Background: an optimization exercise with open tools, aiming at small area. Do not read the settings as production practice.
Where RTL was checked, it was by simulation tests only, not by an equivalence proof against the original.
Some runs may be left out. An edit can pass the tests and still lose a function that they never use.
No functional check of the RTL was part of runs 2 to 5 and 7.
In run 9 the design's own scripts or RTL, not TritonCTS, make the clock network.
The clock input has no modelled driver; a real chip could not lean on it and would need a root buffer or a full tree.

==> run_1/sizes.png <==
The bar under the picture is 50 µm long.
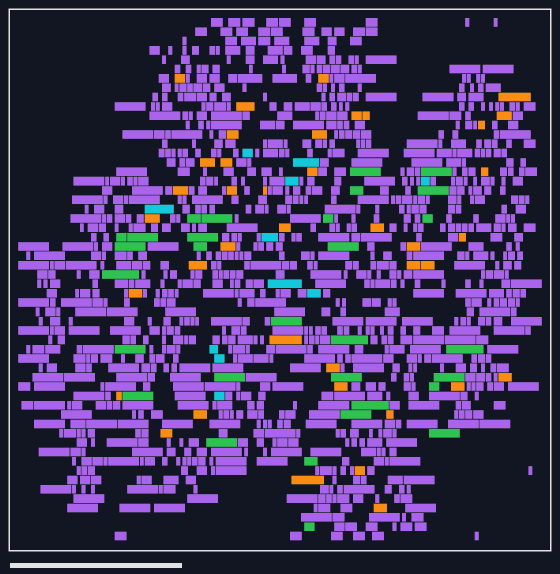
==> run_1/flops_by_reg.png <==
The bar under the picture is 50 µm long. Other sequential cells in the stronger grey, the rest of the logic in the fainter grey.
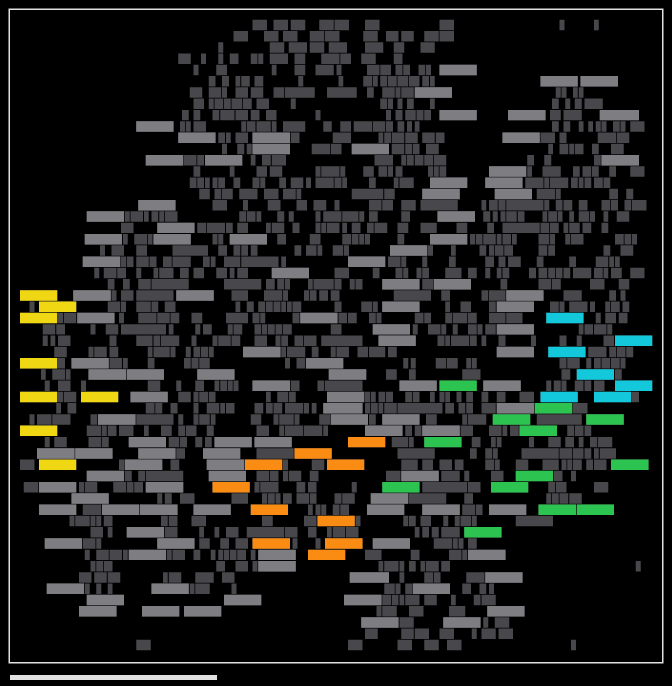
==> run_1/worst_path.png <==
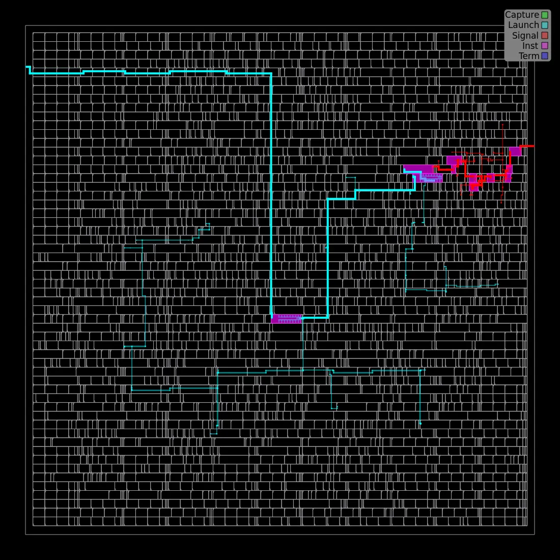
==> design/flow/design.v <==
`timescale 1ns / 1ps
module btn_debounce (
    input  logic clk,
    input  logic rst,
    input  logic btn_in,
    output logic btn_tick
);
    logic       d1, d2, d3, d4;
    logic [7:0] o;
    logic       set;
    assign set = d1 ^ d2;
    always_ff @(posedge clk or posedge rst) begin
        if (rst) begin
            d1 <= 1'b0;
            d2 <= 1'b0;
            d3 <= 1'b0;
            d4 <= 1'b0;
            o  <= 8'd0;
        end else begin
            d1 <= btn_in;
            d2 <= d1;
            d4 <= d3;
            if (set) o <= 8'd0;
            else if (!o[7]) o <= o + 8'd1;
            else d3 <= d2;
        end
    end
    assign btn_tick = d3 & ~d4;
endmodule
`timescale 1ns / 1ps
module game_master_core (
    input  logic       clk,
    input  logic       rst,
    input  logic       u_btn,
    input  logic       r_btn,
    input  logic       l_btn,
    input  logic       die_en,
    input  logic [2:0] die_value,
    output logic [3:0] sec0,
    output logic [3:0] sec1,
    output logic [3:0] min0,
    output logic [3:0] min1,
    output logic [5:0] p1_position,
    output logic [5:0] p2_position,
    output logic [2:0] play_state,
    output logic       wait_p1,
    output logic       wait_p2,
    output logic [1:0] score_p1,
    output logic [1:0] score_p2,
    output logic       scl,
    input  logic       sda_i,
    output logic       sda_o,
    output logic       sda_oe
);
    logic u_tick, r_tick, l_tick;
    btn_debounce U_DB_U (.clk(clk), .rst(rst), .btn_in(u_btn), .btn_tick(u_tick));
    btn_debounce U_DB_R (.clk(clk), .rst(rst), .btn_in(r_btn), .btn_tick(r_tick));
    btn_debounce U_DB_L (.clk(clk), .rst(rst), .btn_in(l_btn), .btn_tick(l_tick));
    localparam logic [2:0] E_IDLE = 3'd0, E_SW = 3'd1, E_PLAY = 3'd2, E_STOP = 3'd3,
                           E_TO = 3'd4, E_END = 3'd5, E_RST = 3'd6;
    logic [2:0]  es;
    logic        start_r, restart_r;
    logic        play_en;
    logic        time_over;
    logic        game_final_r;
    logic [12:0] cnt;
    logic        end_wait;
    assign play_en    = (es == E_PLAY);
    assign play_state = es;
    assign end_wait   = (es == E_RST) && !restart_r && (cnt == 13'd3000);
    always_ff @(posedge clk or posedge rst) begin
        if (rst) begin
            es        <= E_IDLE;
            start_r   <= 1'b0;
            restart_r <= 1'b0;
        end else begin
            start_r   <= 1'b0;
            restart_r <= 1'b0;
            case (es)
                E_IDLE: if (u_tick) begin es <= E_SW; start_r <= 1'b1; end
                E_SW:   if (u_tick) es <= E_PLAY;
                E_PLAY: begin
                    if (time_over) es <= E_TO;
                    else if (game_final_r) es <= E_END;
                    else if (r_tick) es <= E_STOP;
                end
                E_STOP: if (r_tick) es <= E_PLAY;
                E_TO, E_END: if (l_tick) begin es <= E_RST; restart_r <= 1'b1; end
                E_RST: if (end_wait) begin es <= E_SW; start_r <= 1'b1; end
                default: es <= E_IDLE;
            endcase
        end
    end
    localparam logic [1:0] T_INIT = 2'd0, T_STOP = 2'd1, T_RUN = 2'd2, T_END = 2'd3;
    logic [1:0] ts;
    logic       clear_r;
    logic [9:0] tcnt;
    logic       tick;
    logic       m1;
    logic [3:0] m0;
    logic [2:0] s1;
    logic [3:0] s0;
    always_ff @(posedge clk or posedge rst) begin
        if (rst) begin
            ts      <= T_INIT;
            clear_r <= 1'b1;
        end else begin
            clear_r <= (ts == T_INIT) && !start_r;
            case (ts)
                T_INIT: if (start_r) ts <= T_STOP;
                T_STOP: if (play_en) ts <= T_RUN;
                T_RUN: begin
                    if (time_over || game_final_r) ts <= T_END;
                    else if (!play_en) ts <= T_STOP;
                end
                default: if (restart_r) ts <= T_INIT;
            endcase
        end
    end
    always_ff @(posedge clk or posedge rst) begin
        if (rst) begin
            tcnt <= 10'd0;
            tick <= 1'b0;
        end else if (ts != T_RUN) begin
            tick <= 1'b0;
        end else if (tcnt == 10'd999) begin
            tcnt <= 10'd0;
            tick <= 1'b1;
        end else begin
            tcnt <= tcnt + 10'd1;
            tick <= 1'b0;
        end
    end
    assign time_over = !m1 && (m0 == 4'd0) && (s1 == 3'd0) && (s0 == 4'd0);
    always_ff @(posedge clk or posedge rst) begin
        if (rst) begin
            m1 <= 1'b1;
            m0 <= 4'd0;
            s1 <= 3'd0;
            s0 <= 4'd0;
        end else if (clear_r) begin
            m1 <= 1'b1;
            m0 <= 4'd0;
            s1 <= 3'd0;
            s0 <= 4'd0;
        end else if (tick && !time_over) begin
            if (s0 != 4'd0) s0 <= s0 - 4'd1;
            else begin
                s0 <= 4'd9;
                if (s1 != 3'd0) s1 <= s1 - 3'd1;
                else begin
                    s1 <= 3'd5;
                    if (m0 != 4'd0) m0 <= m0 - 4'd1;
                    else begin
                        m0 <= 4'd9;
                        m1 <= 1'b0;
                    end
                end
            end
        end
    end
    assign sec0 = s0;
    assign sec1 = {1'b0, s1};
    assign min0 = m0;
    assign min1 = {3'b000, m1};
    localparam logic [3:0] P_IDLE = 4'd0, P_NEW = 4'd1, P_W1 = 4'd2, P_U1 = 4'd3,
                           P_W2 = 4'd4, P_U2 = 4'd5, P_CMP = 4'd6, P_I2C = 4'd7,
                           P_CHK = 4'd8, P_END = 4'd9, P_WRS = 4'd10;
    logic [3:0] ps;
    logic [5:0] p1, p2;
    logic [1:0] gw;
    logic       game_end_r;
    logic       up1, dn1, up2, dn2;
    logic       final_state, next_match_r;
    logic       pulse3, cmp_done;
    logic [5:0] p1_sum, p2_sum;
    assign pulse3   = (cnt == 13'd3000);
    assign cmp_done = (cnt == 13'd7999);
    assign p1_sum   = p1 + {3'b000, die_value};
    assign p2_sum   = p2 + {3'b000, die_value};
    function automatic logic [5:0] ladder(input logic [5:0] p);
        case (p)
            6'd3:    ladder = 6'd10;
            6'd8:    ladder = 6'd17;
            6'd23:   ladder = 6'd30;
            6'd11:   ladder = 6'd0;
            6'd35:   ladder = 6'd32;
            6'd26:   ladder = 6'd14;
            default: ladder = p;
        endcase
    endfunction
    function automatic logic is_up(input logic [5:0] p);
        is_up = (p == 6'd3) || (p == 6'd8) || (p == 6'd23);
    endfunction
    function automatic logic is_dn(input logic [5:0] p);
        is_dn = (p == 6'd11) || (p == 6'd35) || (p == 6'd26);
    endfunction
    always_ff @(posedge clk or posedge rst) begin
        if (rst) cnt <= 13'd0;
        else if (restart_r) cnt <= 13'd1;
        else if (es == E_RST) cnt <= cnt + 13'd1;
        else begin
            case (ps)
                P_U1, P_U2: begin
                    if (pulse3) cnt <= play_en ? 13'd0 : 13'd1;
                    else cnt <= cnt + 13'd1;
                end
                P_CMP: begin
                    if (play_en) cnt <= cmp_done ? 13'd0 : cnt + 13'd1;
                end
                default: cnt <= 13'd0;
            endcase
        end
    end
    always_ff @(posedge clk or posedge rst) begin
        if (rst) begin
            ps         <= P_IDLE;
            p1         <= 6'd0;
            p2         <= 6'd0;
            gw         <= 2'b00;
            game_end_r <= 1'b0;
            up1        <= 1'b0;
            dn1        <= 1'b0;
            up2        <= 1'b0;
            dn2        <= 1'b0;
        end else begin
            game_end_r <= 1'b0;
            if (restart_r) begin
                ps  <= P_IDLE;
                up1 <= 1'b0;
                dn1 <= 1'b0;
                up2 <= 1'b0;
                dn2 <= 1'b0;
            end else begin
                if (ps == P_IDLE && start_r) begin
                    ps <= P_NEW;
                    p1 <= 6'd0;
                    p2 <= 6'd0;
                end
                if (play_en) begin
                    case (ps)
                        P_NEW: ps <= P_W1;
                        P_W1: if (die_en) begin
                            ps <= P_U1;
                            p1 <= (p1_sum >= 6'd40) ? 6'd40 : p1_sum;
                        end
                        P_U1: if (pulse3) begin
                            ps  <= P_W2;
                            p1  <= ladder(p1);
                            up1 <= is_up(p1);
                            dn1 <= is_dn(p1);
                        end
                        P_W2: begin
                            up1 <= 1'b0;
                            dn1 <= 1'b0;
                            if (die_en) begin
                                ps <= P_U2;
                                p2 <= (p2_sum >= 6'd40) ? 6'd40 : p2_sum;
                            end
                        end
                        P_U2: if (pulse3) begin
                            ps  <= P_CMP;
                            p2  <= ladder(p2);
                            up2 <= is_up(p2);
                            dn2 <= is_dn(p2);
                        end
                        P_CMP: begin
                            up2 <= 1'b0;
                            dn2 <= 1'b0;
                            if (p1 == p2) gw <= 2'b00;
                            else if (p1 > p2) gw <= 2'b01;
                            else gw <= 2'b10;
                            if (cmp_done) ps <= P_I2C;
                        end
                        P_I2C: ps <= P_CHK;
                        P_CHK: begin
                            if (p1 == 6'd40 || p2 == 6'd40) begin
                                ps         <= P_END;
                                game_end_r <= 1'b1;
                            end else ps <= P_W1;
                        end
                        P_END: begin
                            if (final_state) ps <= P_WRS;
                            else if (next_match_r) begin
                                ps <= P_NEW;
                                p1 <= 6'd0;
                                p2 <= 6'd0;
                            end
                        end
                        default: ;
                    endcase
                end
            end
        end
    end
    assign p1_position = p1;
    assign p2_position = p2;
    assign wait_p1     = (ps == P_W1);
    assign wait_p2     = (ps == P_W2);
    localparam logic [2:0] V_IDLE = 3'd0, V_WAIT = 3'd1, V_UPD = 3'd2, V_CHK = 3'd3,
                           V_OVER = 3'd4;
    logic [2:0]  vs;
    logic [1:0]  sc1, sc2;
    logic [12:0] vcnt;
    logic [1:0]  game_result;
    assign final_state = (vs == V_OVER);
    assign game_result = (vs == V_CHK) ? 2'b00 : {sc2[1] & ~sc1[1], sc1[1] & ~sc2[1]};
    always_ff @(posedge clk or posedge rst) begin
        if (rst) begin
            vs           <= V_IDLE;
            sc1          <= 2'd0;
            sc2          <= 2'd0;
            vcnt         <= 13'd0;
            game_final_r <= 1'b0;
            next_match_r <= 1'b0;
        end else begin
            game_final_r <= 1'b0;
            next_match_r <= 1'b0;
            case (vs)
                V_IDLE: begin
                    sc1 <= 2'd0;
                    sc2 <= 2'd0;
                    if (start_r) vs <= V_WAIT;
                end
                V_WAIT: begin
                    if (restart_r) vs <= V_IDLE;
                    else if (game_end_r) vs <= V_UPD;
                end
                V_UPD: begin
                    if (vcnt == 13'd7999) begin
                        vcnt <= 13'd0;
                        vs   <= V_CHK;
                        if (!gw[1]) sc1 <= sc1 + 2'd1;
                        if (!gw[0]) sc2 <= sc2 + 2'd1;
                    end else vcnt <= vcnt + 13'd1;
                end
                V_CHK: begin
                    if (sc1[1] || sc2[1]) begin
                        vs           <= V_OVER;
                        game_final_r <= 1'b1;
                    end else begin
                        vs           <= V_WAIT;
                        next_match_r <= 1'b1;
                    end
                end
                V_OVER: if (restart_r) vs <= V_IDLE;
                default: vs <= V_IDLE;
            endcase
        end
    end
    assign score_p1 = sc1;
    assign score_p2 = sc2;
    localparam logic [1:0] C_IDLE = 2'd0, C_WR = 2'd1, C_WAIT = 2'd2;
    logic [1:0] cph;
    logic       cslave;    
    logic [1:0] creg;      
    logic       crst;      
    logic [1:0] cdat;      
    logic       m_idle, m_done;
    logic [1:0] p1v0, p2v0, p1v1, p2v1, p1v2, p2v2;
    always_comb begin
        case (gw)
            2'b01:   begin p1v0 = 2'd1; p2v0 = 2'd2; end
            2'b10:   begin p1v0 = 2'd2; p2v0 = 2'd1; end
            default: begin p1v0 = 2'd0; p2v0 = 2'd0; end
        endcase
        case (game_result)
            2'b00:   begin p1v1 = 2'd1; p2v1 = 2'd1; end
            2'b01:   begin p1v1 = 2'd2; p2v1 = 2'd3; end
            2'b10:   begin p1v1 = 2'd3; p2v1 = 2'd2; end
            default: begin p1v1 = 2'd0; p2v1 = 2'd0; end
        endcase
        p1v2 = dn1 ? 2'd1 : (up1 ? 2'd2 : 2'd0);
        p2v2 = dn2 ? 2'd1 : (up2 ? 2'd2 : 2'd0);
    end
    always_ff @(posedge clk or posedge rst) begin
        if (rst) begin
            cph    <= C_IDLE;
            cslave <= 1'b0;
            creg   <= 2'd0;
            crst   <= 1'b0;
            cdat   <= 2'd0;
        end else begin
            case (cph)
                C_IDLE: begin
                    crst <= 1'b0;
                    if (restart_r) begin
                        cph <= C_WR; cslave <= 1'b0; creg <= 2'd0; cdat <= 2'd0; crst <= 1'b1;
                    end else if (game_final_r) begin
                        cph <= C_WR; cslave <= 1'b0; creg <= 2'd1; cdat <= p1v1;
                    end else if (ps == P_I2C) begin
                        cph <= C_WR; cslave <= 1'b0; creg <= 2'd0; cdat <= p1v0;
                    end else if (up1 || dn1) begin
                        cph <= C_WR; cslave <= 1'b0; creg <= 2'd2; cdat <= p1v2;
                    end else if (up2 || dn2) begin
                        cph <= C_WR; cslave <= 1'b1; creg <= 2'd2; cdat <= p2v2;
                    end
                end
                C_WR: if (m_idle) cph <= C_WAIT;
                default: if (m_done) begin
                    if (crst) begin
                        if (cslave && creg[0]) cph <= C_IDLE;
                        else begin
                            cph    <= C_WR;
                            cslave <= cslave | creg[0];
                            creg   <= {1'b0, ~creg[0]};
                        end
                    end else if (!cslave && creg == 2'd0) begin
                        cph <= C_WR; cslave <= 1'b1; cdat <= p2v0;
                    end else if (!cslave && creg == 2'd1) begin
                        cph <= C_WR; cslave <= 1'b1; cdat <= p2v1;
                    end else cph <= C_IDLE;
                end
            endcase
        end
    end
    localparam logic [3:0] M_IDLE = 4'd0, M_S1 = 4'd1, M_S2 = 4'd2, M_AW = 4'd3,
                           M_AAW = 4'd4, M_RA = 4'd5, M_AR = 4'd6, M_WB = 4'd7,
                           M_AWB = 4'd8, M_P1 = 4'd9, M_P2 = 4'd10, M_P3 = 4'd11;
    logic [3:0] ms;
    logic [6:0] mc;
    logic [2:0] bc;
    logic       wack;
    logic       m_data, m_ack, rising, falling;
    logic [7:0] m_byte;
    assign m_idle  = (ms == M_IDLE);
    assign m_done  = (ms == M_P3);
    assign m_ack   = (ms == M_AAW) || (ms == M_AR) || (ms == M_AWB);
    assign m_data  = (ms == M_AW) || (ms == M_RA) || (ms == M_WB) || m_ack;
    assign rising  = (mc == 7'd26);
    assign falling = (mc == 7'd76);
    always_comb begin
        case (ms)
            M_AW:    m_byte = cslave ? 8'h54 : 8'hAA;
            M_RA:    m_byte = {6'd0, creg};
            default: m_byte = {6'd0, cdat};
        endcase
    end
    always_ff @(posedge clk or posedge rst) begin
        if (rst) begin
            ms   <= M_IDLE;
            mc   <= 7'd0;
            bc   <= 3'd0;
            wack <= 1'b1;
        end else begin
            case (ms)
                M_IDLE: begin
                    mc <= 7'd0;
                    if (cph == C_WAIT) begin
                        ms <= M_S1;
                        bc <= 3'd0;
                    end
                end
                M_S1: if (mc == 7'd49) begin mc <= 7'd0; ms <= M_S2; end else mc <= mc + 7'd1;
                M_S2: if (mc == 7'd49) begin mc <= 7'd0; ms <= M_AW; end else mc <= mc + 7'd1;
                M_AW, M_RA, M_WB: begin
                    mc <= (mc == 7'd99) ? 7'd0 : mc + 7'd1;
                    if (falling) begin
                        bc <= bc + 3'd1;
                        if (bc == 3'd7) ms <= ms + 4'd1;
                    end
                end
                M_AAW, M_AR, M_AWB: begin
                    mc <= (mc == 7'd99) ? 7'd0 : mc + 7'd1;
                    if (rising) wack <= sda_i;
                    if (falling) begin
                        if (wack || ms == M_AWB) begin
                            ms <= M_P1;
                            mc <= 7'd0;
                        end else ms <= ms + 4'd1;
                    end
                end
                M_P1: if (mc == 7'd49) begin mc <= 7'd0; ms <= M_P2; end else mc <= mc + 7'd1;
                M_P2: if (mc == 7'd24) begin mc <= 7'd0; ms <= M_P3; end else mc <= mc + 7'd1;
                M_P3: if (mc == 7'd24) begin mc <= 7'd0; ms <= M_IDLE; end else mc <= mc + 7'd1;
                default: ms <= M_IDLE;
            endcase
        end
    end
    always_comb begin
        scl    = 1'b1;
        sda_o  = 1'b1;
        sda_oe = 1'b1;
        if (m_data) scl = (mc >= 7'd25) && (mc <= 7'd74);
        else if (ms == M_S2 || ms == M_P1) scl = 1'b0;
        if (m_ack) sda_oe = 1'b0;
        case (ms)
            M_S1, M_S2, M_P1, M_P2: sda_o = 1'b0;
            M_AW, M_RA, M_WB:       sda_o = m_byte[~bc];
            default:                sda_o = 1'b1;
        endcase
    end
endmodule
==> design/flow/run.sh <==
#!/bin/bash
# synth_recipe.tcl (not shown) runs the flow's synth.tcl, then flattens the netlist and writes it again
# the make line also repeats each setting of config.mk as NAME=value (left out here)
make -C /OpenROAD-flow-scripts/flow DESIGN_CONFIG=/design/flow/config.mk WORK_HOME=/design/flow/orfs CLKGATE_MAP_FILE= SYNTH_SCRIPT=/design/flow/synth_recipe.tcl finish
==> design/flow/config.mk <==
export PLATFORM = sky130hd
export DESIGN_NAME = game_master_core
export DESIGN_NICKNAME = game_master_core
export VERILOG_FILES = /design/flow/design.v
export SDC_FILE = /design/flow/constraint.sdc
export NUM_CORES = 4
export LEC_CHECK = 0
export CAP_MARGIN = 20
export CORE_MARGIN = 2
export CORE_UTILIZATION = 40
export PLACE_DENSITY = 0.6
export SLEW_MARGIN = 20
==> design/flow/constraint.sdc <==
create_clock -name core_clock -period 10.0 [get_ports {clk}]
set_input_delay 2.0000 -clock core_clock [delete_from_list [all_inputs] [get_ports {clk}]]
set_output_delay 2.0000 -clock core_clock [all_outputs]
set_load 0.01 [all_outputs]
==> metrics.md, run 1 <==
| Metric | Value |
|---|---|
| Status | `complete, no violations` |
| Vias | `between 7k and 8k` |
| Fin Hold WS | `0.426 ns` |
| Post-CTS Hold Fix Bufs | `0` |
| Register area share after synthesis | `around two fifths` |
| Slowest stage cell, crit path | `clkdlybuf4s50_1` |
| Iteration-0 DRC Markers | `between 500 and 600` |
| Layout cells sized above 1 | `between 7 and 8%` |
| Unrepaired setup endpoints after global routing | `no` |
| Fillcell total | `between 2k and 2.5k` |
| WL/cell | `14.3 µm` |
| Asr flop ratio synth | `100%` |
| Post-CTS setup buffers | `0` |
| IO buf count | `45` |
| CTS tree | `built` |
| Clock buffer depth | `2` |
| M1 WL | `9630 µm` |
| Area share of the largest cell type after synthesis | `38.6%` |
| Net total in the final layout | `1,147` |
| Post-Route WL | `20,500 µm` |
| Crit path DAT | `2.85 ns` |
| DRC viols | `0` |
| Ordered cell list for the critical path | `inv_1 -> ha_1 -> or2_2 -> a22oi_1 -> and2_1 -> a21oi_1 -> a21oi_1 -> clkdlybuf4s50_1` |
| Htree depth | `4` |
| Critical path class | `flip-flop to output port` |
| Die area | `about 25,000 µm²` |
## Picture notes: sizes.png
| size | colour | cells |
|---|---|---|
| _6 and larger | green | 30 |
| _3 and _4 cells | cyan | 11 |
| _2 cells | orange | 39 |
| _0 and _1 cells | purple | 1,029 |
synthesis-to-finish area growth: 13.5%
Worst Slack Setup Final: 5.15 ns
nonclk buf count: 47
cell area after layout: 10,700 µm²

## Picture notes: flops_by_reg.png
| signal | colour | sequential cells |
|---|---|---|
| tcnt | orange | 10 |
| mc | cyan | 7 |
| vcnt | green | 13 |
| U_DB_R.o | yellow | 8 |
not coloured: 110
sequential share of cell area: 34.7%
end-of-flow core utilization: 45.9%
register area: 3710 µm²

## Picture notes: worst_path.png
final setup TNS: 0 ns
Post-Layout Cell Count: 1,428
min cycle time layout: 4.85 ns

## run 1: layer usage
layer | global-route usage (%) | up-vias
met1 | 23.4 | 3647
met3 | 3.14 | 26
met2 | 28.6 | 135
li1 | - | 3854
met4 | 5.80 | 0
met5 | 0 | -
## run 1: path summary, 6_finish.rpt
kind                                            start                  end  slack (ns)  cells after the start
worst max-delay path                ms[0]$_DFFE_PP0P_                  scl        5.15                      8
worst min-delay path            U_DB_L.d3$_DFFE_PP0P_  U_DB_L.d4$_DFF_PP0_        0.43                      0
worst max register to register      ms[0]$_DFFE_PP0P_    mc[4]$_DFFE_PP0P_        7.20                      9
worst min register to register  U_DB_L.d3$_DFFE_PP0P_  U_DB_L.d4$_DFF_PP0_        0.43                      0
max in group asynchronous                         rst      dn1$_DFFE_PP0P_        6.83                      3
min in group asynchronous                         rst    m0[2]$_DFFE_PP0P_        2.04                      2
## run 1: sequential cells by signal, indices dropped and copies added, names as in the netlist, 6 cells and up
signal / count
U_DB_L.o: 8
U_DB_R.o: 8
U_DB_U.o: 8
cnt: 13
mc: 7
p1: 6
p2: 6
tcnt: 10
vcnt: 13
## run 1: final cells by class
class / instances / area [µm²] / area share, %
Clock inverter: 15 / 219 / 2.05
Multi-Input combinational cell: 829 / 5250 / 49.2
Sequential cell: 148 / 3710 / 34.7
Clock buffer: 17 / 425 / 3.99
Timing Repair Buffer: 47 / 469 / 4.40
Tap cell: 319 / 399 / 3.74
Inverter: 53 / 204 / 1.91
## run 1: critical path, delay by kind of cell (launching register included)
| family | cells | cell delay [ns] |
|---|---|---|
| adder cells (fa/ha/maj) | 1 | 0.26 |
| AND/OR/NAND/NOR | 2 | 0.63 |
| buffers and inverters | 2 | 0.64 |
| flip-flops | 1 | 0.37 |
| AO/OA/AOI/OAI | 3 | 0.52 |
## run 1: per-stage QoR
stage / setup slack (ns) / cells / cell area (µm²) / utilization (%)
detailed placement: 5.45 / 1396 / 10000 / 43.1
global placement: 5.50 / 1396 / 10000 / 43.1
global route: 4.91 / 1428 / 10700 / 45.9
CTS: 5.15 / 1428 / 10700 / 45.8
floorplan: 4.03 / 1082 / 9410 / -
finish: 5.15 / 1428 / 10700 / 45.9
## run 1: kinds of logic (layout without fill, tap and decap cells)
| family | after synthesis | after routing | share of synthesized area [%] |
|---|---|---|---|
| buffers and inverters | 105 | 132 | 4.86 |
| DFF | 148 | 148 | 39.4 |
| muxes | 18 | 18 | 2.05 |
| xor gates and xnor gates | 56 | 56 | 5.22 |
| other | 1 | 4 | 0.0399 |
| AOI/OAI and AO/OA | 248 | 248 | 17.4 |
| and+or+nand+nor | 462 | 462 | 25.3 |
| adders and majority gates | 41 | 41 | 5.62 |
## run 1: cells in the final DEF, fill, tap and decap left out, types with 6 or more instances in the layout
cell type	n
o31ai_1	8
mux2i_1	8
and3_1	7
clkdlybuf4s50_1	45
clkbuf_16	17
nand4_1	20
o22ai_1	9
or3_1	8
nor3_1	30
nor4_1	6
xnor2_1	22
nand2b_1	25
a21o_1	14
a21oi_1	59
xor2_1	34
nor2_1	146
nand3_1	39
o211ai_1	6
dfrtp_1	145
ha_1	39
nor3b_1	10
nand3b_1	12
a22o_1	8
and2_1	11
a31oi_1	9
mux2_2	10
nand2_1	88
o21ai_0	67
nor2b_1	22
inv_1	51
--- run 2 (changed files replaced; the others as in run 1) ---
==> design/flow/design.v <==
`timescale 1ns / 1ps
module btn_debounce (
    input  logic clk,
    input  logic rst,
    input  logic btn_in,
    output logic btn_tick
);
    localparam logic [7:0] START = 8'h3a;
    logic       d1, d2, d3, d4;
    logic [7:0] o;
    logic       set, low_ones, stable;
    assign set      = d1 ^ d2;
    assign low_ones = &o[6:0];
    assign stable   = low_ones & o[7];
    always_ff @(posedge clk or posedge rst) begin
        if (rst) begin
            d1 <= 1'b0;
            d2 <= 1'b0;
            d3 <= 1'b0;
            d4 <= 1'b0;
            o  <= START;
        end else begin
            d1 <= btn_in;
            d2 <= d1;
            d4 <= d3;
            if (set) o <= START;
            else o <= {o[6:0], ~(o[7] ^ o[5] ^ o[4] ^ o[3]) | low_ones};
            if (!set && stable) d3 <= d2;
        end
    end
    assign btn_tick = d3 & ~d4;
endmodule
`timescale 1ns / 1ps
module game_master_core (
    input  logic       clk,
    input  logic       rst,
    input  logic       u_btn,
    input  logic       r_btn,
    input  logic       l_btn,
    input  logic       die_en,
    input  logic [2:0] die_value,
    output logic [3:0] sec0,
    output logic [3:0] sec1,
    output logic [3:0] min0,
    output logic [3:0] min1,
    output logic [5:0] p1_position,
    output logic [5:0] p2_position,
    output logic [2:0] play_state,
    output logic       wait_p1,
    output logic       wait_p2,
    output logic [1:0] score_p1,
    output logic [1:0] score_p2,
    output logic       scl,
    input  logic       sda_i,
    output logic       sda_o,
    output logic       sda_oe
);
    function automatic logic [12:0] l13(input logic [12:0] s);
        l13 = {s[11:0], ~(s[12] ^ s[3] ^ s[2] ^ s[0])};
    endfunction
    function automatic logic [9:0] l10(input logic [9:0] s);
        l10 = {s[8:0], ~(s[9] ^ s[6])};
    endfunction
    function automatic logic [6:0] l7(input logic [6:0] s);
        l7 = {s[5:0], ~(s[6] ^ s[5])};
    endfunction
    localparam logic [12:0] C13_1    = 13'h1;      
    localparam logic [12:0] C13_3000 = 13'h1cd0;   
    localparam logic [12:0] C13_7999 = 13'hb86;    
    localparam logic [9:0]  C10_999  = 10'h2b2;    
    localparam logic [6:0]  C7_24    = 7'h57;
    localparam logic [6:0]  C7_26    = 7'h5c;
    localparam logic [6:0]  C7_49    = 7'h2b;
    localparam logic [6:0]  C7_74    = 7'h6c;
    localparam logic [6:0]  C7_76    = 7'h32;
    localparam logic [6:0]  C7_99    = 7'h4b;
    logic u_tick, r_tick, l_tick;
    btn_debounce U_DB_U (.clk(clk), .rst(rst), .btn_in(u_btn), .btn_tick(u_tick));
    btn_debounce U_DB_R (.clk(clk), .rst(rst), .btn_in(r_btn), .btn_tick(r_tick));
    btn_debounce U_DB_L (.clk(clk), .rst(rst), .btn_in(l_btn), .btn_tick(l_tick));
    localparam logic [2:0] E_IDLE = 3'd0, E_SW = 3'd1, E_PLAY = 3'd2, E_STOP = 3'd3,
                           E_TO = 3'd4, E_END = 3'd5, E_RST = 3'd6;
    logic [2:0]  es;
    logic        start_r, restart_r;
    logic        play_en;
    logic        time_over;
    logic        game_final;
    logic [12:0] cnt;
    logic        end_wait;
    assign play_en    = (es == E_PLAY);
    assign play_state = es;
    assign end_wait   = (es == E_RST) && !restart_r && (cnt == C13_3000);
    always_ff @(posedge clk or posedge rst) begin
        if (rst) begin
            es        <= E_IDLE;
            start_r   <= 1'b0;
            restart_r <= 1'b0;
        end else begin
            start_r   <= 1'b0;
            restart_r <= 1'b0;
            case (es)
                E_IDLE: if (u_tick) begin es <= E_SW; start_r <= 1'b1; end
                E_SW:   if (u_tick) es <= E_PLAY;
                E_PLAY: begin
                    if (time_over) es <= E_TO;
                    else if (game_final) es <= E_END;
                    else if (r_tick) es <= E_STOP;
                end
                E_STOP: if (r_tick) es <= E_PLAY;
                E_TO, E_END: if (l_tick) begin es <= E_RST; restart_r <= 1'b1; end
                E_RST: if (end_wait) begin es <= E_SW; start_r <= 1'b1; end
                default: es <= E_IDLE;
            endcase
        end
    end
    localparam logic [1:0] T_INIT = 2'd0, T_STOP = 2'd1, T_RUN = 2'd2, T_END = 2'd3;
    logic [1:0] ts;
    logic       clear_r;
    logic [9:0] tcnt;
    logic       tick;
    logic       m1;
    logic [3:0] m0;
    logic [2:0] s1;
    logic [3:0] s0;
    always_ff @(posedge clk or posedge rst) begin
        if (rst) begin
            ts      <= T_INIT;
            clear_r <= 1'b1;
        end else begin
            clear_r <= (ts == T_INIT) && !start_r;
            case (ts)
                T_INIT: if (start_r) ts <= T_STOP;
                T_STOP: if (play_en) ts <= T_RUN;
                T_RUN: begin
                    if (time_over || game_final) ts <= T_END;
                    else if (!play_en) ts <= T_STOP;
                end
                default: if (restart_r) ts <= T_INIT;
            endcase
        end
    end
    always_ff @(posedge clk or posedge rst) begin
        if (rst) tcnt <= 10'd0;
        else if (ts == T_RUN) tcnt <= (tcnt == C10_999) ? 10'd0 : l10(tcnt);
    end
    always_ff @(posedge clk) tick <= (ts == T_RUN) && (tcnt == C10_999);
    assign time_over = !m1 && (m0 == 4'd0) && (s1 == 3'd0) && (s0 == 4'd0);
    always_ff @(posedge clk or posedge rst) begin
        if (rst) begin
            m1 <= 1'b1;
            m0 <= 4'd0;
            s1 <= 3'd0;
            s0 <= 4'd0;
        end else if (clear_r) begin
            m1 <= 1'b1;
            m0 <= 4'd0;
            s1 <= 3'd0;
            s0 <= 4'd0;
        end else if (tick && !time_over) begin
            if (s0 != 4'd0) s0 <= s0 - 4'd1;
            else begin
                s0 <= 4'd9;
                if (s1 != 3'd0) s1 <= s1 - 3'd1;
                else begin
                    s1 <= 3'd5;
                    if (m0 != 4'd0) m0 <= m0 - 4'd1;
                    else begin
                        m0 <= 4'd9;
                        m1 <= 1'b0;
                    end
                end
            end
        end
    end
    assign sec0 = s0;
    assign sec1 = {1'b0, s1};
    assign min0 = m0;
    assign min1 = {3'b000, m1};
    localparam logic [3:0] P_IDLE = 4'd0, P_NEW = 4'd1, P_I2C = 4'd2, P_CHK = 4'd3,
                           P_W1 = 4'd4, P_U1 = 4'd5, P_W2 = 4'd6, P_U2 = 4'd7,
                           P_CMP = 4'd8, P_END1 = 4'd9, P_END = 4'd10, P_WRS = 4'd11;
    logic [3:0] ps;
    logic [5:0] p1, p2;
    logic [1:0] gw;
    logic       ev, evdn;        
    logic       final_state, next_match;
    logic       pulse3, cmp_done;
    logic       in_turn;
    logic [5:0] cur, sum, newpos;
    logic       cur_up, cur_dn;
    logic       upd, clr_pos;
    assign pulse3   = (cnt == C13_3000);
    assign cmp_done = (cnt == C13_7999);
    assign in_turn  = (ps[3:2] == 2'b01);
    assign cur    = ps[1] ? p2 : p1;
    assign sum    = cur + {3'b000, die_value};
    assign cur_up = (cur == 6'd3) || (cur == 6'd8) || (cur == 6'd23);
    assign cur_dn = (cur == 6'd11) || (cur == 6'd35) || (cur == 6'd26);
    always_comb begin
        if (!ps[0]) newpos = (sum >= 6'd40) ? 6'd40 : sum;
        else begin
            case (cur)
                6'd3:    newpos = 6'd10;
                6'd8:    newpos = 6'd17;
                6'd23:   newpos = 6'd30;
                6'd11:   newpos = 6'd0;
                6'd35:   newpos = 6'd32;
                6'd26:   newpos = 6'd14;
                default: newpos = cur;
            endcase
        end
    end
    assign upd     = play_en && in_turn && (ps[0] ? pulse3 : die_en);
    assign clr_pos = (ps == P_IDLE && start_r) ||
                     (play_en && (ps == P_END1 || ps == P_END) && !final_state && next_match);
    always_ff @(posedge clk or posedge rst) begin
        if (rst) cnt <= 13'd0;
        else if (restart_r) cnt <= C13_1;
        else if (es == E_RST) cnt <= l13(cnt);
        else if (in_turn && ps[0]) begin
            if (pulse3) cnt <= play_en ? 13'd0 : C13_1;
            else cnt <= l13(cnt);
        end else if (ps == P_CMP) begin
            if (play_en) cnt <= cmp_done ? 13'd0 : l13(cnt);
        end else cnt <= 13'd0;
    end
    always_ff @(posedge clk or posedge rst) begin
        if (rst) begin
            p1 <= 6'd0;
            p2 <= 6'd0;
        end else if (clr_pos) begin
            p1 <= 6'd0;
            p2 <= 6'd0;
        end else if (upd) begin
            if (ps[1]) p2 <= newpos;
            else p1 <= newpos;
        end
    end
    always_ff @(posedge clk or posedge rst) begin
        if (rst) begin
            ps   <= P_IDLE;
            ev   <= 1'b0;
        end else if (restart_r) begin
            ps <= P_IDLE;
            ev <= 1'b0;
        end else begin
            if (ps == P_IDLE && start_r) ps <= P_NEW;
            if (ps == P_END1) ps <= P_END;
            if (play_en) begin
                case (ps)
                    P_NEW: ps <= P_W1;
                    P_W1, P_W2: begin
                        ev <= 1'b0;
                        if (die_en) ps <= {ps[3:1], 1'b1};
                    end
                    P_U1, P_U2: if (pulse3) begin
                        ps <= ps[1] ? P_CMP : P_W2;
                        ev <= cur_up | cur_dn;
                    end
                    P_CMP: begin
                        ev <= 1'b0;
                        if (cmp_done) ps <= P_I2C;
                    end
                    P_I2C: ps <= P_CHK;
                    P_CHK: begin
                        if (p1 == 6'd40 || p2 == 6'd40) ps <= P_END1;
                        else ps <= P_W1;
                    end
                    P_END1, P_END: begin
                        if (final_state) ps <= P_WRS;
                        else if (next_match) ps <= P_NEW;
                    end
                    default: ;
                endcase
            end
        end
    end
    always_ff @(posedge clk) begin
        if (play_en && ps == P_CMP) begin
            if (p1 == p2) gw <= 2'b00;
            else if (p1 > p2) gw <= 2'b01;
            else gw <= 2'b10;
        end
        if (play_en && in_turn && ps[0] && pulse3) evdn <= cur_dn;
    end
    assign p1_position = p1;
    assign p2_position = p2;
    assign wait_p1     = (ps == P_W1);
    assign wait_p2     = (ps == P_W2);
    localparam logic [2:0] V_IDLE = 3'd0, V_WAIT = 3'd1, V_WAIT1 = 3'd2, V_UPD = 3'd3,
                           V_CHK = 3'd4, V_OVER1 = 3'd5, V_OVER = 3'd6;
    logic [2:0]  vs;
    logic [1:0]  sc1, sc2;
    logic [12:0] vcnt;
    logic [1:0]  game_result;
    assign final_state = (vs == V_OVER1) || (vs == V_OVER);
    assign game_final  = (vs == V_OVER1);
    assign next_match  = (vs == V_WAIT1);
    assign game_result = (vs == V_CHK) ? 2'b00 : {sc2[1] & ~sc1[1], sc1[1] & ~sc2[1]};
    always_ff @(posedge clk or posedge rst) begin
        if (rst) begin
            vs   <= V_IDLE;
            sc1  <= 2'd0;
            sc2  <= 2'd0;
            vcnt <= 13'd0;
        end else begin
            vcnt <= (vs == V_UPD && vcnt != C13_7999) ? l13(vcnt) : 13'd0;
            case (vs)
                V_IDLE: begin
                    sc1 <= 2'd0;
                    sc2 <= 2'd0;
                    if (start_r) vs <= V_WAIT;
                end
                V_WAIT, V_WAIT1: begin
                    if (restart_r) vs <= V_IDLE;
                    else if (ps == P_END1) vs <= V_UPD;
                    else vs <= V_WAIT;
                end
                V_UPD: begin
                    if (vcnt == C13_7999) begin
                        vs <= V_CHK;
                        if (!gw[1]) sc1 <= sc1 + 2'd1;
                        if (!gw[0]) sc2 <= sc2 + 2'd1;
                    end
                end
                V_CHK: vs <= (sc1[1] || sc2[1]) ? V_OVER1 : V_WAIT1;
                V_OVER1, V_OVER: vs <= restart_r ? V_IDLE : V_OVER;
                default: vs <= V_IDLE;
            endcase
        end
    end
    assign score_p1 = sc1;
    assign score_p2 = sc2;
    localparam logic [1:0] C_IDLE = 2'd0, C_WR = 2'd1, C_WAIT = 2'd2;
    logic [1:0] cph;
    logic       cslave;    
    logic [1:0] creg;      
    logic       crst;      
    logic [1:0] cdat;      
    logic       m_idle, m_done;
    logic [1:0] p1v0, p2v0, p1v1, p2v1;
    logic [1:0] evdat;
    logic       c_go;      
    logic       c_next;    
    always_comb begin
        case (gw)
            2'b01:   begin p1v0 = 2'd1; p2v0 = 2'd2; end
            2'b10:   begin p1v0 = 2'd2; p2v0 = 2'd1; end
            default: begin p1v0 = 2'd0; p2v0 = 2'd0; end
        endcase
        case (game_result)
            2'b00:   begin p1v1 = 2'd1; p2v1 = 2'd1; end
            2'b01:   begin p1v1 = 2'd2; p2v1 = 2'd3; end
            2'b10:   begin p1v1 = 2'd3; p2v1 = 2'd2; end
            default: begin p1v1 = 2'd0; p2v1 = 2'd0; end
        endcase
        evdat = evdn ? 2'd1 : 2'd2;
    end
    assign c_go   = (cph == C_IDLE) && (restart_r || game_final || ps == P_I2C || ev);
    assign c_next = (cph == C_WAIT) && m_done &&
                    (crst ? !(cslave && creg[0]) : (!cslave && !creg[1]));
    always_ff @(posedge clk or posedge rst) begin
        if (rst) cph <= C_IDLE;
        else begin
            case (cph)
                C_IDLE:  if (c_go) cph <= C_WR;
                C_WR:    if (m_idle) cph <= C_WAIT;
                default: if (m_done) cph <= c_next ? C_WR : C_IDLE;
            endcase
        end
    end
    always_ff @(posedge clk) begin
        if (cph == C_IDLE) begin
            crst <= restart_r;
            if (restart_r) begin
                cslave <= 1'b0; creg <= 2'd0; cdat <= 2'd0;
            end else if (game_final) begin
                cslave <= 1'b0; creg <= 2'd1; cdat <= p1v1;
            end else if (ps == P_I2C) begin
                cslave <= 1'b0; creg <= 2'd0; cdat <= p1v0;
            end else begin
                cslave <= ps[3]; creg <= 2'd2; cdat <= evdat;
            end
        end else if (c_next) begin
            if (crst) begin
                cslave <= cslave | creg[0];
                creg   <= {1'b0, ~creg[0]};
            end else begin
                cslave <= 1'b1;
                cdat   <= creg[0] ? p2v1 : p2v0;
            end
        end
    end
    localparam logic [3:0] M_IDLE = 4'd0, M_S1 = 4'd1, M_S2 = 4'd2, M_AW = 4'd3,
                           M_AAW = 4'd4, M_RA = 4'd5, M_AR = 4'd6, M_WB = 4'd7,
                           M_AWB = 4'd8, M_P1 = 4'd9, M_P2 = 4'd10, M_P3 = 4'd11;
    logic [3:0] ms;
    logic [6:0] mc;        
    logic [2:0] bc;        
    logic       wack;      
    logic       scl_d;     
    logic       m_data, m_ack, rising, falling, m_end;
    logic [7:0] m_byte;
    assign m_idle  = (ms == M_IDLE);
    assign m_done  = (ms == M_P3);
    assign m_ack   = (ms == M_AAW) || (ms == M_AR) || (ms == M_AWB);
    assign m_data  = (ms == M_AW) || (ms == M_RA) || (ms == M_WB) || m_ack;
    assign rising  = (mc == C7_26);
    assign falling = (mc == C7_76);
    always_comb begin
        case (ms)
            M_S1, M_S2, M_P1: m_end = (mc == C7_49);
            M_P2, M_P3:       m_end = (mc == C7_24);
            default:          m_end = 1'b0;
        endcase
    end
    always_comb begin
        case (ms)
            M_AW:    m_byte = cslave ? 8'h54 : 8'hAA;
            M_RA:    m_byte = {6'd0, creg};
            default: m_byte = {6'd0, cdat};
        endcase
    end
    always_ff @(posedge clk or posedge rst) begin
        if (rst) ms <= M_IDLE;
        else begin
            case (ms)
                M_IDLE: if (cph == C_WAIT) ms <= M_S1;
                M_S1, M_S2, M_P1, M_P2: if (m_end) ms <= ms + 4'd1;
                M_P3: if (m_end) ms <= M_IDLE;
                M_AW, M_RA, M_WB: if (falling && bc == 3'd7) ms <= ms + 4'd1;
                M_AAW, M_AR, M_AWB: if (falling) ms <= (wack || ms == M_AWB) ? M_P1 : ms + 4'd1;
                default: ms <= M_IDLE;
            endcase
        end
    end
    always_ff @(posedge clk) begin
        scl_d <= 1'b0;
        if (m_idle) begin
            mc <= 7'd0;
            bc <= 3'd0;
        end else if (m_data) begin
            mc    <= (mc == C7_99 || (m_ack && falling && (wack || ms == M_AWB))) ? 7'd0 : l7(mc);
            scl_d <= (mc == C7_24) ? 1'b1 : (mc == C7_74) ? 1'b0 : scl_d;
            if (m_ack && rising) wack <= sda_i;
            if (!m_ack && falling) bc <= bc + 3'd1;
        end else begin
            mc <= m_end ? 7'd0 : l7(mc);
        end
    end
    always_comb begin
        scl    = 1'b1;
        sda_o  = 1'b1;
        sda_oe = 1'b1;
        if (m_data) scl = scl_d;
        else if (ms == M_S2 || ms == M_P1) scl = 1'b0;
        if (m_ack) sda_oe = 1'b0;
        case (ms)
            M_S1, M_S2, M_P1, M_P2: sda_o = 1'b0;
            M_AW, M_RA, M_WB:       sda_o = m_byte[~bc];
            default:                sda_o = 1'b1;
        endcase
    end
endmodule
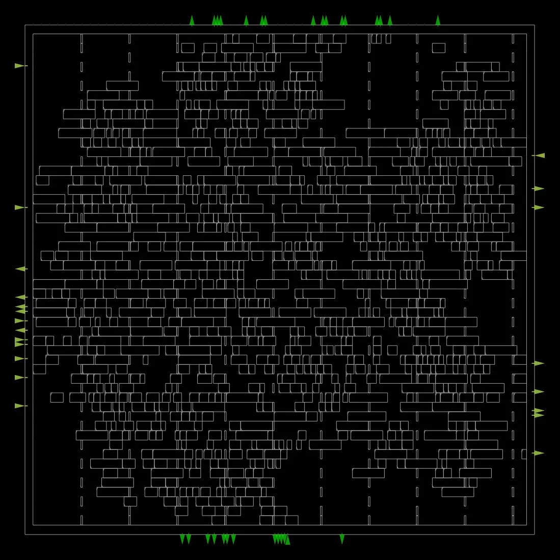
(run_2/placement.png)
fillcell total: 1,901
sequential share of cell area: 38.5%
Post-Layout Cell Count: 1,157
flip-flop and latch count: 144
Tap Count: 270

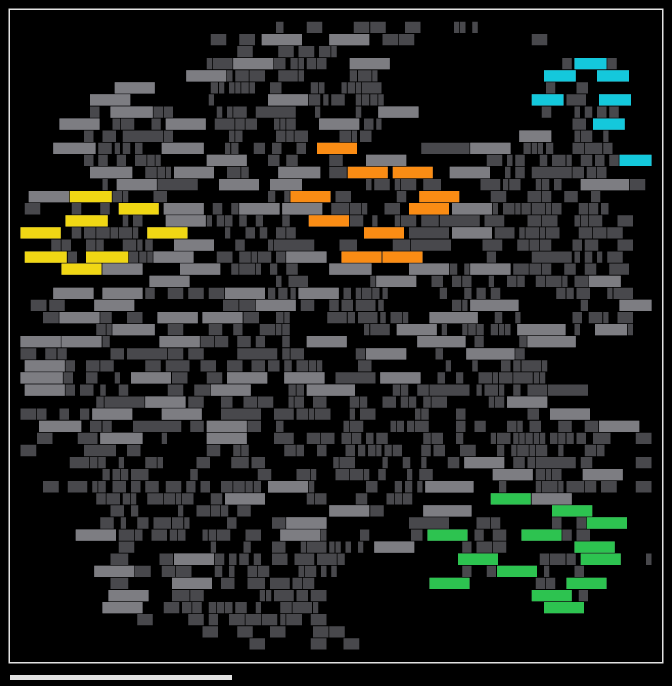
(run_2/flops_by_reg.png)
The bar under the picture is 50 µm long. Other sequential cells in the stronger grey, the rest of the logic in the fainter grey.
| signal | colour | sequential cells |
|---|---|---|
| mc | cyan | 7 |
| tcnt | orange | 10 |
| vcnt | green | 13 |
| U_DB_R.o | yellow | 8 |
register area: 3610 µm²
end-of-flow core utilization: 46.7%

==> run 2 against run 1 <==
- still clean on timing, DRC and antenna
- synthesized area decreased by 13%
- register-to-register slack worse by 0.51 ns
- sequential cell count decreased by 4
- sequential share of layout area is 3.7 points higher
- clock skew fell by 0.0045 ns
- critical path type unchanged
- critical endpoint is now sda_o
- highest routed layer unchanged
==> metrics.md, run 2 <==
| Metric | Value |
|---|---|
| DRC viols | `0 (unchanged)` |
| Yosys reg bits | `~140` |
| Clock buffer depth | `2 (unchanged)` |
| Setup crit end kind | `output port` |
| Post-CTS Hold Fix Bufs | `0 (unchanged)` |
| Most frequent cells in the layout | `dfrtp_1 (108), nor2_1 (69), nand2_1 (45), a21oi_1 (45), clkdlybuf4s50_1 (45)` |
| HPWL after DPL | `12,400 µm` |
| CTS tree | `built` |
| WL/cell | `15.7 µm (+9.4%)` |
| Slew Viols, Final | `0` |
| Post-Route WL | `18,200 µm (-11%)` |
| Htree depth | `4 (unchanged)` |
| Die area | `21,500 µm² (-13%)` |
| Clock-pin slew on the worst setup and hold paths | `0.06 ns` |
| CP max FO | `10` |
| Ordered cell list for the critical path | `inv_1 -> ha_1 -> nand2_1 -> or3_1 -> a311oi_1 -> o21ai_0 -> o311ai_0 -> clkdlybuf4s50_1` |
| Placed instance area | `8790 µm² (-12%)` |
| Post-synth top area cell | `dfrtp_1` |
| Area of the multi-input gates | `4200 µm² (-20%)` |
| Synth Flop Type | `dfrtp_1` |
| Most frequent cell after synthesis | `dfrtp_1` |
| Vias in the first global route | `a little over 6k` |
| Status | `complete, no violations` |
| Clock skew | `0.0119 ns` |
| IO buf count | `45 (unchanged)` |
| Post-CTS setup buffers | `0 (unchanged)` |
| Final setup fails | `0` |
| Mapped Avg Cell Area | `9.63 µm²` |
| Final ANT Viol Nets | `0` |
| # rows | `52` |
| Vias | `6,454 (-16%)` |
| Final setup TNS | `0 ns (unchanged)` |
| Worst Tran Pin Value | `0.955 ns` |
| TritonRoute pass-1 iters | `5` |
| Initial antenna violation count | `0` |
| Final Cycle Share | `49.5%` |
| Mapped Cells | `846` |
| Slowest stage cell, crit path | `clkdlybuf4s50_1` |
| Register area share after synthesis | `44.3% (+4.9 points)` |
| Critical path class | `flip-flop to output port` |
| Synth cell types | `81` |
| Biggest regs | `cnt (13), vcnt (13), tcnt (10)` |
| Layout cells sized above 1 | `8.91% (+1.7 points)` |
| Area share of the largest cell type after synthesis | `33.2% (-5.4 points)` |
| Critical path's largest stage delay | `~0.60 ns` |
| Most common cell after layout, fill and taps aside | `dfrtp_1` |
| Cell area after layout | `9380 µm² (-12%)` |
| Asr flop ratio synth | `84.7% (-15 points)` |
| Clk latency of the worst-skew pair | `around 0.43 ns` |
| Net total in the final layout | `911 (-21%)` |
| TritonCTS Buffers | `17` |
| Unrepaired setup endpoints after global routing | `no` |
| Synthesis-to-finish area growth | `15.2%` |
| Iteration-0 DRC Markers | `466 (-21%)` |
| Crit path DAT | `2.95 ns (+0.10 ns)` |
| Fmax | `0.202 GHz` |
| Worst endpoint required time | `approximately 8.0 ns` |
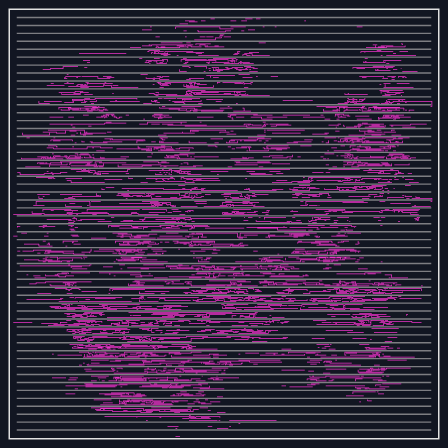
(run_2/layer_met1.png)
Supply wires on this layer in grey.
main direction: horizontal
wire length on this layer: 9,020 µm

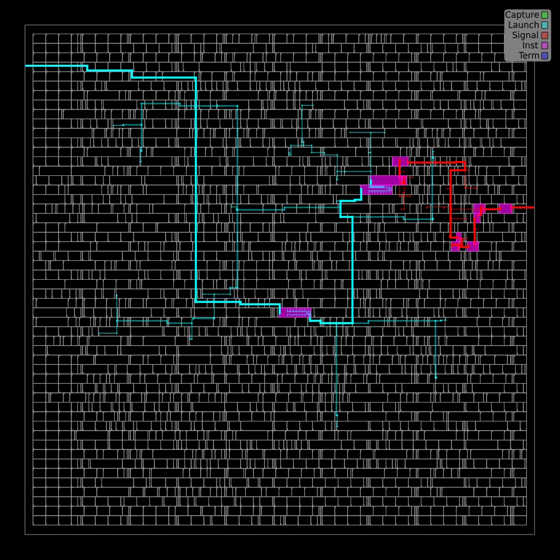
(run_2/worst_path.png)
min cycle time layout: 4.95 ns
Worst Slack Setup Final: 5.05 ns

-- run 2: cell types whose count changed in the layout (fill, tap and decap cells not counted), moves of 11 or more --
cell      change
nor4bb_1     +11
inv_1        -12
nand2_1      -43
a32o_1       +14
xor2_1       -28
o21ai_0      -34
a21oi_1      -14
dfxtp_1      +12
dfstp_2      +11
ha_1         -13
dfrtp_1      -37
nor2_1       -77
nand3_1      -17
and2_1       +13
-- run 2: cells by family (layout without fill, tap and decap cells) --
kind of cell,count (synthesis),in the layout,share of synthesized area [%]
simple gates,327,327,22.6
compound gates,211,211,18.3
flops,144,144,44.3
buf+inv,84,122,4.24
fa+ha+maj,28,28,4.36
mux,27,27,3.53
xor+xnor,24,24,2.58
other cells,1,4,0.0460
-- run 2: critical path: cells and delay by family, from the launching register on --
| family | cells | cell delay [ns] |
|---|---|---|
| and+or+nand+nor | 2 | 0.46 |
| AOI/OAI and AO/OA | 3 | 0.57 |
| adders and majority gates | 1 | 0.39 |
| DFF | 1 | 0.39 |
| buffers and inverters | 2 | 0.72 |
-- run 2: stage by stage --
step | setup WS (ns) | instances | hold slack, ns | util [%]
after detailed placement | 5.49 | 1125 | 0.426 | 43.7
after CTS | 5.03 | 1157 | 0.440 | 46.7
after global routing | 4.76 | 1157 | 0.459 | 46.7
final | 5.05 | 1157 | 0.433 | 46.7
after global placement | 5.52 | 1125 | 0.422 | 43.7
after floorplan | 4.78 | 849 | 0.390 | -
-- run 2: path summary, 6_finish.rpt --
kind / startpoint / to / slack (ns) / cells after the start
worst max-delay path: ms[1]$_DFFE_PP0P_ / sda_o / 5.05 / 8
worst max register to register: ps[1]$_DFFE_PP0P_ / p2[0]$_DFFE_PP0P_ / 6.69 / 9
max in group asynchronous: rst / ps[0]$_DFF_PP0_ / 6.67 / 3
min in group asynchronous: rst / U_DB_U.o[0]$_DFF_PP0_ / 2.00 / 2
worst min-delay path: U_DB_L.d3$_DFFE_PP0P_ / U_DB_L.d4$_DFF_PP0_ / 0.43 / 0
worst min register to register: U_DB_L.d3$_DFFE_PP0P_ / U_DB_L.d4$_DFF_PP0_ / 0.43 / 0
-- run 2: layout make-up --
class	count	share of cell area [%]
clock buffers	21	4.92
clock inverters	11	1.37
inverters	40	1.63
multi-input cells	621	44.8
flip-flops and latches	144	38.5
well taps	270	3.60
repair buffers	50	5.20
-- run 2: per-layer routing --
layer | share of wire [%] | vias to the layer above | routed length, µm | track usage [%]
met5 | 0 | - | 0 | 0
met1 | 50 | 3138 | 9020 | 25.1
met2 | 45 | 123 | 8180 | 26.6
met4 | 1.3 | 0 | 238 | 5.53
li1 | - | 3171 | - | -
met3 | 4.0 | 22 | 723 | 3.73
## Run 3: what changed since run 2
--- a/design/flow/config.mk
+++ b/design/flow/config.mk
@@ -10,2 +10,3 @@
 export CORE_UTILIZATION = 40
+export CTS_BUF_LIST = sky130_fd_sc_hd__clkbuf_8
 export PLACE_DENSITY = 0.6
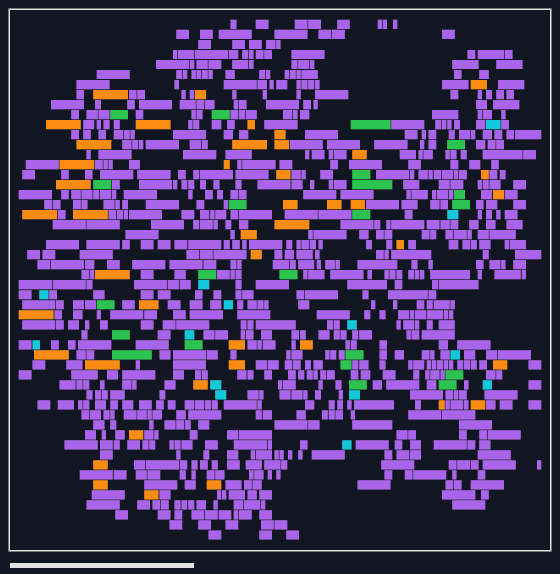
(run_3/sizes.png)
The bar under the picture is 50 µm long.
| size | colour | cells |
|---|---|---|
| _2 cells | orange | 43 |
| _0 and _1 cells | purple | 808 |
| _3 and _4 cells | cyan | 14 |
| _6 and larger | green | 22 |
nonclk buf count: 50
cell area after layout: 9200 µm²
synthesis-to-finish area growth: 12.9%
Worst Slack Setup Final: 5.01 ns

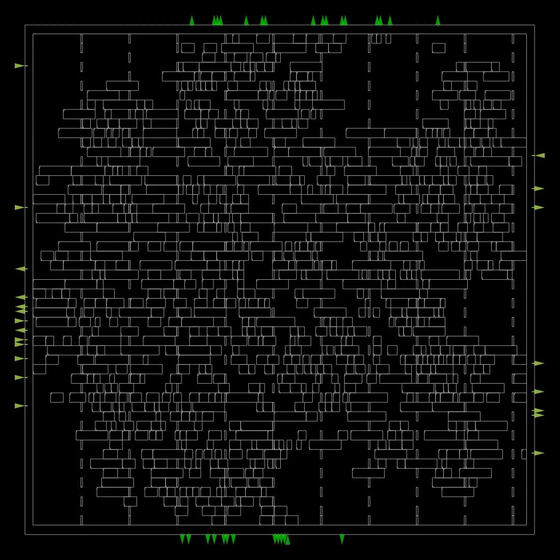
(run_3/placement.png)
core box area: 20,100 µm²
fillcell total: 1,932
end-of-flow core utilization: 45.7%

==> run 3 against run 2 <==
- synthesized cell count is the same
- die area is the same
- sequential cell count is the same
- register-to-register slack is essentially flat
- global-route usage shrank 0.053 points
- utilization shrank 0.93 points
- largest cell class unchanged
- critical endpoint unchanged
- routed wire length shrank 0.19%
- non-clock buffer count is the same
- critical path depth is the same
- clock skew shrank 0.0022 ns
==> metrics.md, run 3 <==
| Metric | Value |
|---|---|
| Synth Flop Type | `dfrtp_1` |
| Crit path DAT | `2.99 ns (+0.04 ns)` |
| Slew Viols, Final | `0 (unchanged)` |
| Biggest regs | `cnt (13), vcnt (13), tcnt (10)` |
| Overall die width | `147 µm` |
| Synth cell count leaders | `dfrtp_1 (108), nor2_1 (69), a21oi_1 (45), nand2_1 (45), inv_1 (40)` |
| Slowest stage cell, crit path | `clkdlybuf4s50_1` |
| Area share of the largest cell type after synthesis | `33.2% (unchanged)` |
| Die area | `21,500 µm² (unchanged)` |
| Most common cell after layout, fill and taps aside | `dfrtp_1` |
| DRC viols | `0 (unchanged)` |
| CP bufs+invs | `2 (unchanged)` |
| Initial antenna violation count | `0 (unchanged)` |
| Setup crit end kind | `output port` |
| Clock skew | `0.00970 ns (-0.00225 ns)` |
| Critical path class | `flip-flop to output port` |
| Fin Hold WS | `0.450 ns (+0.0168 ns)` |
| Net total in the final layout | `911 (unchanged)` |
| TritonCTS Buffers | `17 (unchanged)` |
| Worst Tran Pin Value | `0.992 ns (+0.0363 ns)` |
| Final setup fails | `0 (unchanged)` |
| Ordered cell list for the critical path | `inv_1 -> ha_1 -> nand2_1 -> or3_1 -> a311oi_1 -> o21ai_0 -> o311ai_0 -> clkdlybuf4s50_1` |
| Largest delay contributor family on the critical path | `buffers and inverters` |
| Min cycle time layout | `4.99 ns (+0.0374 ns)` |
| IO buf count | `45 (unchanged)` |
| Iteration-0 DRC Markers | `420 (-9.9%)` |
| Clock buffer depth | `2 (unchanged)` |
| Layout cells sized above 1 | `8.91% (unchanged)` |
| Total GRT Usage | `17.5%` |
| Post-synth top area cell | `dfrtp_1` |
| HPWL after DPL | `12,400 µm (unchanged)` |
| # rows | `52 (unchanged)` |
| TritonRoute pass-1 iters | `5 (unchanged)` |
| WL/cell | `15.7 µm (-0.19%)` |
| Register area share after synthesis | `44.3% (unchanged)` |
| Vias in the first global route | `6,197 (-0.065%)` |
| Most frequent cells in the layout | `dfrtp_1 (108), nor2_1 (69), nand2_1 (45), a21oi_1 (45), clkdlybuf4s50_1 (45)` |
| Htree depth | `4 (unchanged)` |
| Clk latency of the worst-skew pair | `0.46 ns (+0.03 ns)` |
| Final ANT Viol Nets | `0 (unchanged)` |
| Worst endpoint required time | `8.00 ns (about the same)` |
| Post-Route WL | `18,100 µm (-0.19%)` |
| Placed instance area | `8790 µm² (unchanged)` |
| Status | `complete, no violations` |
| Most frequent cell after synthesis | `dfrtp_1` |
| Mapped Avg Cell Area | `9.63 µm² (unchanged)` |
| Yosys reg bits | `144 (unchanged)` |
| Clock-pin slew on the worst setup and hold paths | `0.08 ns (+0.02 ns)` |
| Fmax | `0.200 GHz (-0.75%)` |
| Final Cycle Share | `49.9% (+0.37 points)` |
| Place WS | `5.49 ns (unchanged)` |
| Final setup TNS | `0 ns (unchanged)` |
| Post-CTS Hold Fix Bufs | `0 (unchanged)` |
| Vias | `6,430 (-0.37%)` |
| Unrepaired setup endpoints after global routing | `no` |
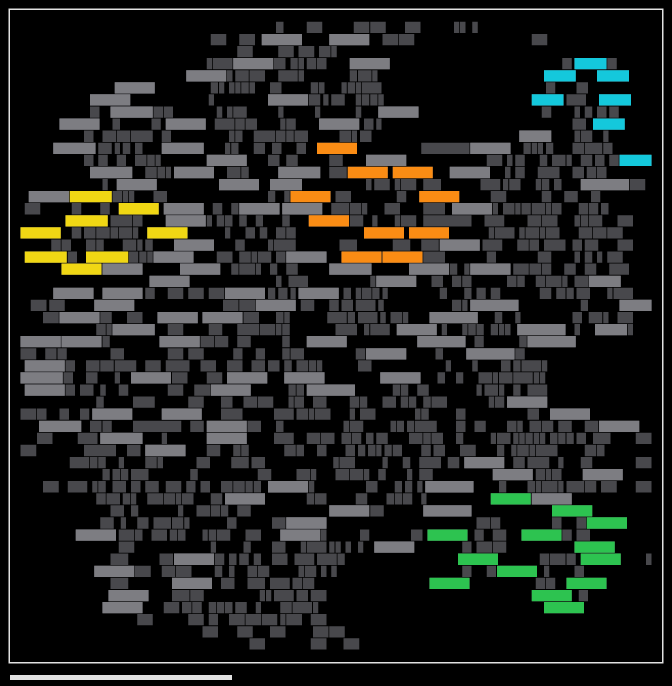
(run_3/flops_by_reg.png)
The bar under the picture is 50 µm long. Other sequential cells in the stronger grey, the rest of the logic in the fainter grey.
| signal | colour | sequential cells |
|---|---|---|
| U_DB_R.o | yellow | 8 |
| tcnt | orange | 10 |
| mc | cyan | 7 |
| vcnt | green | 13 |
not coloured: 106

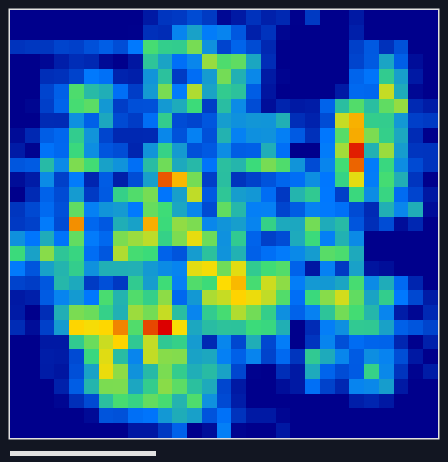
(run_3/metal_density.png)
The bar under the picture is 50 µm long. 29 x 29 tiles, from dark blue (low) to red (high), scaled to the fullest tile. Values are wire area over tile area, all layers added.
emptiest ninth of the die: top left
mean over tiles: 0.13
fullest tile: 0.52
tiles over half the peak: 14%
densest ninth of the die: middle

[run 3: changes by cell type in the layout (fill, tap and decap cells not counted)]
cell       delta
inv_1         +3
clkbuf_1      -3
clkbuf_16    -18
clkbuf_8     +17
bufinv_16     +1
[run 3: stage by stage]
step                cells
floorplan             849
detailed placement   1125
global placement     1125
global route         1157
finish               1157
CTS                  1157
[run 3: final cells by class]
| cell class | instances | area [µm²] | share of cell area, % |
|---|---|---|---|
| multi-input cells | 621 | 4200 | 45.7 |
| flip-flops and latches | 144 | 3610 | 39.3 |
| repair buffers | 50 | 488 | 5.31 |
| well taps | 270 | 338 | 3.67 |
| clock buffers | 17 | 234 | 2.54 |
| clock inverters | 15 | 170 | 1.85 |
| inverters | 40 | 153 | 1.66 |
[run 3: path summary, 6_finish.rpt]
path,start,endpoint,slack [ns],cells past startpoint
setup / recovery,ms[1]$_DFFE_PP0P_,sda_o,5.01,8
hold / removal,U_DB_R.d3$_DFFE_PP0P_,U_DB_R.d4$_DFF_PP0_,0.45,0
setup reg to reg,ps[1]$_DFFE_PP0P_,p2[0]$_DFFE_PP0P_,6.69,9
hold reg to reg,U_DB_R.d3$_DFFE_PP0P_,U_DB_R.d4$_DFF_PP0_,0.45,0
max in group asynchronous,rst,ms[1]$_DFFE_PP0P_,6.67,3
min in group asynchronous,rst,U_DB_U.o[0]$_DFF_PP0_,1.99,2
[run 3: layer usage]
metal | part of all wire [%] | vias up | wire length [µm] | GRT usage, %
li1 | - | 3167 | - | -
met1 | 50 | 3137 | 9090 | 25.2
met2 | 45 | 110 | 8140 | 26.7
met3 | 3.8 | 16 | 693 | 3.54
met4 | 1.1 | 0 | 206 | 5.10
met5 | 0 | - | 0 | 0
[run 3: cells by family after synthesis]
family | synth area share, %
mux | 3.53
xor+xnor | 2.58
fa+ha+maj | 4.36
flops | 44.3
compound gates | 18.3
simple gates | 22.6
other cells | 0.0460
buf+inv | 4.24
## Run 4: what changed since run 3
--- a/design/flow/config.mk
+++ b/design/flow/config.mk
@@ -10,3 +10,3 @@
 export CORE_UTILIZATION = 40
-export CTS_BUF_LIST = sky130_fd_sc_hd__clkbuf_8
+export CTS_BUF_LIST = sky130_fd_sc_hd__clkbuf_4 sky130_fd_sc_hd__clkbuf_8
 export PLACE_DENSITY = 0.6
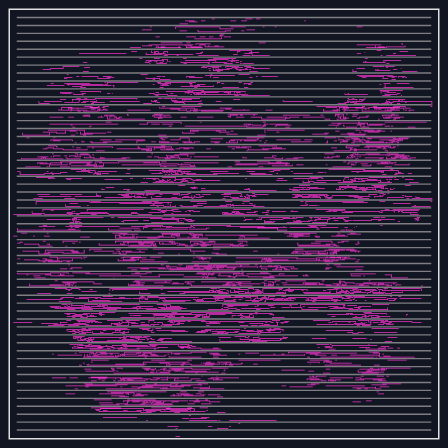
(run_4/layer_met1.png)
Supply wires on this layer in grey.
main direction: horizontal
nets with wire on the layer: 841
longest straight run: 38.2 µm

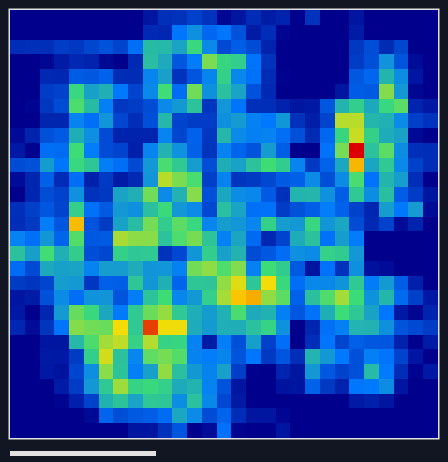
(run_4/metal_density.png)
The bar under the picture is 50 µm long. 29 x 29 tiles, from dark blue (low) to red (high), scaled to the fullest tile. Values are wire area over tile area, all layers added.
nearly empty tiles: 21%
emptiest ninth of the die: top left
mean over tiles: 0.13
densest ninth of the die: middle
fullest tile: 0.60
tiles over half the peak: 8.3%

==> run 4 against run 3 <==
- die area unchanged
- synthesized area unchanged
- cell area up 0.12%
==> metrics.md, run 4 <==
| Metric | Value |
|---|---|
| Core box area | `20,100 µm² (unchanged)` |
| Most frequent cells in the layout | `dfrtp_1 (108), nor2_1 (69), nand2_1 (45), a21oi_1 (45), clkdlybuf4s50_1 (45)` |
| Most common cell after layout, fill and taps aside | `dfrtp_1` |
| Clock-pin slew on the worst setup and hold paths | `0.08 ns (about the same)` |
| Slowest stage cell, crit path | `clkdlybuf4s50_1` |
| Yosys reg bits | `144 (unchanged)` |
| Clock skew | `0.0115 ns (+0.00184 ns)` |
| Mux share of post-synthesis cell area | `3.53% (unchanged)` |
| Final ANT Viol Nets | `0 (unchanged)` |
| HPWL after DPL | `12,400 µm (unchanged)` |
| Final setup TNS | `0 ns (unchanged)` |
| TritonCTS Buffers | `17 (unchanged)` |
| Post-CTS Hold Fix Bufs | `0 (unchanged)` |
| Post-Place Cells | `1,125 (unchanged)` |
| Worst endpoint required time | `8.00 ns (about the same)` |
| Setup crit end kind | `output port` |
| Critical path class | `flip-flop to output port` |
| Area share of the largest cell type after synthesis | `33.2% (unchanged)` |
| Synth Area in Compound Gates | `18.3% (unchanged)` |
| Fmax | `0.201 GHz (about the same)` |
| Critical path's largest stage delay | `0.60 ns` |
| Vias in the first global route | `6,200 (+0.048%)` |
| Htree depth | `4 (unchanged)` |
| Ordered cell list for the critical path | `inv_1 -> ha_1 -> nand2_1 -> or3_1 -> a311oi_1 -> o21ai_0 -> o311ai_0 -> clkdlybuf4s50_1` |
| Mapped Avg Cell Area | `9.63 µm² (unchanged)` |
| Most frequent cell after synthesis | `dfrtp_1` |
| Post-Layout Cell Count | `1,157 (unchanged)` |
| XOR/XNOR Fraction of Synth Area | `2.58% (unchanged)` |
| DRC viols | `0 (unchanged)` |
| Biggest regs | `cnt (13), vcnt (13), tcnt (10)` |
| Vias | `6,424 (-0.093%)` |
| WL/cell | `15.7 µm (+0.41%)` |
| Iteration-0 DRC Markers | `440 (+4.8%)` |
| Initial antenna violation count | `0 (unchanged)` |
| Synth Flop Type | `dfrtp_1` |
| Clock buffer depth | `2 (unchanged)` |
| Net total in the final layout | `911 (unchanged)` |
| Final Cycle Share | `49.9% (about the same)` |
| Worst Tran Pin Value | `0.985 ns (-0.00624 ns)` |
| Status | `complete, no violations` |
| Adder-Cell Fraction of Synth Area | `4.36% (unchanged)` |
| Clk latency of the worst-skew pair | `0.46 ns (about the same)` |
| Die area | `21,500 µm² (unchanged)` |
| Crit path DAT | `2.99 ns (about the same)` |
| TritonRoute pass-1 iters | `4 (-1)` |
| Overall die width | `147 µm (unchanged)` |
| Synth cell count leaders | `dfrtp_1 (108), nor2_1 (69), a21oi_1 (45), nand2_1 (45), inv_1 (40)` |
| Slew Viols, Final | `0 (unchanged)` |
| Largest family of logic cells by synthesized area | `simple AND/OR/NAND/NOR gates` |
| # rows | `52 (unchanged)` |
| Layout cells sized above 1 | `9.24% (+0.34 points)` |
| Unrepaired setup endpoints after global routing | `no` |
| Post-synth top area cell | `dfrtp_1` |
| Simple logic cell fraction of the synthesized area | `22.6% (unchanged)` |
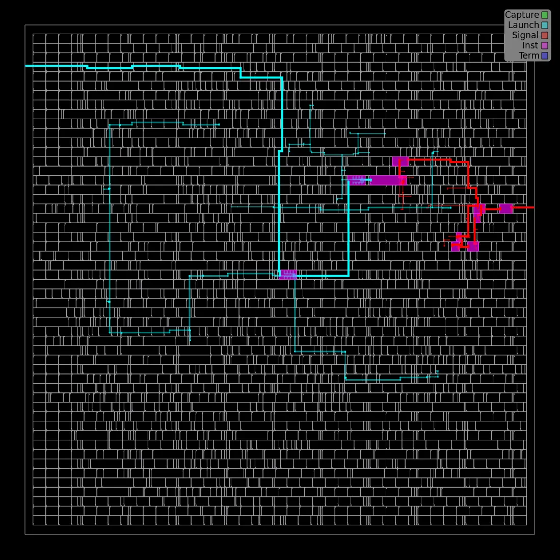
(run_4/worst_path.png)
min cycle time layout: 4.99 ns
Worst Slack Setup Final: 5.01 ns
end-of-flow core utilization: 45.8%

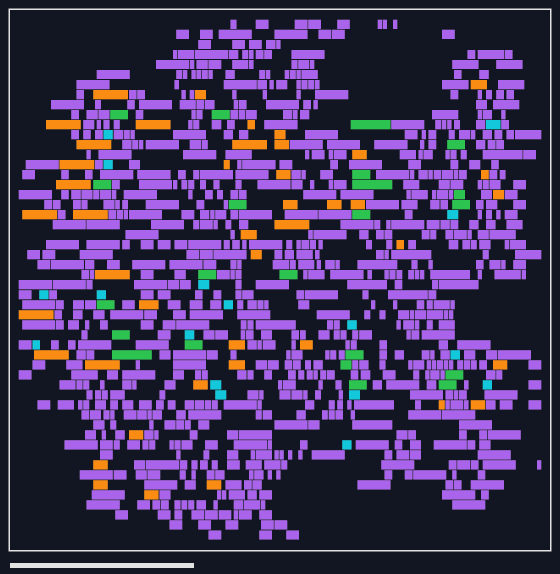
(run_4/sizes.png)
The bar under the picture is 50 µm long.
synthesis-to-finish area growth: 13.0%
cell area after layout: 9210 µm²

==> run 4: cell counts after synthesis <==
Identical to the previous run, type by type.
==> run 4: worst paths after layout <==
check / start / endpoint / slack [ns] / depth (start not counted)
worst min-delay path: U_DB_R.d3$_DFFE_PP0P_ / U_DB_R.d4$_DFF_PP0_ / 0.45 / 0
max in group asynchronous: rst / cnt[0]$_DFFE_PP0P_ / 6.68 / 3
worst max-delay path: ms[1]$_DFFE_PP0P_ / sda_o / 5.01 / 8
min in group asynchronous: rst / U_DB_U.o[0]$_DFF_PP0_ / 1.98 / 2
worst max register to register: ps[1]$_DFFE_PP0P_ / p2[0]$_DFFE_PP0P_ / 6.68 / 9
worst min register to register: U_DB_R.d3$_DFFE_PP0P_ / U_DB_R.d4$_DFF_PP0_ / 0.45 / 0
==> run 4: layout make-up <==
type / count / area (µm²)
fillers: 1932 / 10900
multi-input cells: 621 / 4200
flip-flops and latches: 144 / 3610
repair buffers: 50 / 488
well taps: 270 / 338
clock buffers: 20 / 256
clock inverters: 12 / 159
inverters: 40 / 153
==> run 4: critical path, delay by kind of cell (launching register included) <==
| family | cells | cell delay [ns] |
|---|---|---|
| compound gates | 3 | 0.57 |
| flops | 1 | 0.40 |
| fa+ha+maj | 1 | 0.38 |
| simple gates | 2 | 0.47 |
| buf+inv | 2 | 0.72 |
==> run 4: logic make-up after synthesis <==
kind of cell,Yosys count
compound gates,211
other cells,1
mux,27
fa+ha+maj,28
flops,144
simple gates,327
xor+xnor,24
buf+inv,84
==> run 4: per-stage QoR <==
stage / worst slack (ns) / instance area [µm²]
CTS: 4.98 / 9210
detailed placement: 5.49 / 8790
global route: 4.71 / 9210
finish: 5.01 / 9210
global placement: 5.52 / 8790
floorplan: 4.78 / 8160
==> run 4: per-layer routing <==
metal | GRT usage, % | part of all wire [%]
met1 | 25.3 | 50
met2 | 26.7 | 45
met3 | 3.54 | 3.9
met4 | 5.10 | 1.2
met5 | 0 | 0
## Run 5: what changed since run 4
==> design/flow/flow/run.sh (new file) <==
#!/bin/bash
# Own layout flow: the standard synthesis, then an area re-mapping of its
# combinational logic (the flip-flops stay exactly as synthesized), then
# the standard layout steps with port buffers of the smallest size.
# Each tool's output goes to a log of its own in this folder.
set -euo pipefail
W=$PWD
R=$W/orfs/results/$FLOW_PLATFORM/game_master_core/base
LIB=$FLOW_HOME/platforms/$FLOW_PLATFORM/lib/sky130_fd_sc_hd__tt_025C_1v80.lib
YOSYS=${YOSYS_EXE:-$(dirname "$FLOW_HOME")/tools/install/yosys/bin/yosys}

# 1. standard synthesis (1_2_yosys.v, 1_synth.odb)
bash standard.sh synth > log_1_synth.log 2>&1

# 2. area re-mapping of the combinational logic
cp "$R/1_2_yosys.v" "$W/1_2_yosys_standard.v"
sed -e "s#IN_LIB#$LIB#g" -e "s#IN_NETLIST#$W/1_2_yosys_standard.v#" \
    -e "s#OUT_NETLIST#$W/1_2_yosys_remapped.v#" -e "s#OUT_STAT#$W/remapped_stat.txt#" \
    flow/reabc.ys > "$W/reabc_run.ys"
"$YOSYS" -s "$W/reabc_run.ys" > log_2_reabc.log 2>&1
cp "$W/1_2_yosys_remapped.v" "$R/1_2_yosys.v"
rm -f "$R/1_synth.odb" "$R/1_synth.sdc"

# 3. the rest of the standard layout
bash standard.sh "BUFFER_PORTS_ARGS=-buffer_cell sky130_fd_sc_hd__buf_1" finish > log_3_layout.log 2>&1
test -f out/final.def
==> design/flow/flow/reabc.ys (new file) <==
# Re-map the combinational logic of the standard synthesis for area.
# The flip-flops are kept as they are (same instances, names and cells);
# every other cell is expanded to its function and mapped again by ABC with
# an area-oriented script, without the timing-driven buffering.
read_liberty -ignore_miss_func IN_LIB
read_verilog IN_NETLIST
hierarchy -top game_master_core
setattr -mod -set keep_hierarchy 1 sky130_fd_sc_hd__df* sky130_fd_sc_hd__edf*
flatten
rename -hide w:* i:* %d o:* %d
opt
abc -liberty IN_LIB  -dont_use sky130_fd_sc_hd__probe_p_8 -dont_use sky130_fd_sc_hd__probec_p_8 -dont_use sky130_fd_sc_hd__lpflow_bleeder_1 -dont_use sky130_fd_sc_hd__lpflow_clkbufkapwr_1 -dont_use sky130_fd_sc_hd__lpflow_clkbufkapwr_16 -dont_use sky130_fd_sc_hd__lpflow_clkbufkapwr_2 -dont_use sky130_fd_sc_hd__lpflow_clkbufkapwr_4 -dont_use sky130_fd_sc_hd__lpflow_clkbufkapwr_8 -dont_use sky130_fd_sc_hd__lpflow_clkinvkapwr_1 -dont_use sky130_fd_sc_hd__lpflow_clkinvkapwr_16 -dont_use sky130_fd_sc_hd__lpflow_clkinvkapwr_2 -dont_use sky130_fd_sc_hd__lpflow_clkinvkapwr_4 -dont_use sky130_fd_sc_hd__lpflow_clkinvkapwr_8 -dont_use sky130_fd_sc_hd__lpflow_decapkapwr_12 -dont_use sky130_fd_sc_hd__lpflow_decapkapwr_3 -dont_use sky130_fd_sc_hd__lpflow_decapkapwr_4 -dont_use sky130_fd_sc_hd__lpflow_decapkapwr_6 -dont_use sky130_fd_sc_hd__lpflow_decapkapwr_8 -dont_use sky130_fd_sc_hd__lpflow_inputiso0n_1 -dont_use sky130_fd_sc_hd__lpflow_inputiso0p_1 -dont_use sky130_fd_sc_hd__lpflow_inputiso1n_1 -dont_use sky130_fd_sc_hd__lpflow_inputiso1p_1 -dont_use sky130_fd_sc_hd__lpflow_inputisolatch_1 -dont_use sky130_fd_sc_hd__lpflow_isobufsrc_1 -dont_use sky130_fd_sc_hd__lpflow_isobufsrc_16 -dont_use sky130_fd_sc_hd__lpflow_isobufsrc_2 -dont_use sky130_fd_sc_hd__lpflow_isobufsrc_4 -dont_use sky130_fd_sc_hd__lpflow_isobufsrc_8 -dont_use sky130_fd_sc_hd__lpflow_isobufsrckapwr_16 -dont_use sky130_fd_sc_hd__lpflow_lsbuf_lh_hl_isowell_tap_1 -dont_use sky130_fd_sc_hd__lpflow_lsbuf_lh_hl_isowell_tap_2 -dont_use sky130_fd_sc_hd__lpflow_lsbuf_lh_hl_isowell_tap_4 -dont_use sky130_fd_sc_hd__lpflow_lsbuf_lh_isowell_4 -dont_use sky130_fd_sc_hd__lpflow_lsbuf_lh_isowell_tap_1 -dont_use sky130_fd_sc_hd__lpflow_lsbuf_lh_isowell_tap_2 -dont_use sky130_fd_sc_hd__lpflow_lsbuf_lh_isowell_tap_4 -script "+strash;dch;map -a;strash;dch;map -a;strash;dch;map -a;topo"
splitnets
opt_clean -purge
hilomap -hicell sky130_fd_sc_hd__conb_1 HI -locell sky130_fd_sc_hd__conb_1 LO
opt_clean -purge
insbuf -buf sky130_fd_sc_hd__buf_4 A X
opt_clean -purge
blackbox sky130_fd_sc_hd__df* sky130_fd_sc_hd__edf*
tee -o OUT_STAT stat -liberty IN_LIB
write_verilog -noattr -nohex -nodec OUT_NETLIST
==> design/flow/standard.sh (new file) <==
#!/bin/bash
# synth_recipe.tcl (not shown) runs the flow's synth.tcl, then flattens the netlist and writes it again
# the make line also repeats each setting of config.mk as NAME=value (left out here)
make -C /OpenROAD-flow-scripts/flow DESIGN_CONFIG=/design/flow/config.mk WORK_HOME=/design/flow/orfs CLKGATE_MAP_FILE= SYNTH_SCRIPT=/design/flow/synth_recipe.tcl "${@:-finish}"
--- a/design/flow/config.mk
+++ b/design/flow/config.mk
@@ -10,3 +10,3 @@
 export CORE_UTILIZATION = 40
-export CTS_BUF_LIST = sky130_fd_sc_hd__clkbuf_4 sky130_fd_sc_hd__clkbuf_8
+export CTS_BUF_LIST = sky130_fd_sc_hd__clkbuf_8
 export PLACE_DENSITY = 0.6
removed: design/flow/run.sh
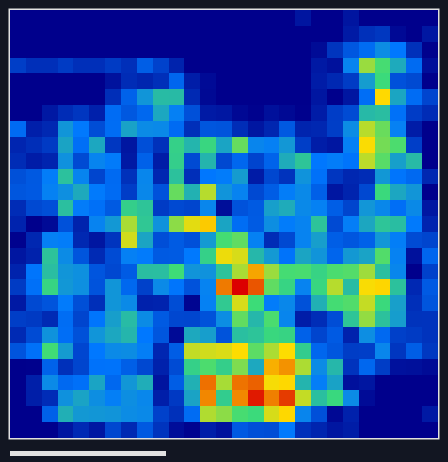
(run_5/metal_density.png)
The bar under the picture is 50 µm long. 27 x 27 tiles, from dark blue (low) to red (high), scaled to the fullest tile. Values are wire area over tile area, all layers added.
tiles over half the peak: 10%
mean over tiles: 0.14
fullest tile: 0.61

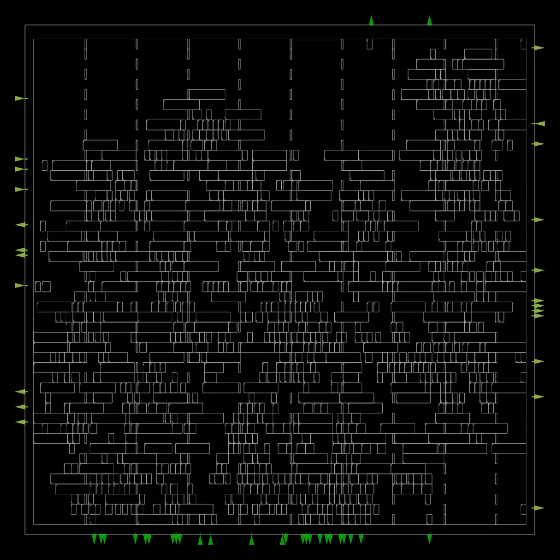
(run_5/placement.png)
Post-Layout Cell Count: 1,208
core box area: 17,300 µm²
end-of-flow core utilization: 46.0%

==> run 5 against run 4 <==
- clock skew is 0.0024 ns higher
- global-route usage is 0.60 points higher
- clock-buffer cell count is 2 lower
- fmax is 21% higher
- die area is 13% lower
- sequential share of layout area is 6.2 points higher
- final cell count is 4.4% higher
- register-to-register slack better by 0.10 ns
- critical endpoint is now sda_oe
- non-clock buffer count is 3 lower
- critical path type unchanged
==> metrics.md, run 5 <==
| Metric | Value |
|---|---|
| Clock skew | `0.0140 ns (+0.00242 ns)` |
| Die area | `18,800 µm² (-13%)` |
| Ordered cell list for the critical path | `clkinv_1 -> nor2_1 -> nor2_1 -> nor2_1 -> clkinv_1 -> nand2_1 -> nand2_1 -> buf_1` |
| Critical R2R Capture | `p2[2]$_DFFE_PP0P_` |
| R2R cell count | `12 (+3)` |
| Biggest regs | `cnt (13), vcnt (13), tcnt (10)` |
| Worst Hold Path EP | `U_DB_L.d2$_DFF_PP0_` |
| Hold wc startpoint | `U_DB_L.d1$_DFF_PP0_` |
| Clock-pin slew on the worst setup and hold paths | `0.08 ns (about the same)` |
| Synthesis-to-finish area growth | `12.4%` |
| Htree depth | `4 (unchanged)` |
| Critical path class | `flip-flop to output port` |
| Unrepaired setup endpoints after global routing | `no` |
| WL/cell | `13.1 µm (-17%)` |
| Initial antenna violation count | `0 (unchanged)` |
| Worst endpoint required time | `8.00 ns (about the same)` |
| Post-CTS Hold Fix Bufs | `0 (unchanged)` |
| Fmax | `0.243 GHz (+21%)` |
| Crit path DAT | `2.11 ns (-0.88 ns)` |
| Slowest stage cell, crit path | `dfrtp_1` |
| Worst Hold Path Cells | `0 (unchanged)` |
| RR Startpoint | `cnt[0]$_DFFE_PP0P_` |
| Overall die width | `137 µm (-6.6%)` |
| HPWL after DPL | `11,700 µm (-5.5%)` |
| Final setup TNS | `0 ns (unchanged)` |
| CP Launch Point | `ms[0]$_DFFE_PP0P_` |
| Clk latency of the worst-skew pair | `0.46 ns (about the same)` |
| Mapped Avg Cell Area | `7.83 µm² (-19%)` |
| Layout cells sized above 1 | `5.60% (-3.6 points)` |
| Status | `complete, no violations` |
| Slew Viols, Final | `0 (unchanged)` |
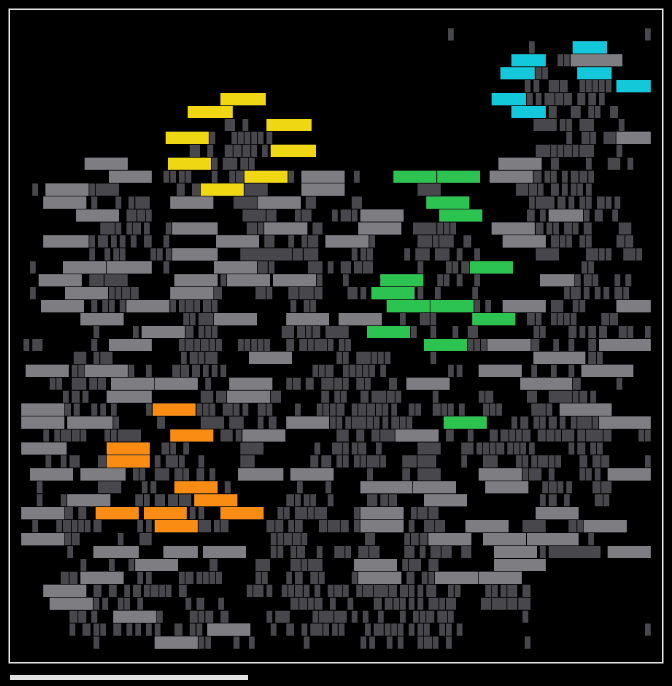
(run_5/flops_by_reg.png)
The bar under the picture is 50 µm long. Other sequential cells in the stronger grey, the rest of the logic in the fainter grey.
sequential share of cell area: 45.4%

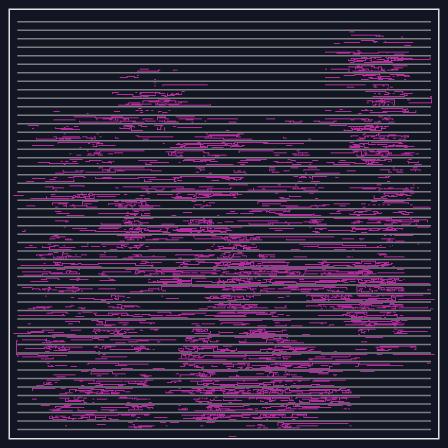
(run_5/layer_met1.png)
Supply wires on this layer in grey.
Post-Route WL: 15,800 µm
vias: 6,200
met1 Use GR: 24.3%

## run 5: worst max-delay path by stage
stage | end | slack, ns
final | sda_oe | 5.89
after global routing | sda_oe | 5.60
after CTS | sda_oe | 5.85
after detailed placement | p1[0]$_DFFE_PP0P_ | 6.35
after global placement | p1[0]$_DFFE_PP0P_ | 6.38
after floorplan | U_DB_L.d1$_DFF_PP0_ | 5.89
## run 5: cell type report
class | instances | share of cell area (%)
inverters | 177 | 8.38
clock buffers | 18 | 3.11
flip-flops and latches | 144 | 45.4
well taps | 225 | 3.54
multi-input cells | 583 | 35.3
clock inverters | 14 | 2.00
repair buffers | 47 | 2.31
## run 5: critical path, delay by kind of cell, from the launching register on
| family | cells | cell delay, ns |
|---|---|---|
| AND/OR/NAND/NOR | 5 | 0.81 |
| flip-flops | 1 | 0.44 |
| buffers and inverters | 3 | 0.41 |
## run 5: metrics by stage
| step | hold slack, ns | worst slack [ns] | std cells |
|---|---|---|---|
| global route | 0.413 | 5.60 | 1208 |
| detailed placement | 0.387 | 6.35 | 1176 |
| CTS | 0.407 | 5.85 | 1208 |
| global placement | 0.385 | 6.38 | 1176 |
| floorplan | 0.374 | 5.89 | 904 |
| finish | 0.409 | 5.89 | 1208 |
## run 5: routing by layer
| layer | vias up | GRT usage [%] | wire length [µm] |
|---|---|---|---|
| li1 | 3156 | - | - |
| met1 | 2829 | 24.3 | 7350 |
| met2 | 202 | 27.6 | 7180 |
| met3 | 13 | 6.26 | 1080 |
| met4 | 0 | 5.33 | 147 |
| met5 | - | 0 | 0 |
## Run 6: what changed since run 5
--- a/design/flow/design.v
+++ b/design/flow/design.v
@@ -196,17 +196,20 @@
     assign sum    = cur + {3'b000, die_value};
-    assign cur_up = (cur == 6'd3) || (cur == 6'd8) || (cur == 6'd23);
-    assign cur_dn = (cur == 6'd11) || (cur == 6'd35) || (cur == 6'd26);
+    logic at3, at8, at11, at23, at26, at35;
+    assign at3  = (cur == 6'd3);
+    assign at8  = (cur == 6'd8);
+    assign at11 = (cur[4:0] == 5'd11);
+    assign at23 = (cur[4:0] == 5'd23);
+    assign at26 = (cur[4:0] == 5'd26);
+    assign at35 = cur[5] && (cur[2:0] == 3'd3);
+    assign cur_up = at3 || at8 || at23;
+    assign cur_dn = at11 || at35 || at26;
     always_comb begin
-        if (!ps[0]) newpos = (sum >= 6'd40) ? 6'd40 : sum;
-        else begin
-            case (cur)
-                6'd3:    newpos = 6'd10;
-                6'd8:    newpos = 6'd17;
-                6'd23:   newpos = 6'd30;
-                6'd11:   newpos = 6'd0;
-                6'd35:   newpos = 6'd32;
-                6'd26:   newpos = 6'd14;
-                default: newpos = cur;
-            endcase
-        end
+        if (!ps[0]) newpos = (sum[5] && sum[3]) ? 6'd40 : sum;
+        else if (at3)  newpos = 6'd10;
+        else if (at8)  newpos = 6'd17;
+        else if (at23) newpos = 6'd30;
+        else if (at11) newpos = 6'd0;
+        else if (at35) newpos = 6'd32;
+        else if (at26) newpos = 6'd14;
+        else newpos = cur;
     end
@@ -265,3 +268,3 @@
                     P_CHK: begin
-                        if (p1 == 6'd40 || p2 == 6'd40) ps <= P_END1;
+                        if ((p1[5] && p1[3]) || (p2[5] && p2[3])) ps <= P_END1;
                         else ps <= P_W1;
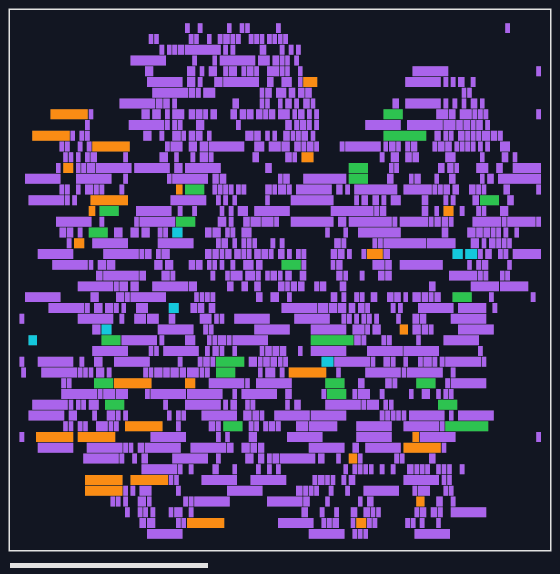
(run_6/sizes.png)
The bar under the picture is 50 µm long.
| size | colour | cells |
|---|---|---|
| _2 cells | orange | 28 |
| _0 and _1 cells | purple | 903 |
| _6 and larger | green | 23 |
| _3 and _4 cells | cyan | 7 |

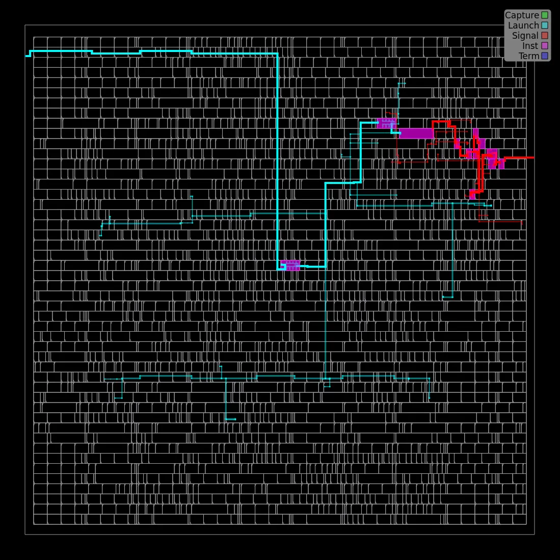
(run_6/worst_path.png)
Post-Layout Cell Count: 1,186
min cycle time layout: 4.13 ns
end-of-flow core utilization: 46.0%

==> run 6 against run 5 <==
- sequential share of layout area up 0.19 points
- largest cell class unchanged
- fmax down 0.42%
- global-route usage down 0.56 points
- utilization about the same
- cell area down 0.42%
- worst hold slack better by 0.0013 ns
==> metrics.md, run 6 <==
| Metric | Value |
|---|---|
| Status | `complete, no violations` |
| Initial Util | `40.7%` |
| Post-CTS Hold Fix Bufs | `0 (unchanged)` |
| Setup crit end kind | `output port` |
| Placer congestion estimate | `0.899` |
| Clock-pin slew on the worst setup and hold paths | `0.07 ns (about the same)` |
| Final setup TNS | `0 ns (unchanged)` |
| HPWL after DPL | `11,000 µm (-5.9%)` |
| Slowest stage cell, crit path | `dfrtp_1` |
| Most frequent cells in the layout | `clkinv_1 (179), nor2_1 (166), dfrtp_1 (108)` |
| Layout cells sized above 1 | `6.04% (+0.44 points)` |
| Post-CTS setup buffers | `0` |
| Final setup fails | `0` |
| Worst endpoint required time | `8.00 ns (about the same)` |
| Post-Synthesis Cell Area | `7020 µm²` |
| Final hold violation count | `0` |
| Critical path class | `flip-flop to output port` |
| Total GRT Usage | `17.5%` |
| Core box area | `17,200 µm² (-0.35%)` |
| Largest delay contributor family on the critical path | `compound AO/OA/AOI/OAI gates` |
| Biggest regs | `cnt (13), vcnt (13), tcnt (10)` |
| Final Cycle Share | `41.3%` |
| Unrepaired setup endpoints after global routing | `no` |
| Ordered cell list for the critical path | `clkinv_1 -> nor2_1 -> nand2_1 -> clkinv_1 -> a21oi_1 -> nand2_1 -> a22oi_1 -> o21ai_0 -> buf_1` |
| Htree depth | `4 (unchanged)` |
| CP bufs+invs | `3 (unchanged)` |
| Crit start category | `flip-flop` |
| TritonCTS Buffers | `17` |
| Met3 Track Usage GR | `5.04% (-1.2 points)` |
| Mapped Avg Cell Area | `7.97 µm² (+1.8%)` |
| Slew Viols, Final | `0 (unchanged)` |
| Critical path's largest stage delay | `around 0.43 ns` |
| Clock skew | `0.0147 ns (+0.000748 ns)` |
| Met2 Usage GRT | `27.4% (-0.22 points)` |
| Iteration-0 DRC Markers | `410` |
| Clk latency of the worst-skew pair | `0.46 ns (about the same)` |
| Fmax | `0.242 GHz (-0.42%)` |
| Avg Vias per Cell | `between 5 and 6` |
| Post_cts resized | `0` |
| WL/cell | `12.8 µm (-2.0%)` |
| Busiest layer in global routing | `met2` |
| Worst min-delay path category | `flip-flop to flip-flop` |
| Crit path DAT | `2.13 ns (+0.02 ns)` |
| Overall die width | `137 µm (-0.39%)` |
| Die area | `18,600 µm² (-0.79%)` |
| Top Ports | `50` |
| Synthesis-to-finish area growth | `12.8%` |
| Initial antenna violation count | `0 (unchanged)` |
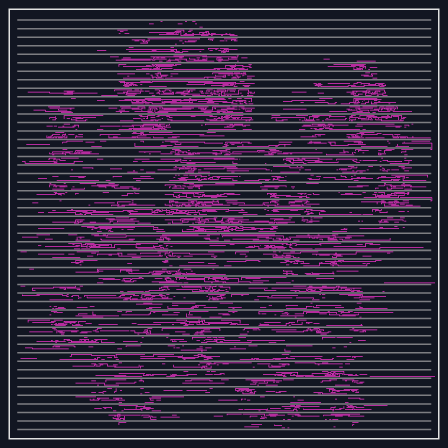
(run_6/layer_met1.png)
Supply wires on this layer in grey.
longest straight run: 39.6 µm
share of all routed wire: 48%
main direction: horizontal
met1 Use GR: 23.5%
Post-Route WL: 15,200 µm
vias: 6,046

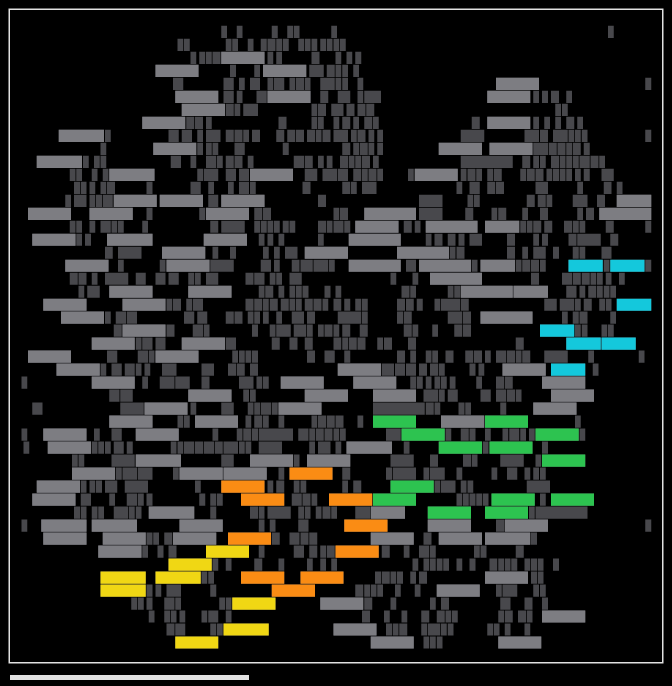
(run_6/flops_by_reg.png)
The bar under the picture is 50 µm long. Other sequential cells in the stronger grey, the rest of the logic in the fainter grey.
| signal | colour | sequential cells |
|---|---|---|
| tcnt | orange | 10 |
| vcnt | green | 13 |
| U_DB_R.o | yellow | 8 |
| mc | cyan | 7 |
sequential share of cell area: 45.6%

## run 6: cell count changes in the layout (fill, tap and decap cells not counted), sizes merged, moves of 3 or more
cell	previous run	this run
a2111oi	4	1
a21oi	68	61
a31oi	6	10
and3	0	4
nand2	118	79
nor2	171	166
nor3	30	40
nor4	7	14
o211ai	7	3
o21a	4	1
o21ai	46	58
## run 6: metal layers
metal  up-vias  part of all wire (%)
li1       3091                     -
met2       141                    46
met3        18                   4.7
met5         -                     0
met1      2796                    48
met4         0                   1.3
## run 6: cell type report
class / instances / area, µm²
fillers: 1697 / 9320
flip-flops and latches: 144 / 3610
multi-input cells: 557 / 2740
inverters: 180 / 678
well taps: 225 / 282
clock buffers: 19 / 262
repair buffers: 48 / 204
clock inverters: 13 / 149
## run 6: worst reg2reg max path: stages (launching register included)
cell	delay [ns]
dfrtp_1	0.59
o21ai_0	0.66
clkinv_1	0.32
nor2_1	0.26
a21oi_1	0.13
a21oi_1	0.20
clkinv_1	0.09
nor2_1	0.20
o21ai_0	0.14
o21ai_0	0.21
a32oi_1	0.09
o21a_1	0.22
o22ai_1	0.12
## run 6: worst paths after layout
kind,from,endpoint,slack (ns),cells after the start
max,ms[3]$_DFFE_PP0P_,scl,5.87,9
min,U_DB_U.d1$_DFF_PP0_,U_DB_U.d2$_DFF_PP0_,0.41,0
max reg2reg,ps[1]$_DFFE_PP0P_,p2[4]$_DFFE_PP0P_,6.69,12
min reg2reg,U_DB_U.d1$_DFF_PP0_,U_DB_U.d2$_DFF_PP0_,0.41,0
max in group asynchronous,rst,clear_r$_DFF_PP1_,7.20,4
min in group asynchronous,rst,cnt[7]$_DFFE_PP0P_,1.59,2
## run 6: metrics by stage
step	cells	util (%)	hold WS (ns)	setup slack (ns)
CTS	1185	45.8	0.413	5.85
global placement	1153	43.5	0.389	6.21
finish	1186	46.0	0.410	5.87
floorplan	881	-	0.368	5.89
detailed placement	1153	43.5	0.392	6.17
global route	1186	46.0	0.415	5.69
## Run 7: what changed since run 6
--- a/design/flow/design.v
+++ b/design/flow/design.v
@@ -7,3 +7,3 @@
 );
-    localparam logic [7:0] START = 8'h3a;
+    localparam logic [7:0] START = 8'h11;
     logic       d1, d2, d3, d4;
@@ -19,3 +19,2 @@
             d3 <= 1'b0;
-            d4 <= 1'b0;
             o  <= START;
@@ -24,5 +23,4 @@
             d2 <= d1;
-            d4 <= d3;
             if (set) o <= START;
-            else o <= {o[6:0], ~(o[7] ^ o[5] ^ o[4] ^ o[3]) | low_ones};
+            else o <= {o[6:0], ~(o[7] ^ o[6] ^ o[4] ^ o[2]) | low_ones};
             if (!set && stable) d3 <= d2;
@@ -30,2 +28,3 @@
     end
+    always_ff @(posedge clk) d4 <= d3;
     assign btn_tick = d3 & ~d4;
@@ -218,5 +217,4 @@
                      (play_en && (ps == P_END1 || ps == P_END) && !final_state && next_match);
-    always_ff @(posedge clk or posedge rst) begin
-        if (rst) cnt <= 13'd0;
-        else if (restart_r) cnt <= C13_1;
+    always_ff @(posedge clk) begin
+        if (restart_r) cnt <= C13_1;
         else if (es == E_RST) cnt <= l13(cnt);
@@ -307,5 +305,3 @@
             sc2  <= 2'd0;
-            vcnt <= 13'd0;
         end else begin
-            vcnt <= (vs == V_UPD && vcnt != C13_7999) ? l13(vcnt) : 13'd0;
             case (vs)
@@ -334,2 +330,3 @@
     end
+    always_ff @(posedge clk) vcnt <= (vs == V_UPD && vcnt != C13_7999) ? l13(vcnt) : 13'd0;
     assign score_p1 = sc1;
--- a/design/flow/flow/run.sh
+++ b/design/flow/flow/run.sh
@@ -24,3 +24,5 @@
 # 3. the rest of the standard layout
-bash standard.sh "BUFFER_PORTS_ARGS=-buffer_cell sky130_fd_sc_hd__buf_1" finish > log_3_layout.log 2>&1
+bash standard.sh "BUFFER_PORTS_ARGS=-buffer_cell sky130_fd_sc_hd__buf_1" \
+    "CTS_ARGS=-sink_clustering_enable -repair_clock_nets -dont_use_dummy_load -buf_list sky130_fd_sc_hd__clkbuf_8" \
+    finish > log_3_layout.log 2>&1
 test -f out/final.def
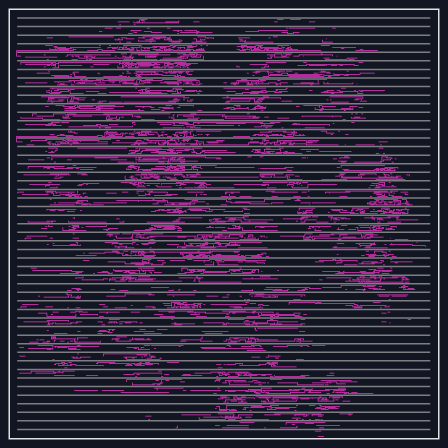
(run_7/layer_met1.png)
Supply wires on this layer in grey.
share of all routed wire: 48%
wire length on this layer: 7,340 µm
nets with wire on the layer: 911
main direction: horizontal

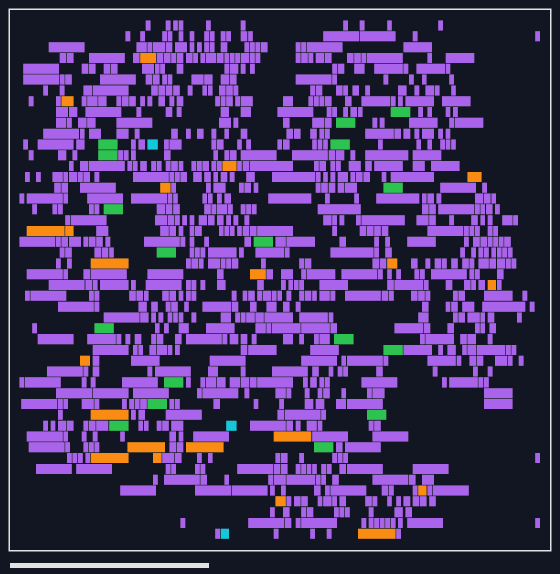
(run_7/sizes.png)
The bar under the picture is 50 µm long.
synthesis-to-finish area growth: 10.1%
cell area after layout: 7650 µm²
nonclk buf count: 47
Worst Slack Setup Final: 5.97 ns

==> run 7 against run 6 <==
- still clean on timing, DRC and antenna
- critical path depth fell by 1
- routed wire length rose by 0.73%
- via count rose by 0.28%
- utilization fell by 1.2 points
- highest routed layer unchanged
==> metrics.md, run 7 <==
| Metric | Value |
|---|---|
| Status | `complete, no violations` |
| Worst Hold Path Cells | `0 (unchanged)` |
| TritonCTS Buffers | `17 (unchanged)` |
| Mapped Avg Cell Area | `7.80 µm² (-2.1%)` |
| Vias | `6,063 (+0.28%)` |
| Most frequent cells in the layout | `nor2_1 (174), clkinv_1 (160), nand2_1 (86)` |
| Layout cells sized above 1 | `4.29% (-1.7 points)` |
| DRC viols | `0` |
| Final hold violation count | `0 (unchanged)` |
| Setup crit end kind | `output port` |
| Worst min-delay path category | `flip-flop to flip-flop` |
| Clk latency of the worst-skew pair | `0.43 ns (-0.03 ns)` |
| Crit start category | `flip-flop` |
| Clock-pin slew on the worst setup and hold paths | `0.07 ns (about the same)` |
| WL/cell | `13.0 µm (+1.2%)` |
| Initial antenna violation count | `0 (unchanged)` |
| Post-Route WL | `15,300 µm (+0.73%)` |
| Crit path DAT | `2.03 ns (-0.10 ns)` |
| Avg Vias per Cell | `5.14 (+0.79%)` |
| Slew Viols, Final | `0 (unchanged)` |
| Post-CTS setup buffers | `0 (unchanged)` |
| Top Ports | `50 (unchanged)` |
| Slowest stage cell, crit path | `dfrtp_1` |
| HPWL after DPL | `11,300 µm (+2.9%)` |
| Overall die width | `136 µm (-0.50%)` |
| Final setup TNS | `0 ns (unchanged)` |
| Clock skew | `0.0238 ns (+0.00908 ns)` |
| Iteration-0 DRC Markers | `440 (+7.3%)` |
| Critical path class | `flip-flop to output port` |
| Total GRT Usage | `17.3% (-0.20 points)` |
| Initial Util | `40.6% (-0.14 points)` |
| Final setup fails | `0 (unchanged)` |
| GRT overflow | `0` |
| Min cycle time layout | `4.03 ns (-0.0975 ns)` |
| Htree depth | `4 (unchanged)` |
| Final Cycle Share | `40.3% (-0.97 points)` |
| R2R cell count | `9 (-3)` |
| Post-Synthesis Cell Area | `6950 µm² (-1.0%)` |
| Die area | `18,400 µm² (-1.0%)` |
| Post-CTS Hold Fix Bufs | `0 (unchanged)` |
| Worst endpoint required time | `8.00 ns (about the same)` |
| Placer congestion estimate | `0.921 (+2.5%)` |
| Fmax | `0.248 GHz (+2.4%)` |
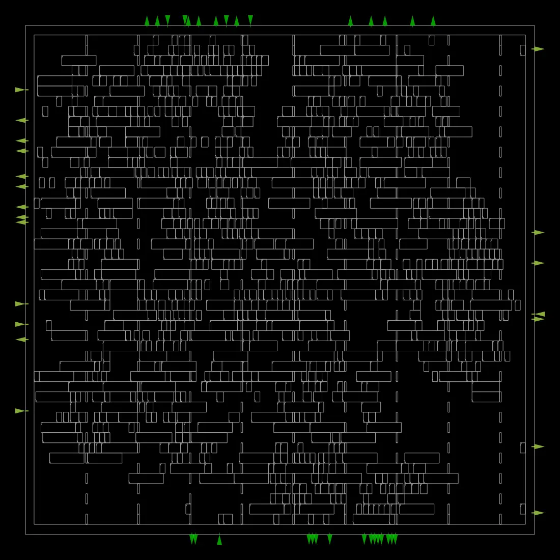
(run_7/placement.png)
Tap Count: 225
Post-Layout Cell Count: 1,180
# rows: 48
fillcell total: 1,740
core box area: 17,100 µm²

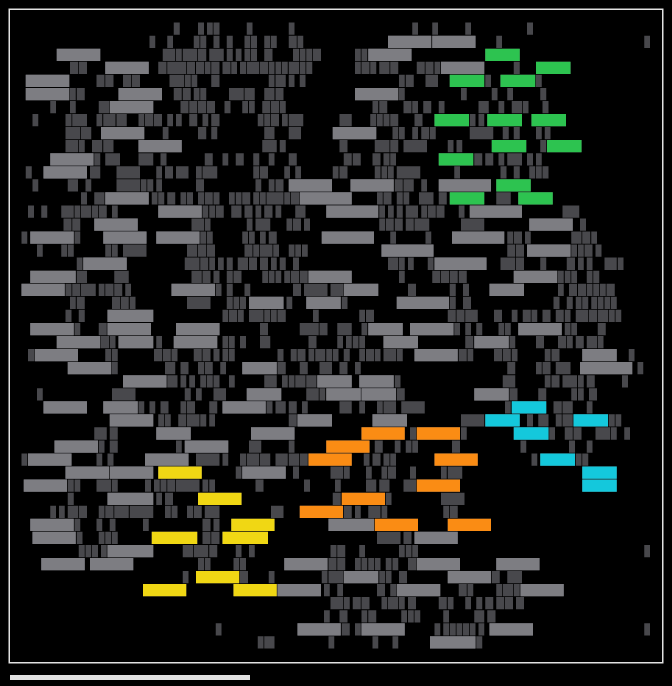
(run_7/flops_by_reg.png)
The bar under the picture is 50 µm long. Other sequential cells in the stronger grey, the rest of the logic in the fainter grey.
| signal | colour | sequential cells |
|---|---|---|
| tcnt | orange | 10 |
| vcnt | green | 13 |
| mc | cyan | 7 |
| U_DB_R.o | yellow | 8 |
not coloured: 106
register area: 3460 µm²
sequential share of cell area: 45.2%
end-of-flow core utilization: 44.7%

run 7: worst paths after layout:
path,start,end,slack [ns]
min in group asynchronous,rst,tcnt[0]$_DFFE_PP0N_,1.60
worst min-delay path,U_DB_U.d1$_DFF_PP0_,U_DB_U.d2$_DFF_PP0_,0.40
max in group asynchronous,rst,p2[2]$_DFFE_PP0P_,7.31
worst max register to register,ps[0]$_DFF_PP0_,cnt[1]$_SDFFE_PP0P_,6.78
worst min register to register,U_DB_U.d1$_DFF_PP0_,U_DB_U.d2$_DFF_PP0_,0.40
worst max-delay path,ms[1]$_DFFE_PP0P_,scl,5.97
run 7: final cells by class:
cell class | instances | area (µm²) | share of cell area [%]
clock buffer | 17 | 234 | 3.06
inverter | 161 | 607 | 7.93
multi-input combinational | 586 | 2890 | 37.7
sequential | 144 | 3460 | 45.2
tap | 225 | 282 | 3.68
timing repair buffer | 47 | 184 | 2.40
run 7: through the flow:
| stage | utilization (%) | cells | hold slack [ns] | area, µm² | worst slack (ns) |
|---|---|---|---|---|---|
| after global routing | 44.7 | 1180 | 0.412 | 7650 | 5.78 |
| after CTS | 44.7 | 1180 | 0.399 | 7650 | 5.92 |
| final | 44.7 | 1180 | 0.396 | 7650 | 5.97 |
| after detailed placement | 43.3 | 1163 | 0.388 | 7420 | 6.27 |
| after floorplan | - | 891 | 0.368 | 6950 | 6.45 |
| after global placement | 43.3 | 1163 | 0.384 | 7420 | 6.33 |
run 7: layer usage:
layer | global-route usage, % | wire length, µm | vias to the layer above
met3 | 4.10 | 778 | 29
met5 | 0 | 0 | -
met2 | 26.5 | 6850 | 146
met1 | 24.0 | 7340 | 2764
met4 | 6.48 | 309 | 0
li1 | - | - | 3124
run 7: critical path: cells and delay by family, from the launching register on:
| family | cells | cell delay (ns) |
|---|---|---|
| buffers and inverters | 3 | 0.37 |
| AND/OR/NAND/NOR | 3 | 0.29 |
| AO/OA/AOI/OAI | 2 | 0.54 |
| flip-flops | 1 | 0.42 |
## Run 8: what changed since run 7
--- a/design/flow/design.v
+++ b/design/flow/design.v
@@ -80,3 +80,4 @@
     localparam logic [2:0] E_IDLE = 3'd0, E_SW = 3'd1, E_PLAY = 3'd2, E_STOP = 3'd3,
-                           E_TO = 3'd4, E_END = 3'd5, E_RST = 3'd6;
+                           E_TO = 3'd4, E_END = 3'd5, E_RST = 3'd6,
+                           E_SW1 = 3'd7;   
     logic [2:0]  es;
@@ -89,3 +90,4 @@
     assign play_en    = (es == E_PLAY);
-    assign play_state = es;
+    assign play_state = (es == E_SW1) ? E_SW : es;
+    assign start_r    = (es == E_SW1);
     assign end_wait   = (es == E_RST) && !restart_r && (cnt == C13_3000);
@@ -94,10 +96,8 @@
             es        <= E_IDLE;
-            start_r   <= 1'b0;
             restart_r <= 1'b0;
         end else begin
-            start_r   <= 1'b0;
             restart_r <= 1'b0;
             case (es)
-                E_IDLE: if (u_tick) begin es <= E_SW; start_r <= 1'b1; end
-                E_SW:   if (u_tick) es <= E_PLAY;
+                E_IDLE: if (u_tick) es <= E_SW1;
+                E_SW, E_SW1: es <= u_tick ? E_PLAY : E_SW;
                 E_PLAY: begin
@@ -109,4 +109,3 @@
                 E_TO, E_END: if (l_tick) begin es <= E_RST; restart_r <= 1'b1; end
-                E_RST: if (end_wait) begin es <= E_SW; start_r <= 1'b1; end
-                default: es <= E_IDLE;
+                default: if (end_wait) es <= E_SW1;   
             endcase
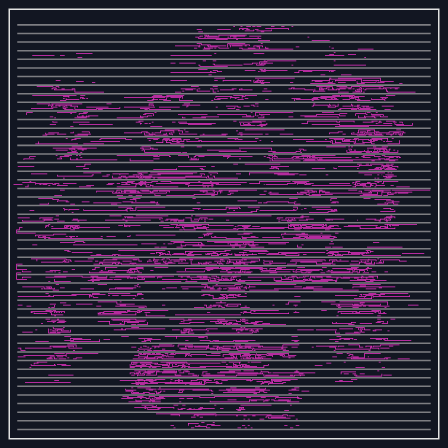
(run_8/layer_met1.png)
Supply wires on this layer in grey.
main direction: horizontal
nets with wire on the layer: 909
longest straight run: 25.8 µm
share of all routed wire: 49%

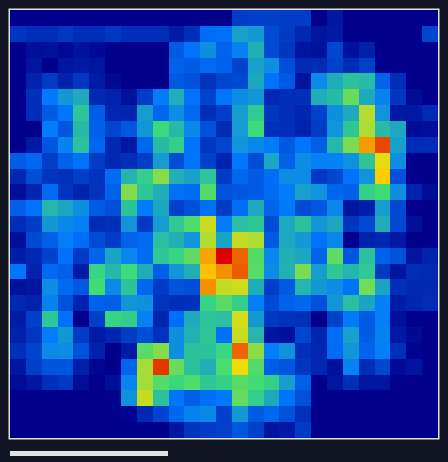
(run_8/metal_density.png)
The bar under the picture is 50 µm long. 27 x 27 tiles, from dark blue (low) to red (high), scaled to the fullest tile. Values are wire area over tile area, all layers added.
Post-Route WL: 15,000 µm
Total GRT Usage: 17.5%
vias: 6,018

==> run 8 against run 7 <==
- critical path type unchanged
- worst hold slack better by 0.0042 ns
- highest routed layer unchanged
- via count down 0.74%
- final cell count is 0.42% lower
- utilization is 0.68 points higher
- cell area decreased by 0.95%
- synthesized cell count rose by 0.11%
==> metrics.md, run 8 <==
| Metric | Value |
|---|---|
| Status | `complete, no violations` |
| GRT overflow | `0 (unchanged)` |
| Top layer in use | `met4` |
| Critical path class | `flip-flop to output port` |
| TritonCTS Buffers | `17 (unchanged)` |
| # rows | `47 (-2.1%)` |
| WL/cell | `12.8 µm (-1.1%)` |
| Clk latency of the worst-skew pair | `0.44 ns (about the same)` |
| Iteration-0 DRC Markers | `362 (-18%)` |
| Overall die width | `135 µm (-0.41%)` |
| Post-Synthesis Cell Area | `6890 µm² (-0.85%)` |
| Layout cells sized above 1 | `3.77% (-0.52 points)` |
| Core box area | `16,700 µm² (-2.4%)` |
| M1 WL | `7330 µm (about the same)` |
| Mapped Avg Cell Area | `7.73 µm² (-0.96%)` |
| Initial antenna violation count | `0 (unchanged)` |
| Final setup TNS | `0 ns (unchanged)` |
| Initial Util | `41.3% (+0.66 points)` |
| Met3 WL post-DR | `694 µm (-11%)` |
| Final Cycle Share | `40.4% (+0.044 points)` |
| Worst endpoint required time | `8.00 ns (about the same)` |
| Clock skew | `0.0238 ns (+0.0000472 ns)` |
| CP Launch Point | `ms[0]$_DFFE_PP0P_` |
| Place WS | `6.34 ns (+0.0699 ns)` |
| Fmax | `0.248 GHz (-0.11%)` |
| Post-Place Cells | `1,158 (-0.43%)` |
| Worst min-delay path category | `flip-flop to flip-flop` |
| Avg Vias per Cell | `5.12 (-0.32%)` |
| Crit start category | `flip-flop` |
| Setup crit end kind | `output port` |
| Post-CTS setup buffers | `0 (unchanged)` |
| Slew Viols, Final | `0 (unchanged)` |
| Die area | `18,300 µm² (-0.82%)` |
| HPWL after DPL | `11,200 µm (-1.1%)` |
| Hold wc startpoint | `U_DB_U.d1$_DFF_PP0_` |
| Htree depth | `4 (unchanged)` |
| Worst Hold Path Cells | `0 (unchanged)` |
| R2R cell count | `14 (+5)` |
| Worst Hold Path EP | `U_DB_U.d2$_DFF_PP0_` |
| Worst reg2reg setup slack | `6.68 ns (-0.10 ns)` |
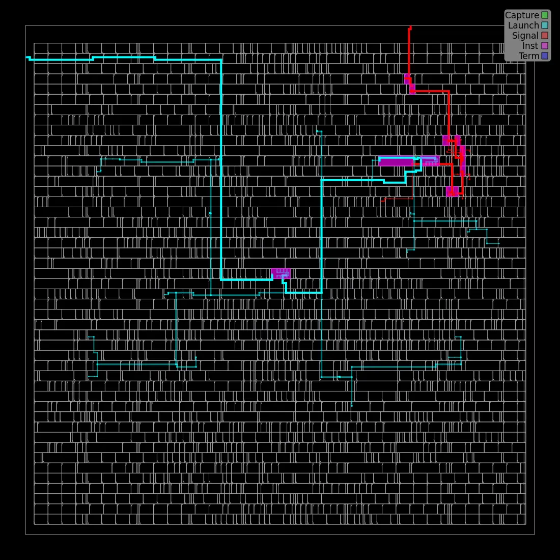
(run_8/worst_path.png)
end-of-flow core utilization: 45.4%
Worst Slack Setup Final: 5.96 ns
min cycle time layout: 4.04 ns

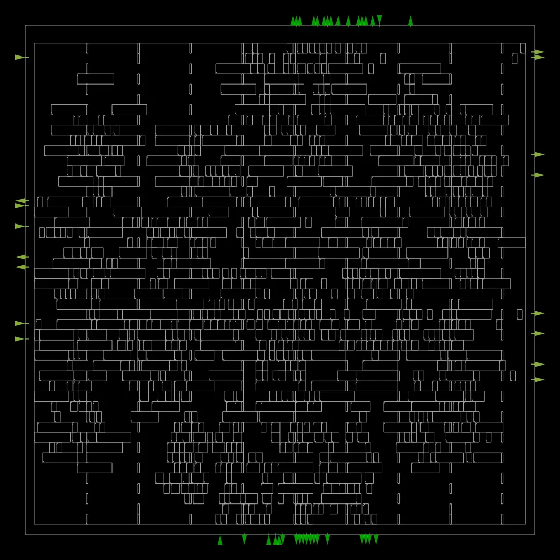
(run_8/placement.png)
Tap Count: 220
Post-Layout Cell Count: 1,175
flip-flop and latch count: 143
fillcell total: 1,729

run 8: cell type report:
class | instances | area, µm²
Clock buffer | 17 | 234
Inverter | 174 | 656
Sequential cell | 143 | 3430
Timing Repair Buffer | 46 | 176
Multi-Input combinational cell | 575 | 2810
Tap cell | 220 | 275
Fill cell | 1729 | 9120
run 8: through the flow:
step	utilization, %	area [µm²]
after global routing	45.4	7580
after global placement	44.0	7350
after floorplan	-	6890
final	45.4	7580
after detailed placement	44.0	7350
after CTS	45.4	7580
run 8: how the worst max path moves through the flow:
stage,end,slack [ns],cells after the start
finish,sda_oe,5.96,9
floorplan,U_DB_L.d1$_DFF_PP0_,6.46,1
global placement,p2[2]$_DFFE_PP0P_,6.37,13
detailed placement,p2[2]$_DFFE_PP0P_,6.34,13
global route,sda_oe,5.70,9
CTS,sda_oe,5.92,9
run 8: critical path: stages (launching register included):
cell      delay [ns]
dfrtp_1         0.46
nor2_1          0.14
clkinv_1        0.10
nor2_1          0.17
clkinv_1        0.11
nor2_1          0.15
clkinv_1        0.07
o21ai_0         0.13
clkinv_1        0.13
buf_1           0.15
run 8: routing by layer:
| metal | GRT usage, % | vias up |
|---|---|---|
| met4 | 7.70 | 0 |
| met2 | 26.5 | 135 |
| li1 | - | 3114 |
| met3 | 4.45 | 27 |
| met5 | 0 | - |
| met1 | 23.7 | 2742 |
## Run 9: what changed since run 8
--- a/design/flow/flow/run.sh
+++ b/design/flow/flow/run.sh
@@ -3,3 +3,4 @@
 # combinational logic (the flip-flops stay exactly as synthesized), then
-# the standard layout steps with port buffers of the smallest size.
+# the standard layout steps with port buffers of the smallest size and a
+# smaller balanced clock tree of our own (flow/cts.tcl).
 # Each tool's output goes to a log of its own in this folder.
@@ -23,6 +24,15 @@
 
-# 3. the rest of the standard layout
-bash standard.sh "BUFFER_PORTS_ARGS=-buffer_cell sky130_fd_sc_hd__buf_1" \
-    "CTS_ARGS=-sink_clustering_enable -repair_clock_nets -dont_use_dummy_load -buf_list sky130_fd_sc_hd__clkbuf_8" \
-    finish > log_3_layout.log 2>&1
+# 3. placement, with port buffers of the smallest size
+PORTBUF="BUFFER_PORTS_ARGS=-buffer_cell sky130_fd_sc_hd__buf_1"
+bash standard.sh "$PORTBUF" place > log_3_place.log 2>&1
+
+# 4. clock tree: flow/cts.tcl in place of ORFS's CTS step (a root buffer and
+#    ten leaf buffers, each driving one cluster of flip-flops)
+bash standard.sh run "RUN_SCRIPT=$W/flow/cts.tcl" RUN_LOG_NAME_STEM=4_1_cts \
+    MY_CTS_CLOCK_PORT=clk MY_CTS_LEAVES=10 MY_CTS_LEAF_CELL=sky130_fd_sc_hd__clkbuf_8 \
+    MY_CTS_ROOT_CELL=sky130_fd_sc_hd__clkbuf_8 > log_4_cts.log 2>&1
+test -f "$R/4_1_cts.odb"
+
+# 5. routing and the rest of the standard layout
+bash standard.sh "$PORTBUF" finish > log_5_route_finish.log 2>&1
 test -f out/final.def
==> design/flow/flow/cts.tcl (new file) <==
# Clock tree step in place of ORFS's CTS: a two-level balanced tree.
# A root buffer beside the clk pin drives NLEAF leaf buffers; each leaf drives
# one cluster of flip-flops (k-means on their placed locations) and sits at
# the cluster's centre. Then the same legalisation and timing repair as ORFS's
# CTS step, and the same outputs (4_1_cts.odb, 4_cts.sdc).
utl::set_metrics_stage "cts__{}"
source $::env(SCRIPTS_DIR)/load.tcl
erase_non_stage_variables cts
load_design 3_place.odb 3_place.sdc

set nleaf [expr {[info exists ::env(MY_CTS_LEAVES)] ? $::env(MY_CTS_LEAVES) : 6}]
set leaf_cell [expr {[info exists ::env(MY_CTS_LEAF_CELL)] ? $::env(MY_CTS_LEAF_CELL) : "sky130_fd_sc_hd__clkbuf_8"}]
set root_cell [expr {[info exists ::env(MY_CTS_ROOT_CELL)] ? $::env(MY_CTS_ROOT_CELL) : "sky130_fd_sc_hd__clkbuf_8"}]

set db [ord::get_db]
set block [ord::get_db_block]
set clk_bterm [$block findBTerm $::env(MY_CTS_CLOCK_PORT)]
set clk_net [$clk_bterm getNet]

# flip-flop clock pins on the clock net
set sinks {}
foreach it [$clk_net getITerms] {
  lappend sinks $it
}
set n [llength $sinks]
puts "manual CTS: $n sinks, $nleaf leaves ($leaf_cell), root $root_cell"

proc iterm_xy { it } {
  set box [[$it getInst] getBBox]
  return [list [expr {([$box xMin] + [$box xMax]) / 2.0}] [expr {([$box yMin] + [$box yMax]) / 2.0}]]
}
set pts {}
foreach it $sinks { lappend pts [iterm_xy $it] }

# k-means, seeded with points spread along x then y order
set order [lsort -real -index 0 [lmap p $pts {set p}]]
set cent {}
for {set k 0} {$k < $nleaf} {incr k} {
  lappend cent [lindex $order [expr {int(($k + 0.5) * $n / $nleaf)}]]
}
set assign [lrepeat $n 0]
for {set iter 0} {$iter < 50} {incr iter} {
  # balanced assignment: each cluster takes at most ceil(n/nleaf) sinks,
  # points taken in order of their best distance
  set cap [expr {int(ceil(double($n) / $nleaf))}]
  set pairs {}
  for {set i 0} {$i < $n} {incr i} {
    lassign [lindex $pts $i] x y
    for {set k 0} {$k < $nleaf} {incr k} {
      lassign [lindex $cent $k] cx cy
      lappend pairs [list [expr {abs($x - $cx) + abs($y - $cy)}] $i $k]
    }
  }
  set pairs [lsort -real -index 0 $pairs]
  set done [lrepeat $n 0]
  set fill [lrepeat $nleaf 0]
  set new [lrepeat $n 0]
  foreach pr $pairs {
    lassign $pr d i k
    if {[lindex $done $i] || [lindex $fill $k] >= $cap} continue
    lset done $i 1
    lset fill $k [expr {[lindex $fill $k] + 1}]
    lset new $i $k
  }
  set ncent {}
  for {set k 0} {$k < $nleaf} {incr k} {
    set sx 0.0; set sy 0.0; set c 0
    for {set i 0} {$i < $n} {incr i} {
      if {[lindex $new $i] == $k} {
        lassign [lindex $pts $i] x y
        set sx [expr {$sx + $x}]; set sy [expr {$sy + $y}]; incr c
      }
    }
    if {$c > 0} { lappend ncent [list [expr {$sx / $c}] [expr {$sy / $c}]] } else { lappend ncent [lindex $cent $k] }
  }
  set cent $ncent
  if {$new == $assign} break
  set assign $new
}

# root buffer next to the clock pin
set pin_box [$clk_bterm getBBox]
set px [expr {([$pin_box xMin] + [$pin_box xMax]) / 2}]
set py [expr {([$pin_box yMin] + [$pin_box yMax]) / 2}]
set core [$block getCoreArea]
set px [expr {max([$core xMin], min($px, [$core xMax] - 10000))}]
set py [expr {max([$core yMin], min($py, [$core yMax] - 10000))}]

set root [odb::dbInst_create $block [$db findMaster $root_cell] clkbuf_root]
$root setLocation $px $py
$root setPlacementStatus PLACED
set root_net [odb::dbNet_create $block clknet_root]
$root_net setSigType CLOCK
[$root findITerm A] connect $clk_net
[$root findITerm X] connect $root_net

for {set k 0} {$k < $nleaf} {incr k} {
  lassign [lindex $cent $k] cx cy
  set b [odb::dbInst_create $block [$db findMaster $leaf_cell] clkbuf_leaf_$k]
  $b setLocation [expr {int($cx)}] [expr {int($cy)}]
  $b setPlacementStatus PLACED
  set net [odb::dbNet_create $block clknet_leaf_$k]
  $net setSigType CLOCK
  [$b findITerm A] connect $root_net
  [$b findITerm X] connect $net
  set cnt 0
  for {set i 0} {$i < $n} {incr i} {
    if {[lindex $assign $i] == $k} {
      set it [lindex $sinks $i]
      $it disconnect
      $it connect $net
      incr cnt
    }
  }
  puts "leaf $k: $cnt sinks at ([expr {int($cx)}], [expr {int($cy)}])"
}

set_propagated_clock [all_clocks]

set_placement_padding -global \
  -left $::env(CELL_PAD_IN_SITES_DETAIL_PLACEMENT) \
  -right $::env(CELL_PAD_IN_SITES_DETAIL_PLACEMENT)
detailed_placement
log_cmd estimate_parasitics -placement

report_clock_skew
report_check_types -max_slew -max_capacitance -violators

repair_timing_helper
detailed_placement
check_placement -verbose

report_metrics 4 "cts final"

orfs_write_db $::env(RESULTS_DIR)/4_1_cts.odb
orfs_write_sdc $::env(RESULTS_DIR)/4_cts.sdc
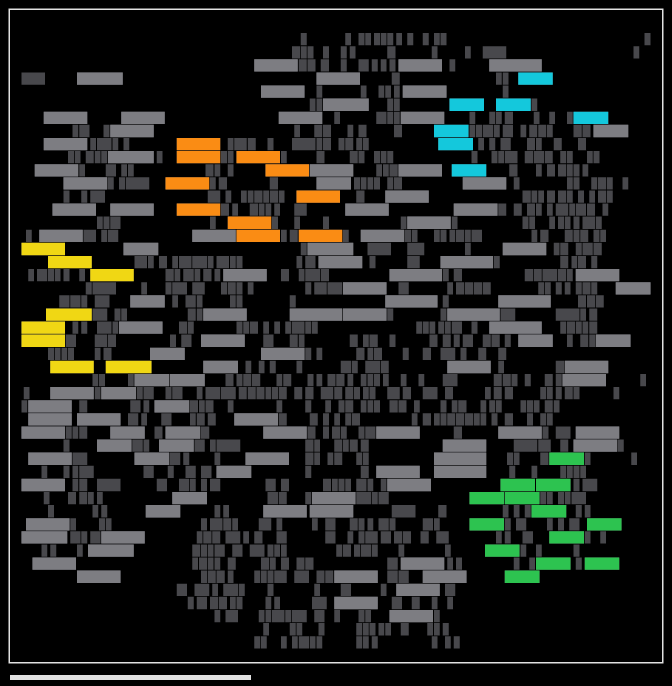
(run_9/flops_by_reg.png)
The bar under the picture is 50 µm long. Other sequential cells in the stronger grey, the rest of the logic in the fainter grey.
| signal | colour | sequential cells |
|---|---|---|
| mc | cyan | 7 |
| tcnt | orange | 10 |
| U_DB_R.o | yellow | 8 |
| vcnt | green | 13 |

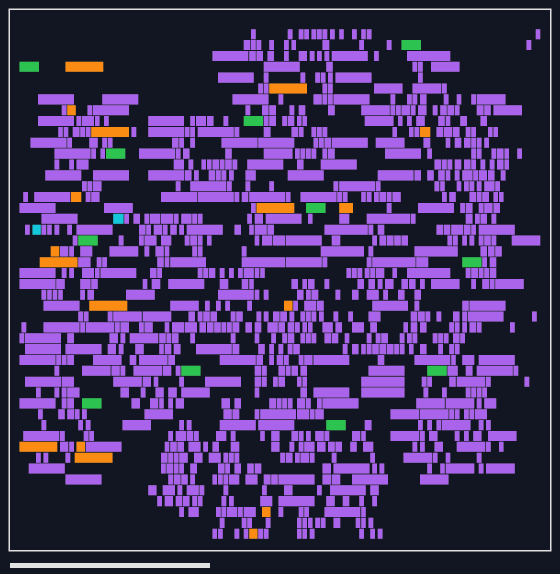
(run_9/sizes.png)
The bar under the picture is 50 µm long.
| size | colour | cells |
|---|---|---|
| _0 and _1 cells | purple | 919 |
| _2 cells | orange | 17 |
| _6 and larger | green | 11 |
| _3 and _4 cells | cyan | 2 |

==> run 9 against run 8 <==
- synthesized area stayed put
- worst setup slack worse by 0.010 ns
- worst hold slack better by 0.0053 ns
- sequential cell count stayed put
- register-to-register slack hardly changed
- critical path depth stayed put
- critical path type unchanged
- largest cell class unchanged
==> metrics.md, run 9 <==
| Metric | Value |
|---|---|
| Iteration-0 DRC Markers | `391 (+8.0%)` |
| Clock skew | `0.0107 ns (-0.0131 ns)` |
| Status | `complete, no violations` |
| Busiest layer in global routing | `met2` |
| Total GRT Usage | `16.2% (-1.3 points)` |
| Worst min-delay path category | `flip-flop to flip-flop` |
| Critical path's largest stage delay | `0.47 ns (about the same)` |
| Final Cycle Share | `40.5% (+0.10 points)` |
| Worst Hold Path Cells | `0 (unchanged)` |
| Clk latency of the worst-skew pair | `0.43 ns (about the same)` |
| Slowest stage cell, crit path | `dfrtp_1` |
| Met3 Track Usage GR | `1.91% (-2.5 points)` |
| CP bufs+invs | `5 (unchanged)` |
| Worst reg2reg setup slack | `6.68 ns (about the same)` |
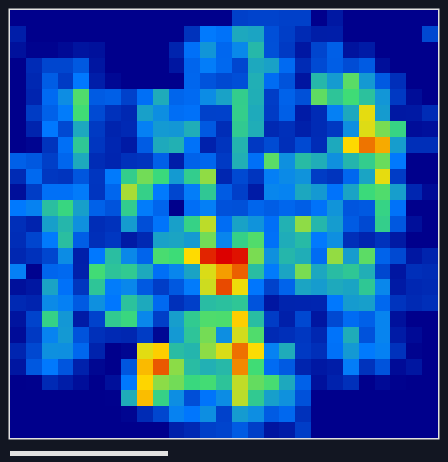
(run_9/metal_density.png)
The bar under the picture is 50 µm long. 27 x 27 tiles, from dark blue (low) to red (high), scaled to the fullest tile. Values are wire area over tile area, all layers added.
fullest tile: 0.61
mean over tiles: 0.13
nearly empty tiles: 20%

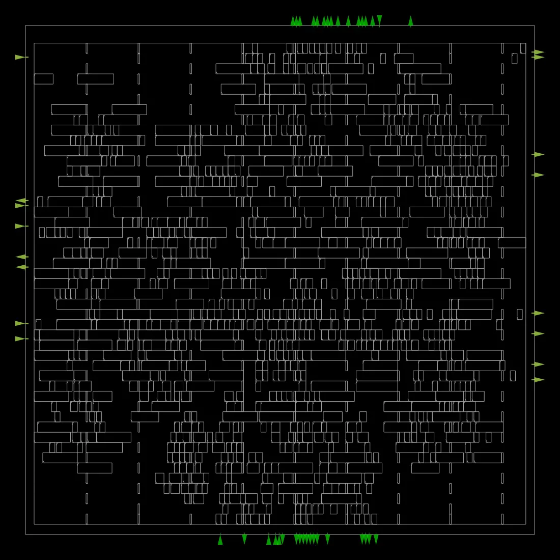
(run_9/placement.png)
sequential share of cell area: 45.8%
end-of-flow core utilization: 44.9%
# rows: 47
Post-Layout Cell Count: 1,169

[run 9: cell types whose count changed in the layout (fill, tap and decap cells not counted)]
cell,delta
clkbuf_8,-6
[run 9: worst max-delay path by stage]
stage                 startpoint  depth (start not counted)             endpoint  slack, ns
2_1_floorplan                rst                          1  U_DB_L.d1$_DFF_PP0_       6.46
3_3_place_gp        die_value[0]                         13    p2[2]$_DFFE_PP0P_       6.37
3_5_place_dp        die_value[0]                         13    p2[2]$_DFFE_PP0P_       6.34
4_1_cts        ms[0]$_DFFE_PP0P_                          9               sda_oe       5.90
5_1_grt        ms[0]$_DFFE_PP0P_                          9               sda_oe       5.68
6_report       ms[0]$_DFFE_PP0P_                          9               sda_oe       5.95
[run 9: cell type report]
class / count / area [µm²]
Fill cell: 1736 / 9200
Sequential cell: 143 / 3430
Multi-Input combinational cell: 575 / 2810
Inverter: 174 / 656
Tap cell: 220 / 275
Timing Repair Buffer: 46 / 176
Buffer: 11 / 151

[afterwards: timing with drivers on the ports]
The flow's constraints put no driver on any port. The routed layouts listed below were extracted and timed again, unchanged, in two steps.
Step 1 (the two cells are an assumption about what drives the block):
set clk [get_ports {clk}]
set_driving_cell -lib_cell sky130_fd_sc_hd__clkbuf_16 $clk
set_driving_cell -lib_cell sky130_fd_sc_hd__buf_2 [delete_from_list [all_inputs] $clk]
Step 2 moves the port delays by t, midway between the first and last clock arrival at a register: inputs arrive t later, outputs are due t later. That takes back most of the time a late clock gives input paths.
Three values: no drivers, after step 1, after step 2; two values: the first two.
run | shift t [ns] | setup WS [ns] | worst register clock-pin slew, ns
run 1 | 0.464 | 5.150 / 5.100 / 5.396 | 0.07 / 0.07
run 2 | 0.473 | 5.048 / 5.001 / 5.474 | 0.07 / 0.07
run 3 | 0.494 | 5.011 / 4.971 / 5.465 | 0.09 / 0.09
run 4 | 0.491 | 5.014 / 4.975 / 5.466 | 0.09 / 0.09
run 5 | 0.491 | 5.887 / 5.851 / 6.317 | 0.09 / 0.09
run 6 | 0.488 | 5.870 / 5.830 / 6.131 | 0.09 / 0.09
run 7 | 0.458 | 5.967 / 5.930 / 6.239 | 0.08 / 0.08
run 8 | 0.467 | 5.963 / 5.927 / 6.309 | 0.08 / 0.08
run 9 | 0.436 | 5.953 / 5.937 / 6.310 | 0.09 / 0.09
After both steps every run listed still meets setup and hold.
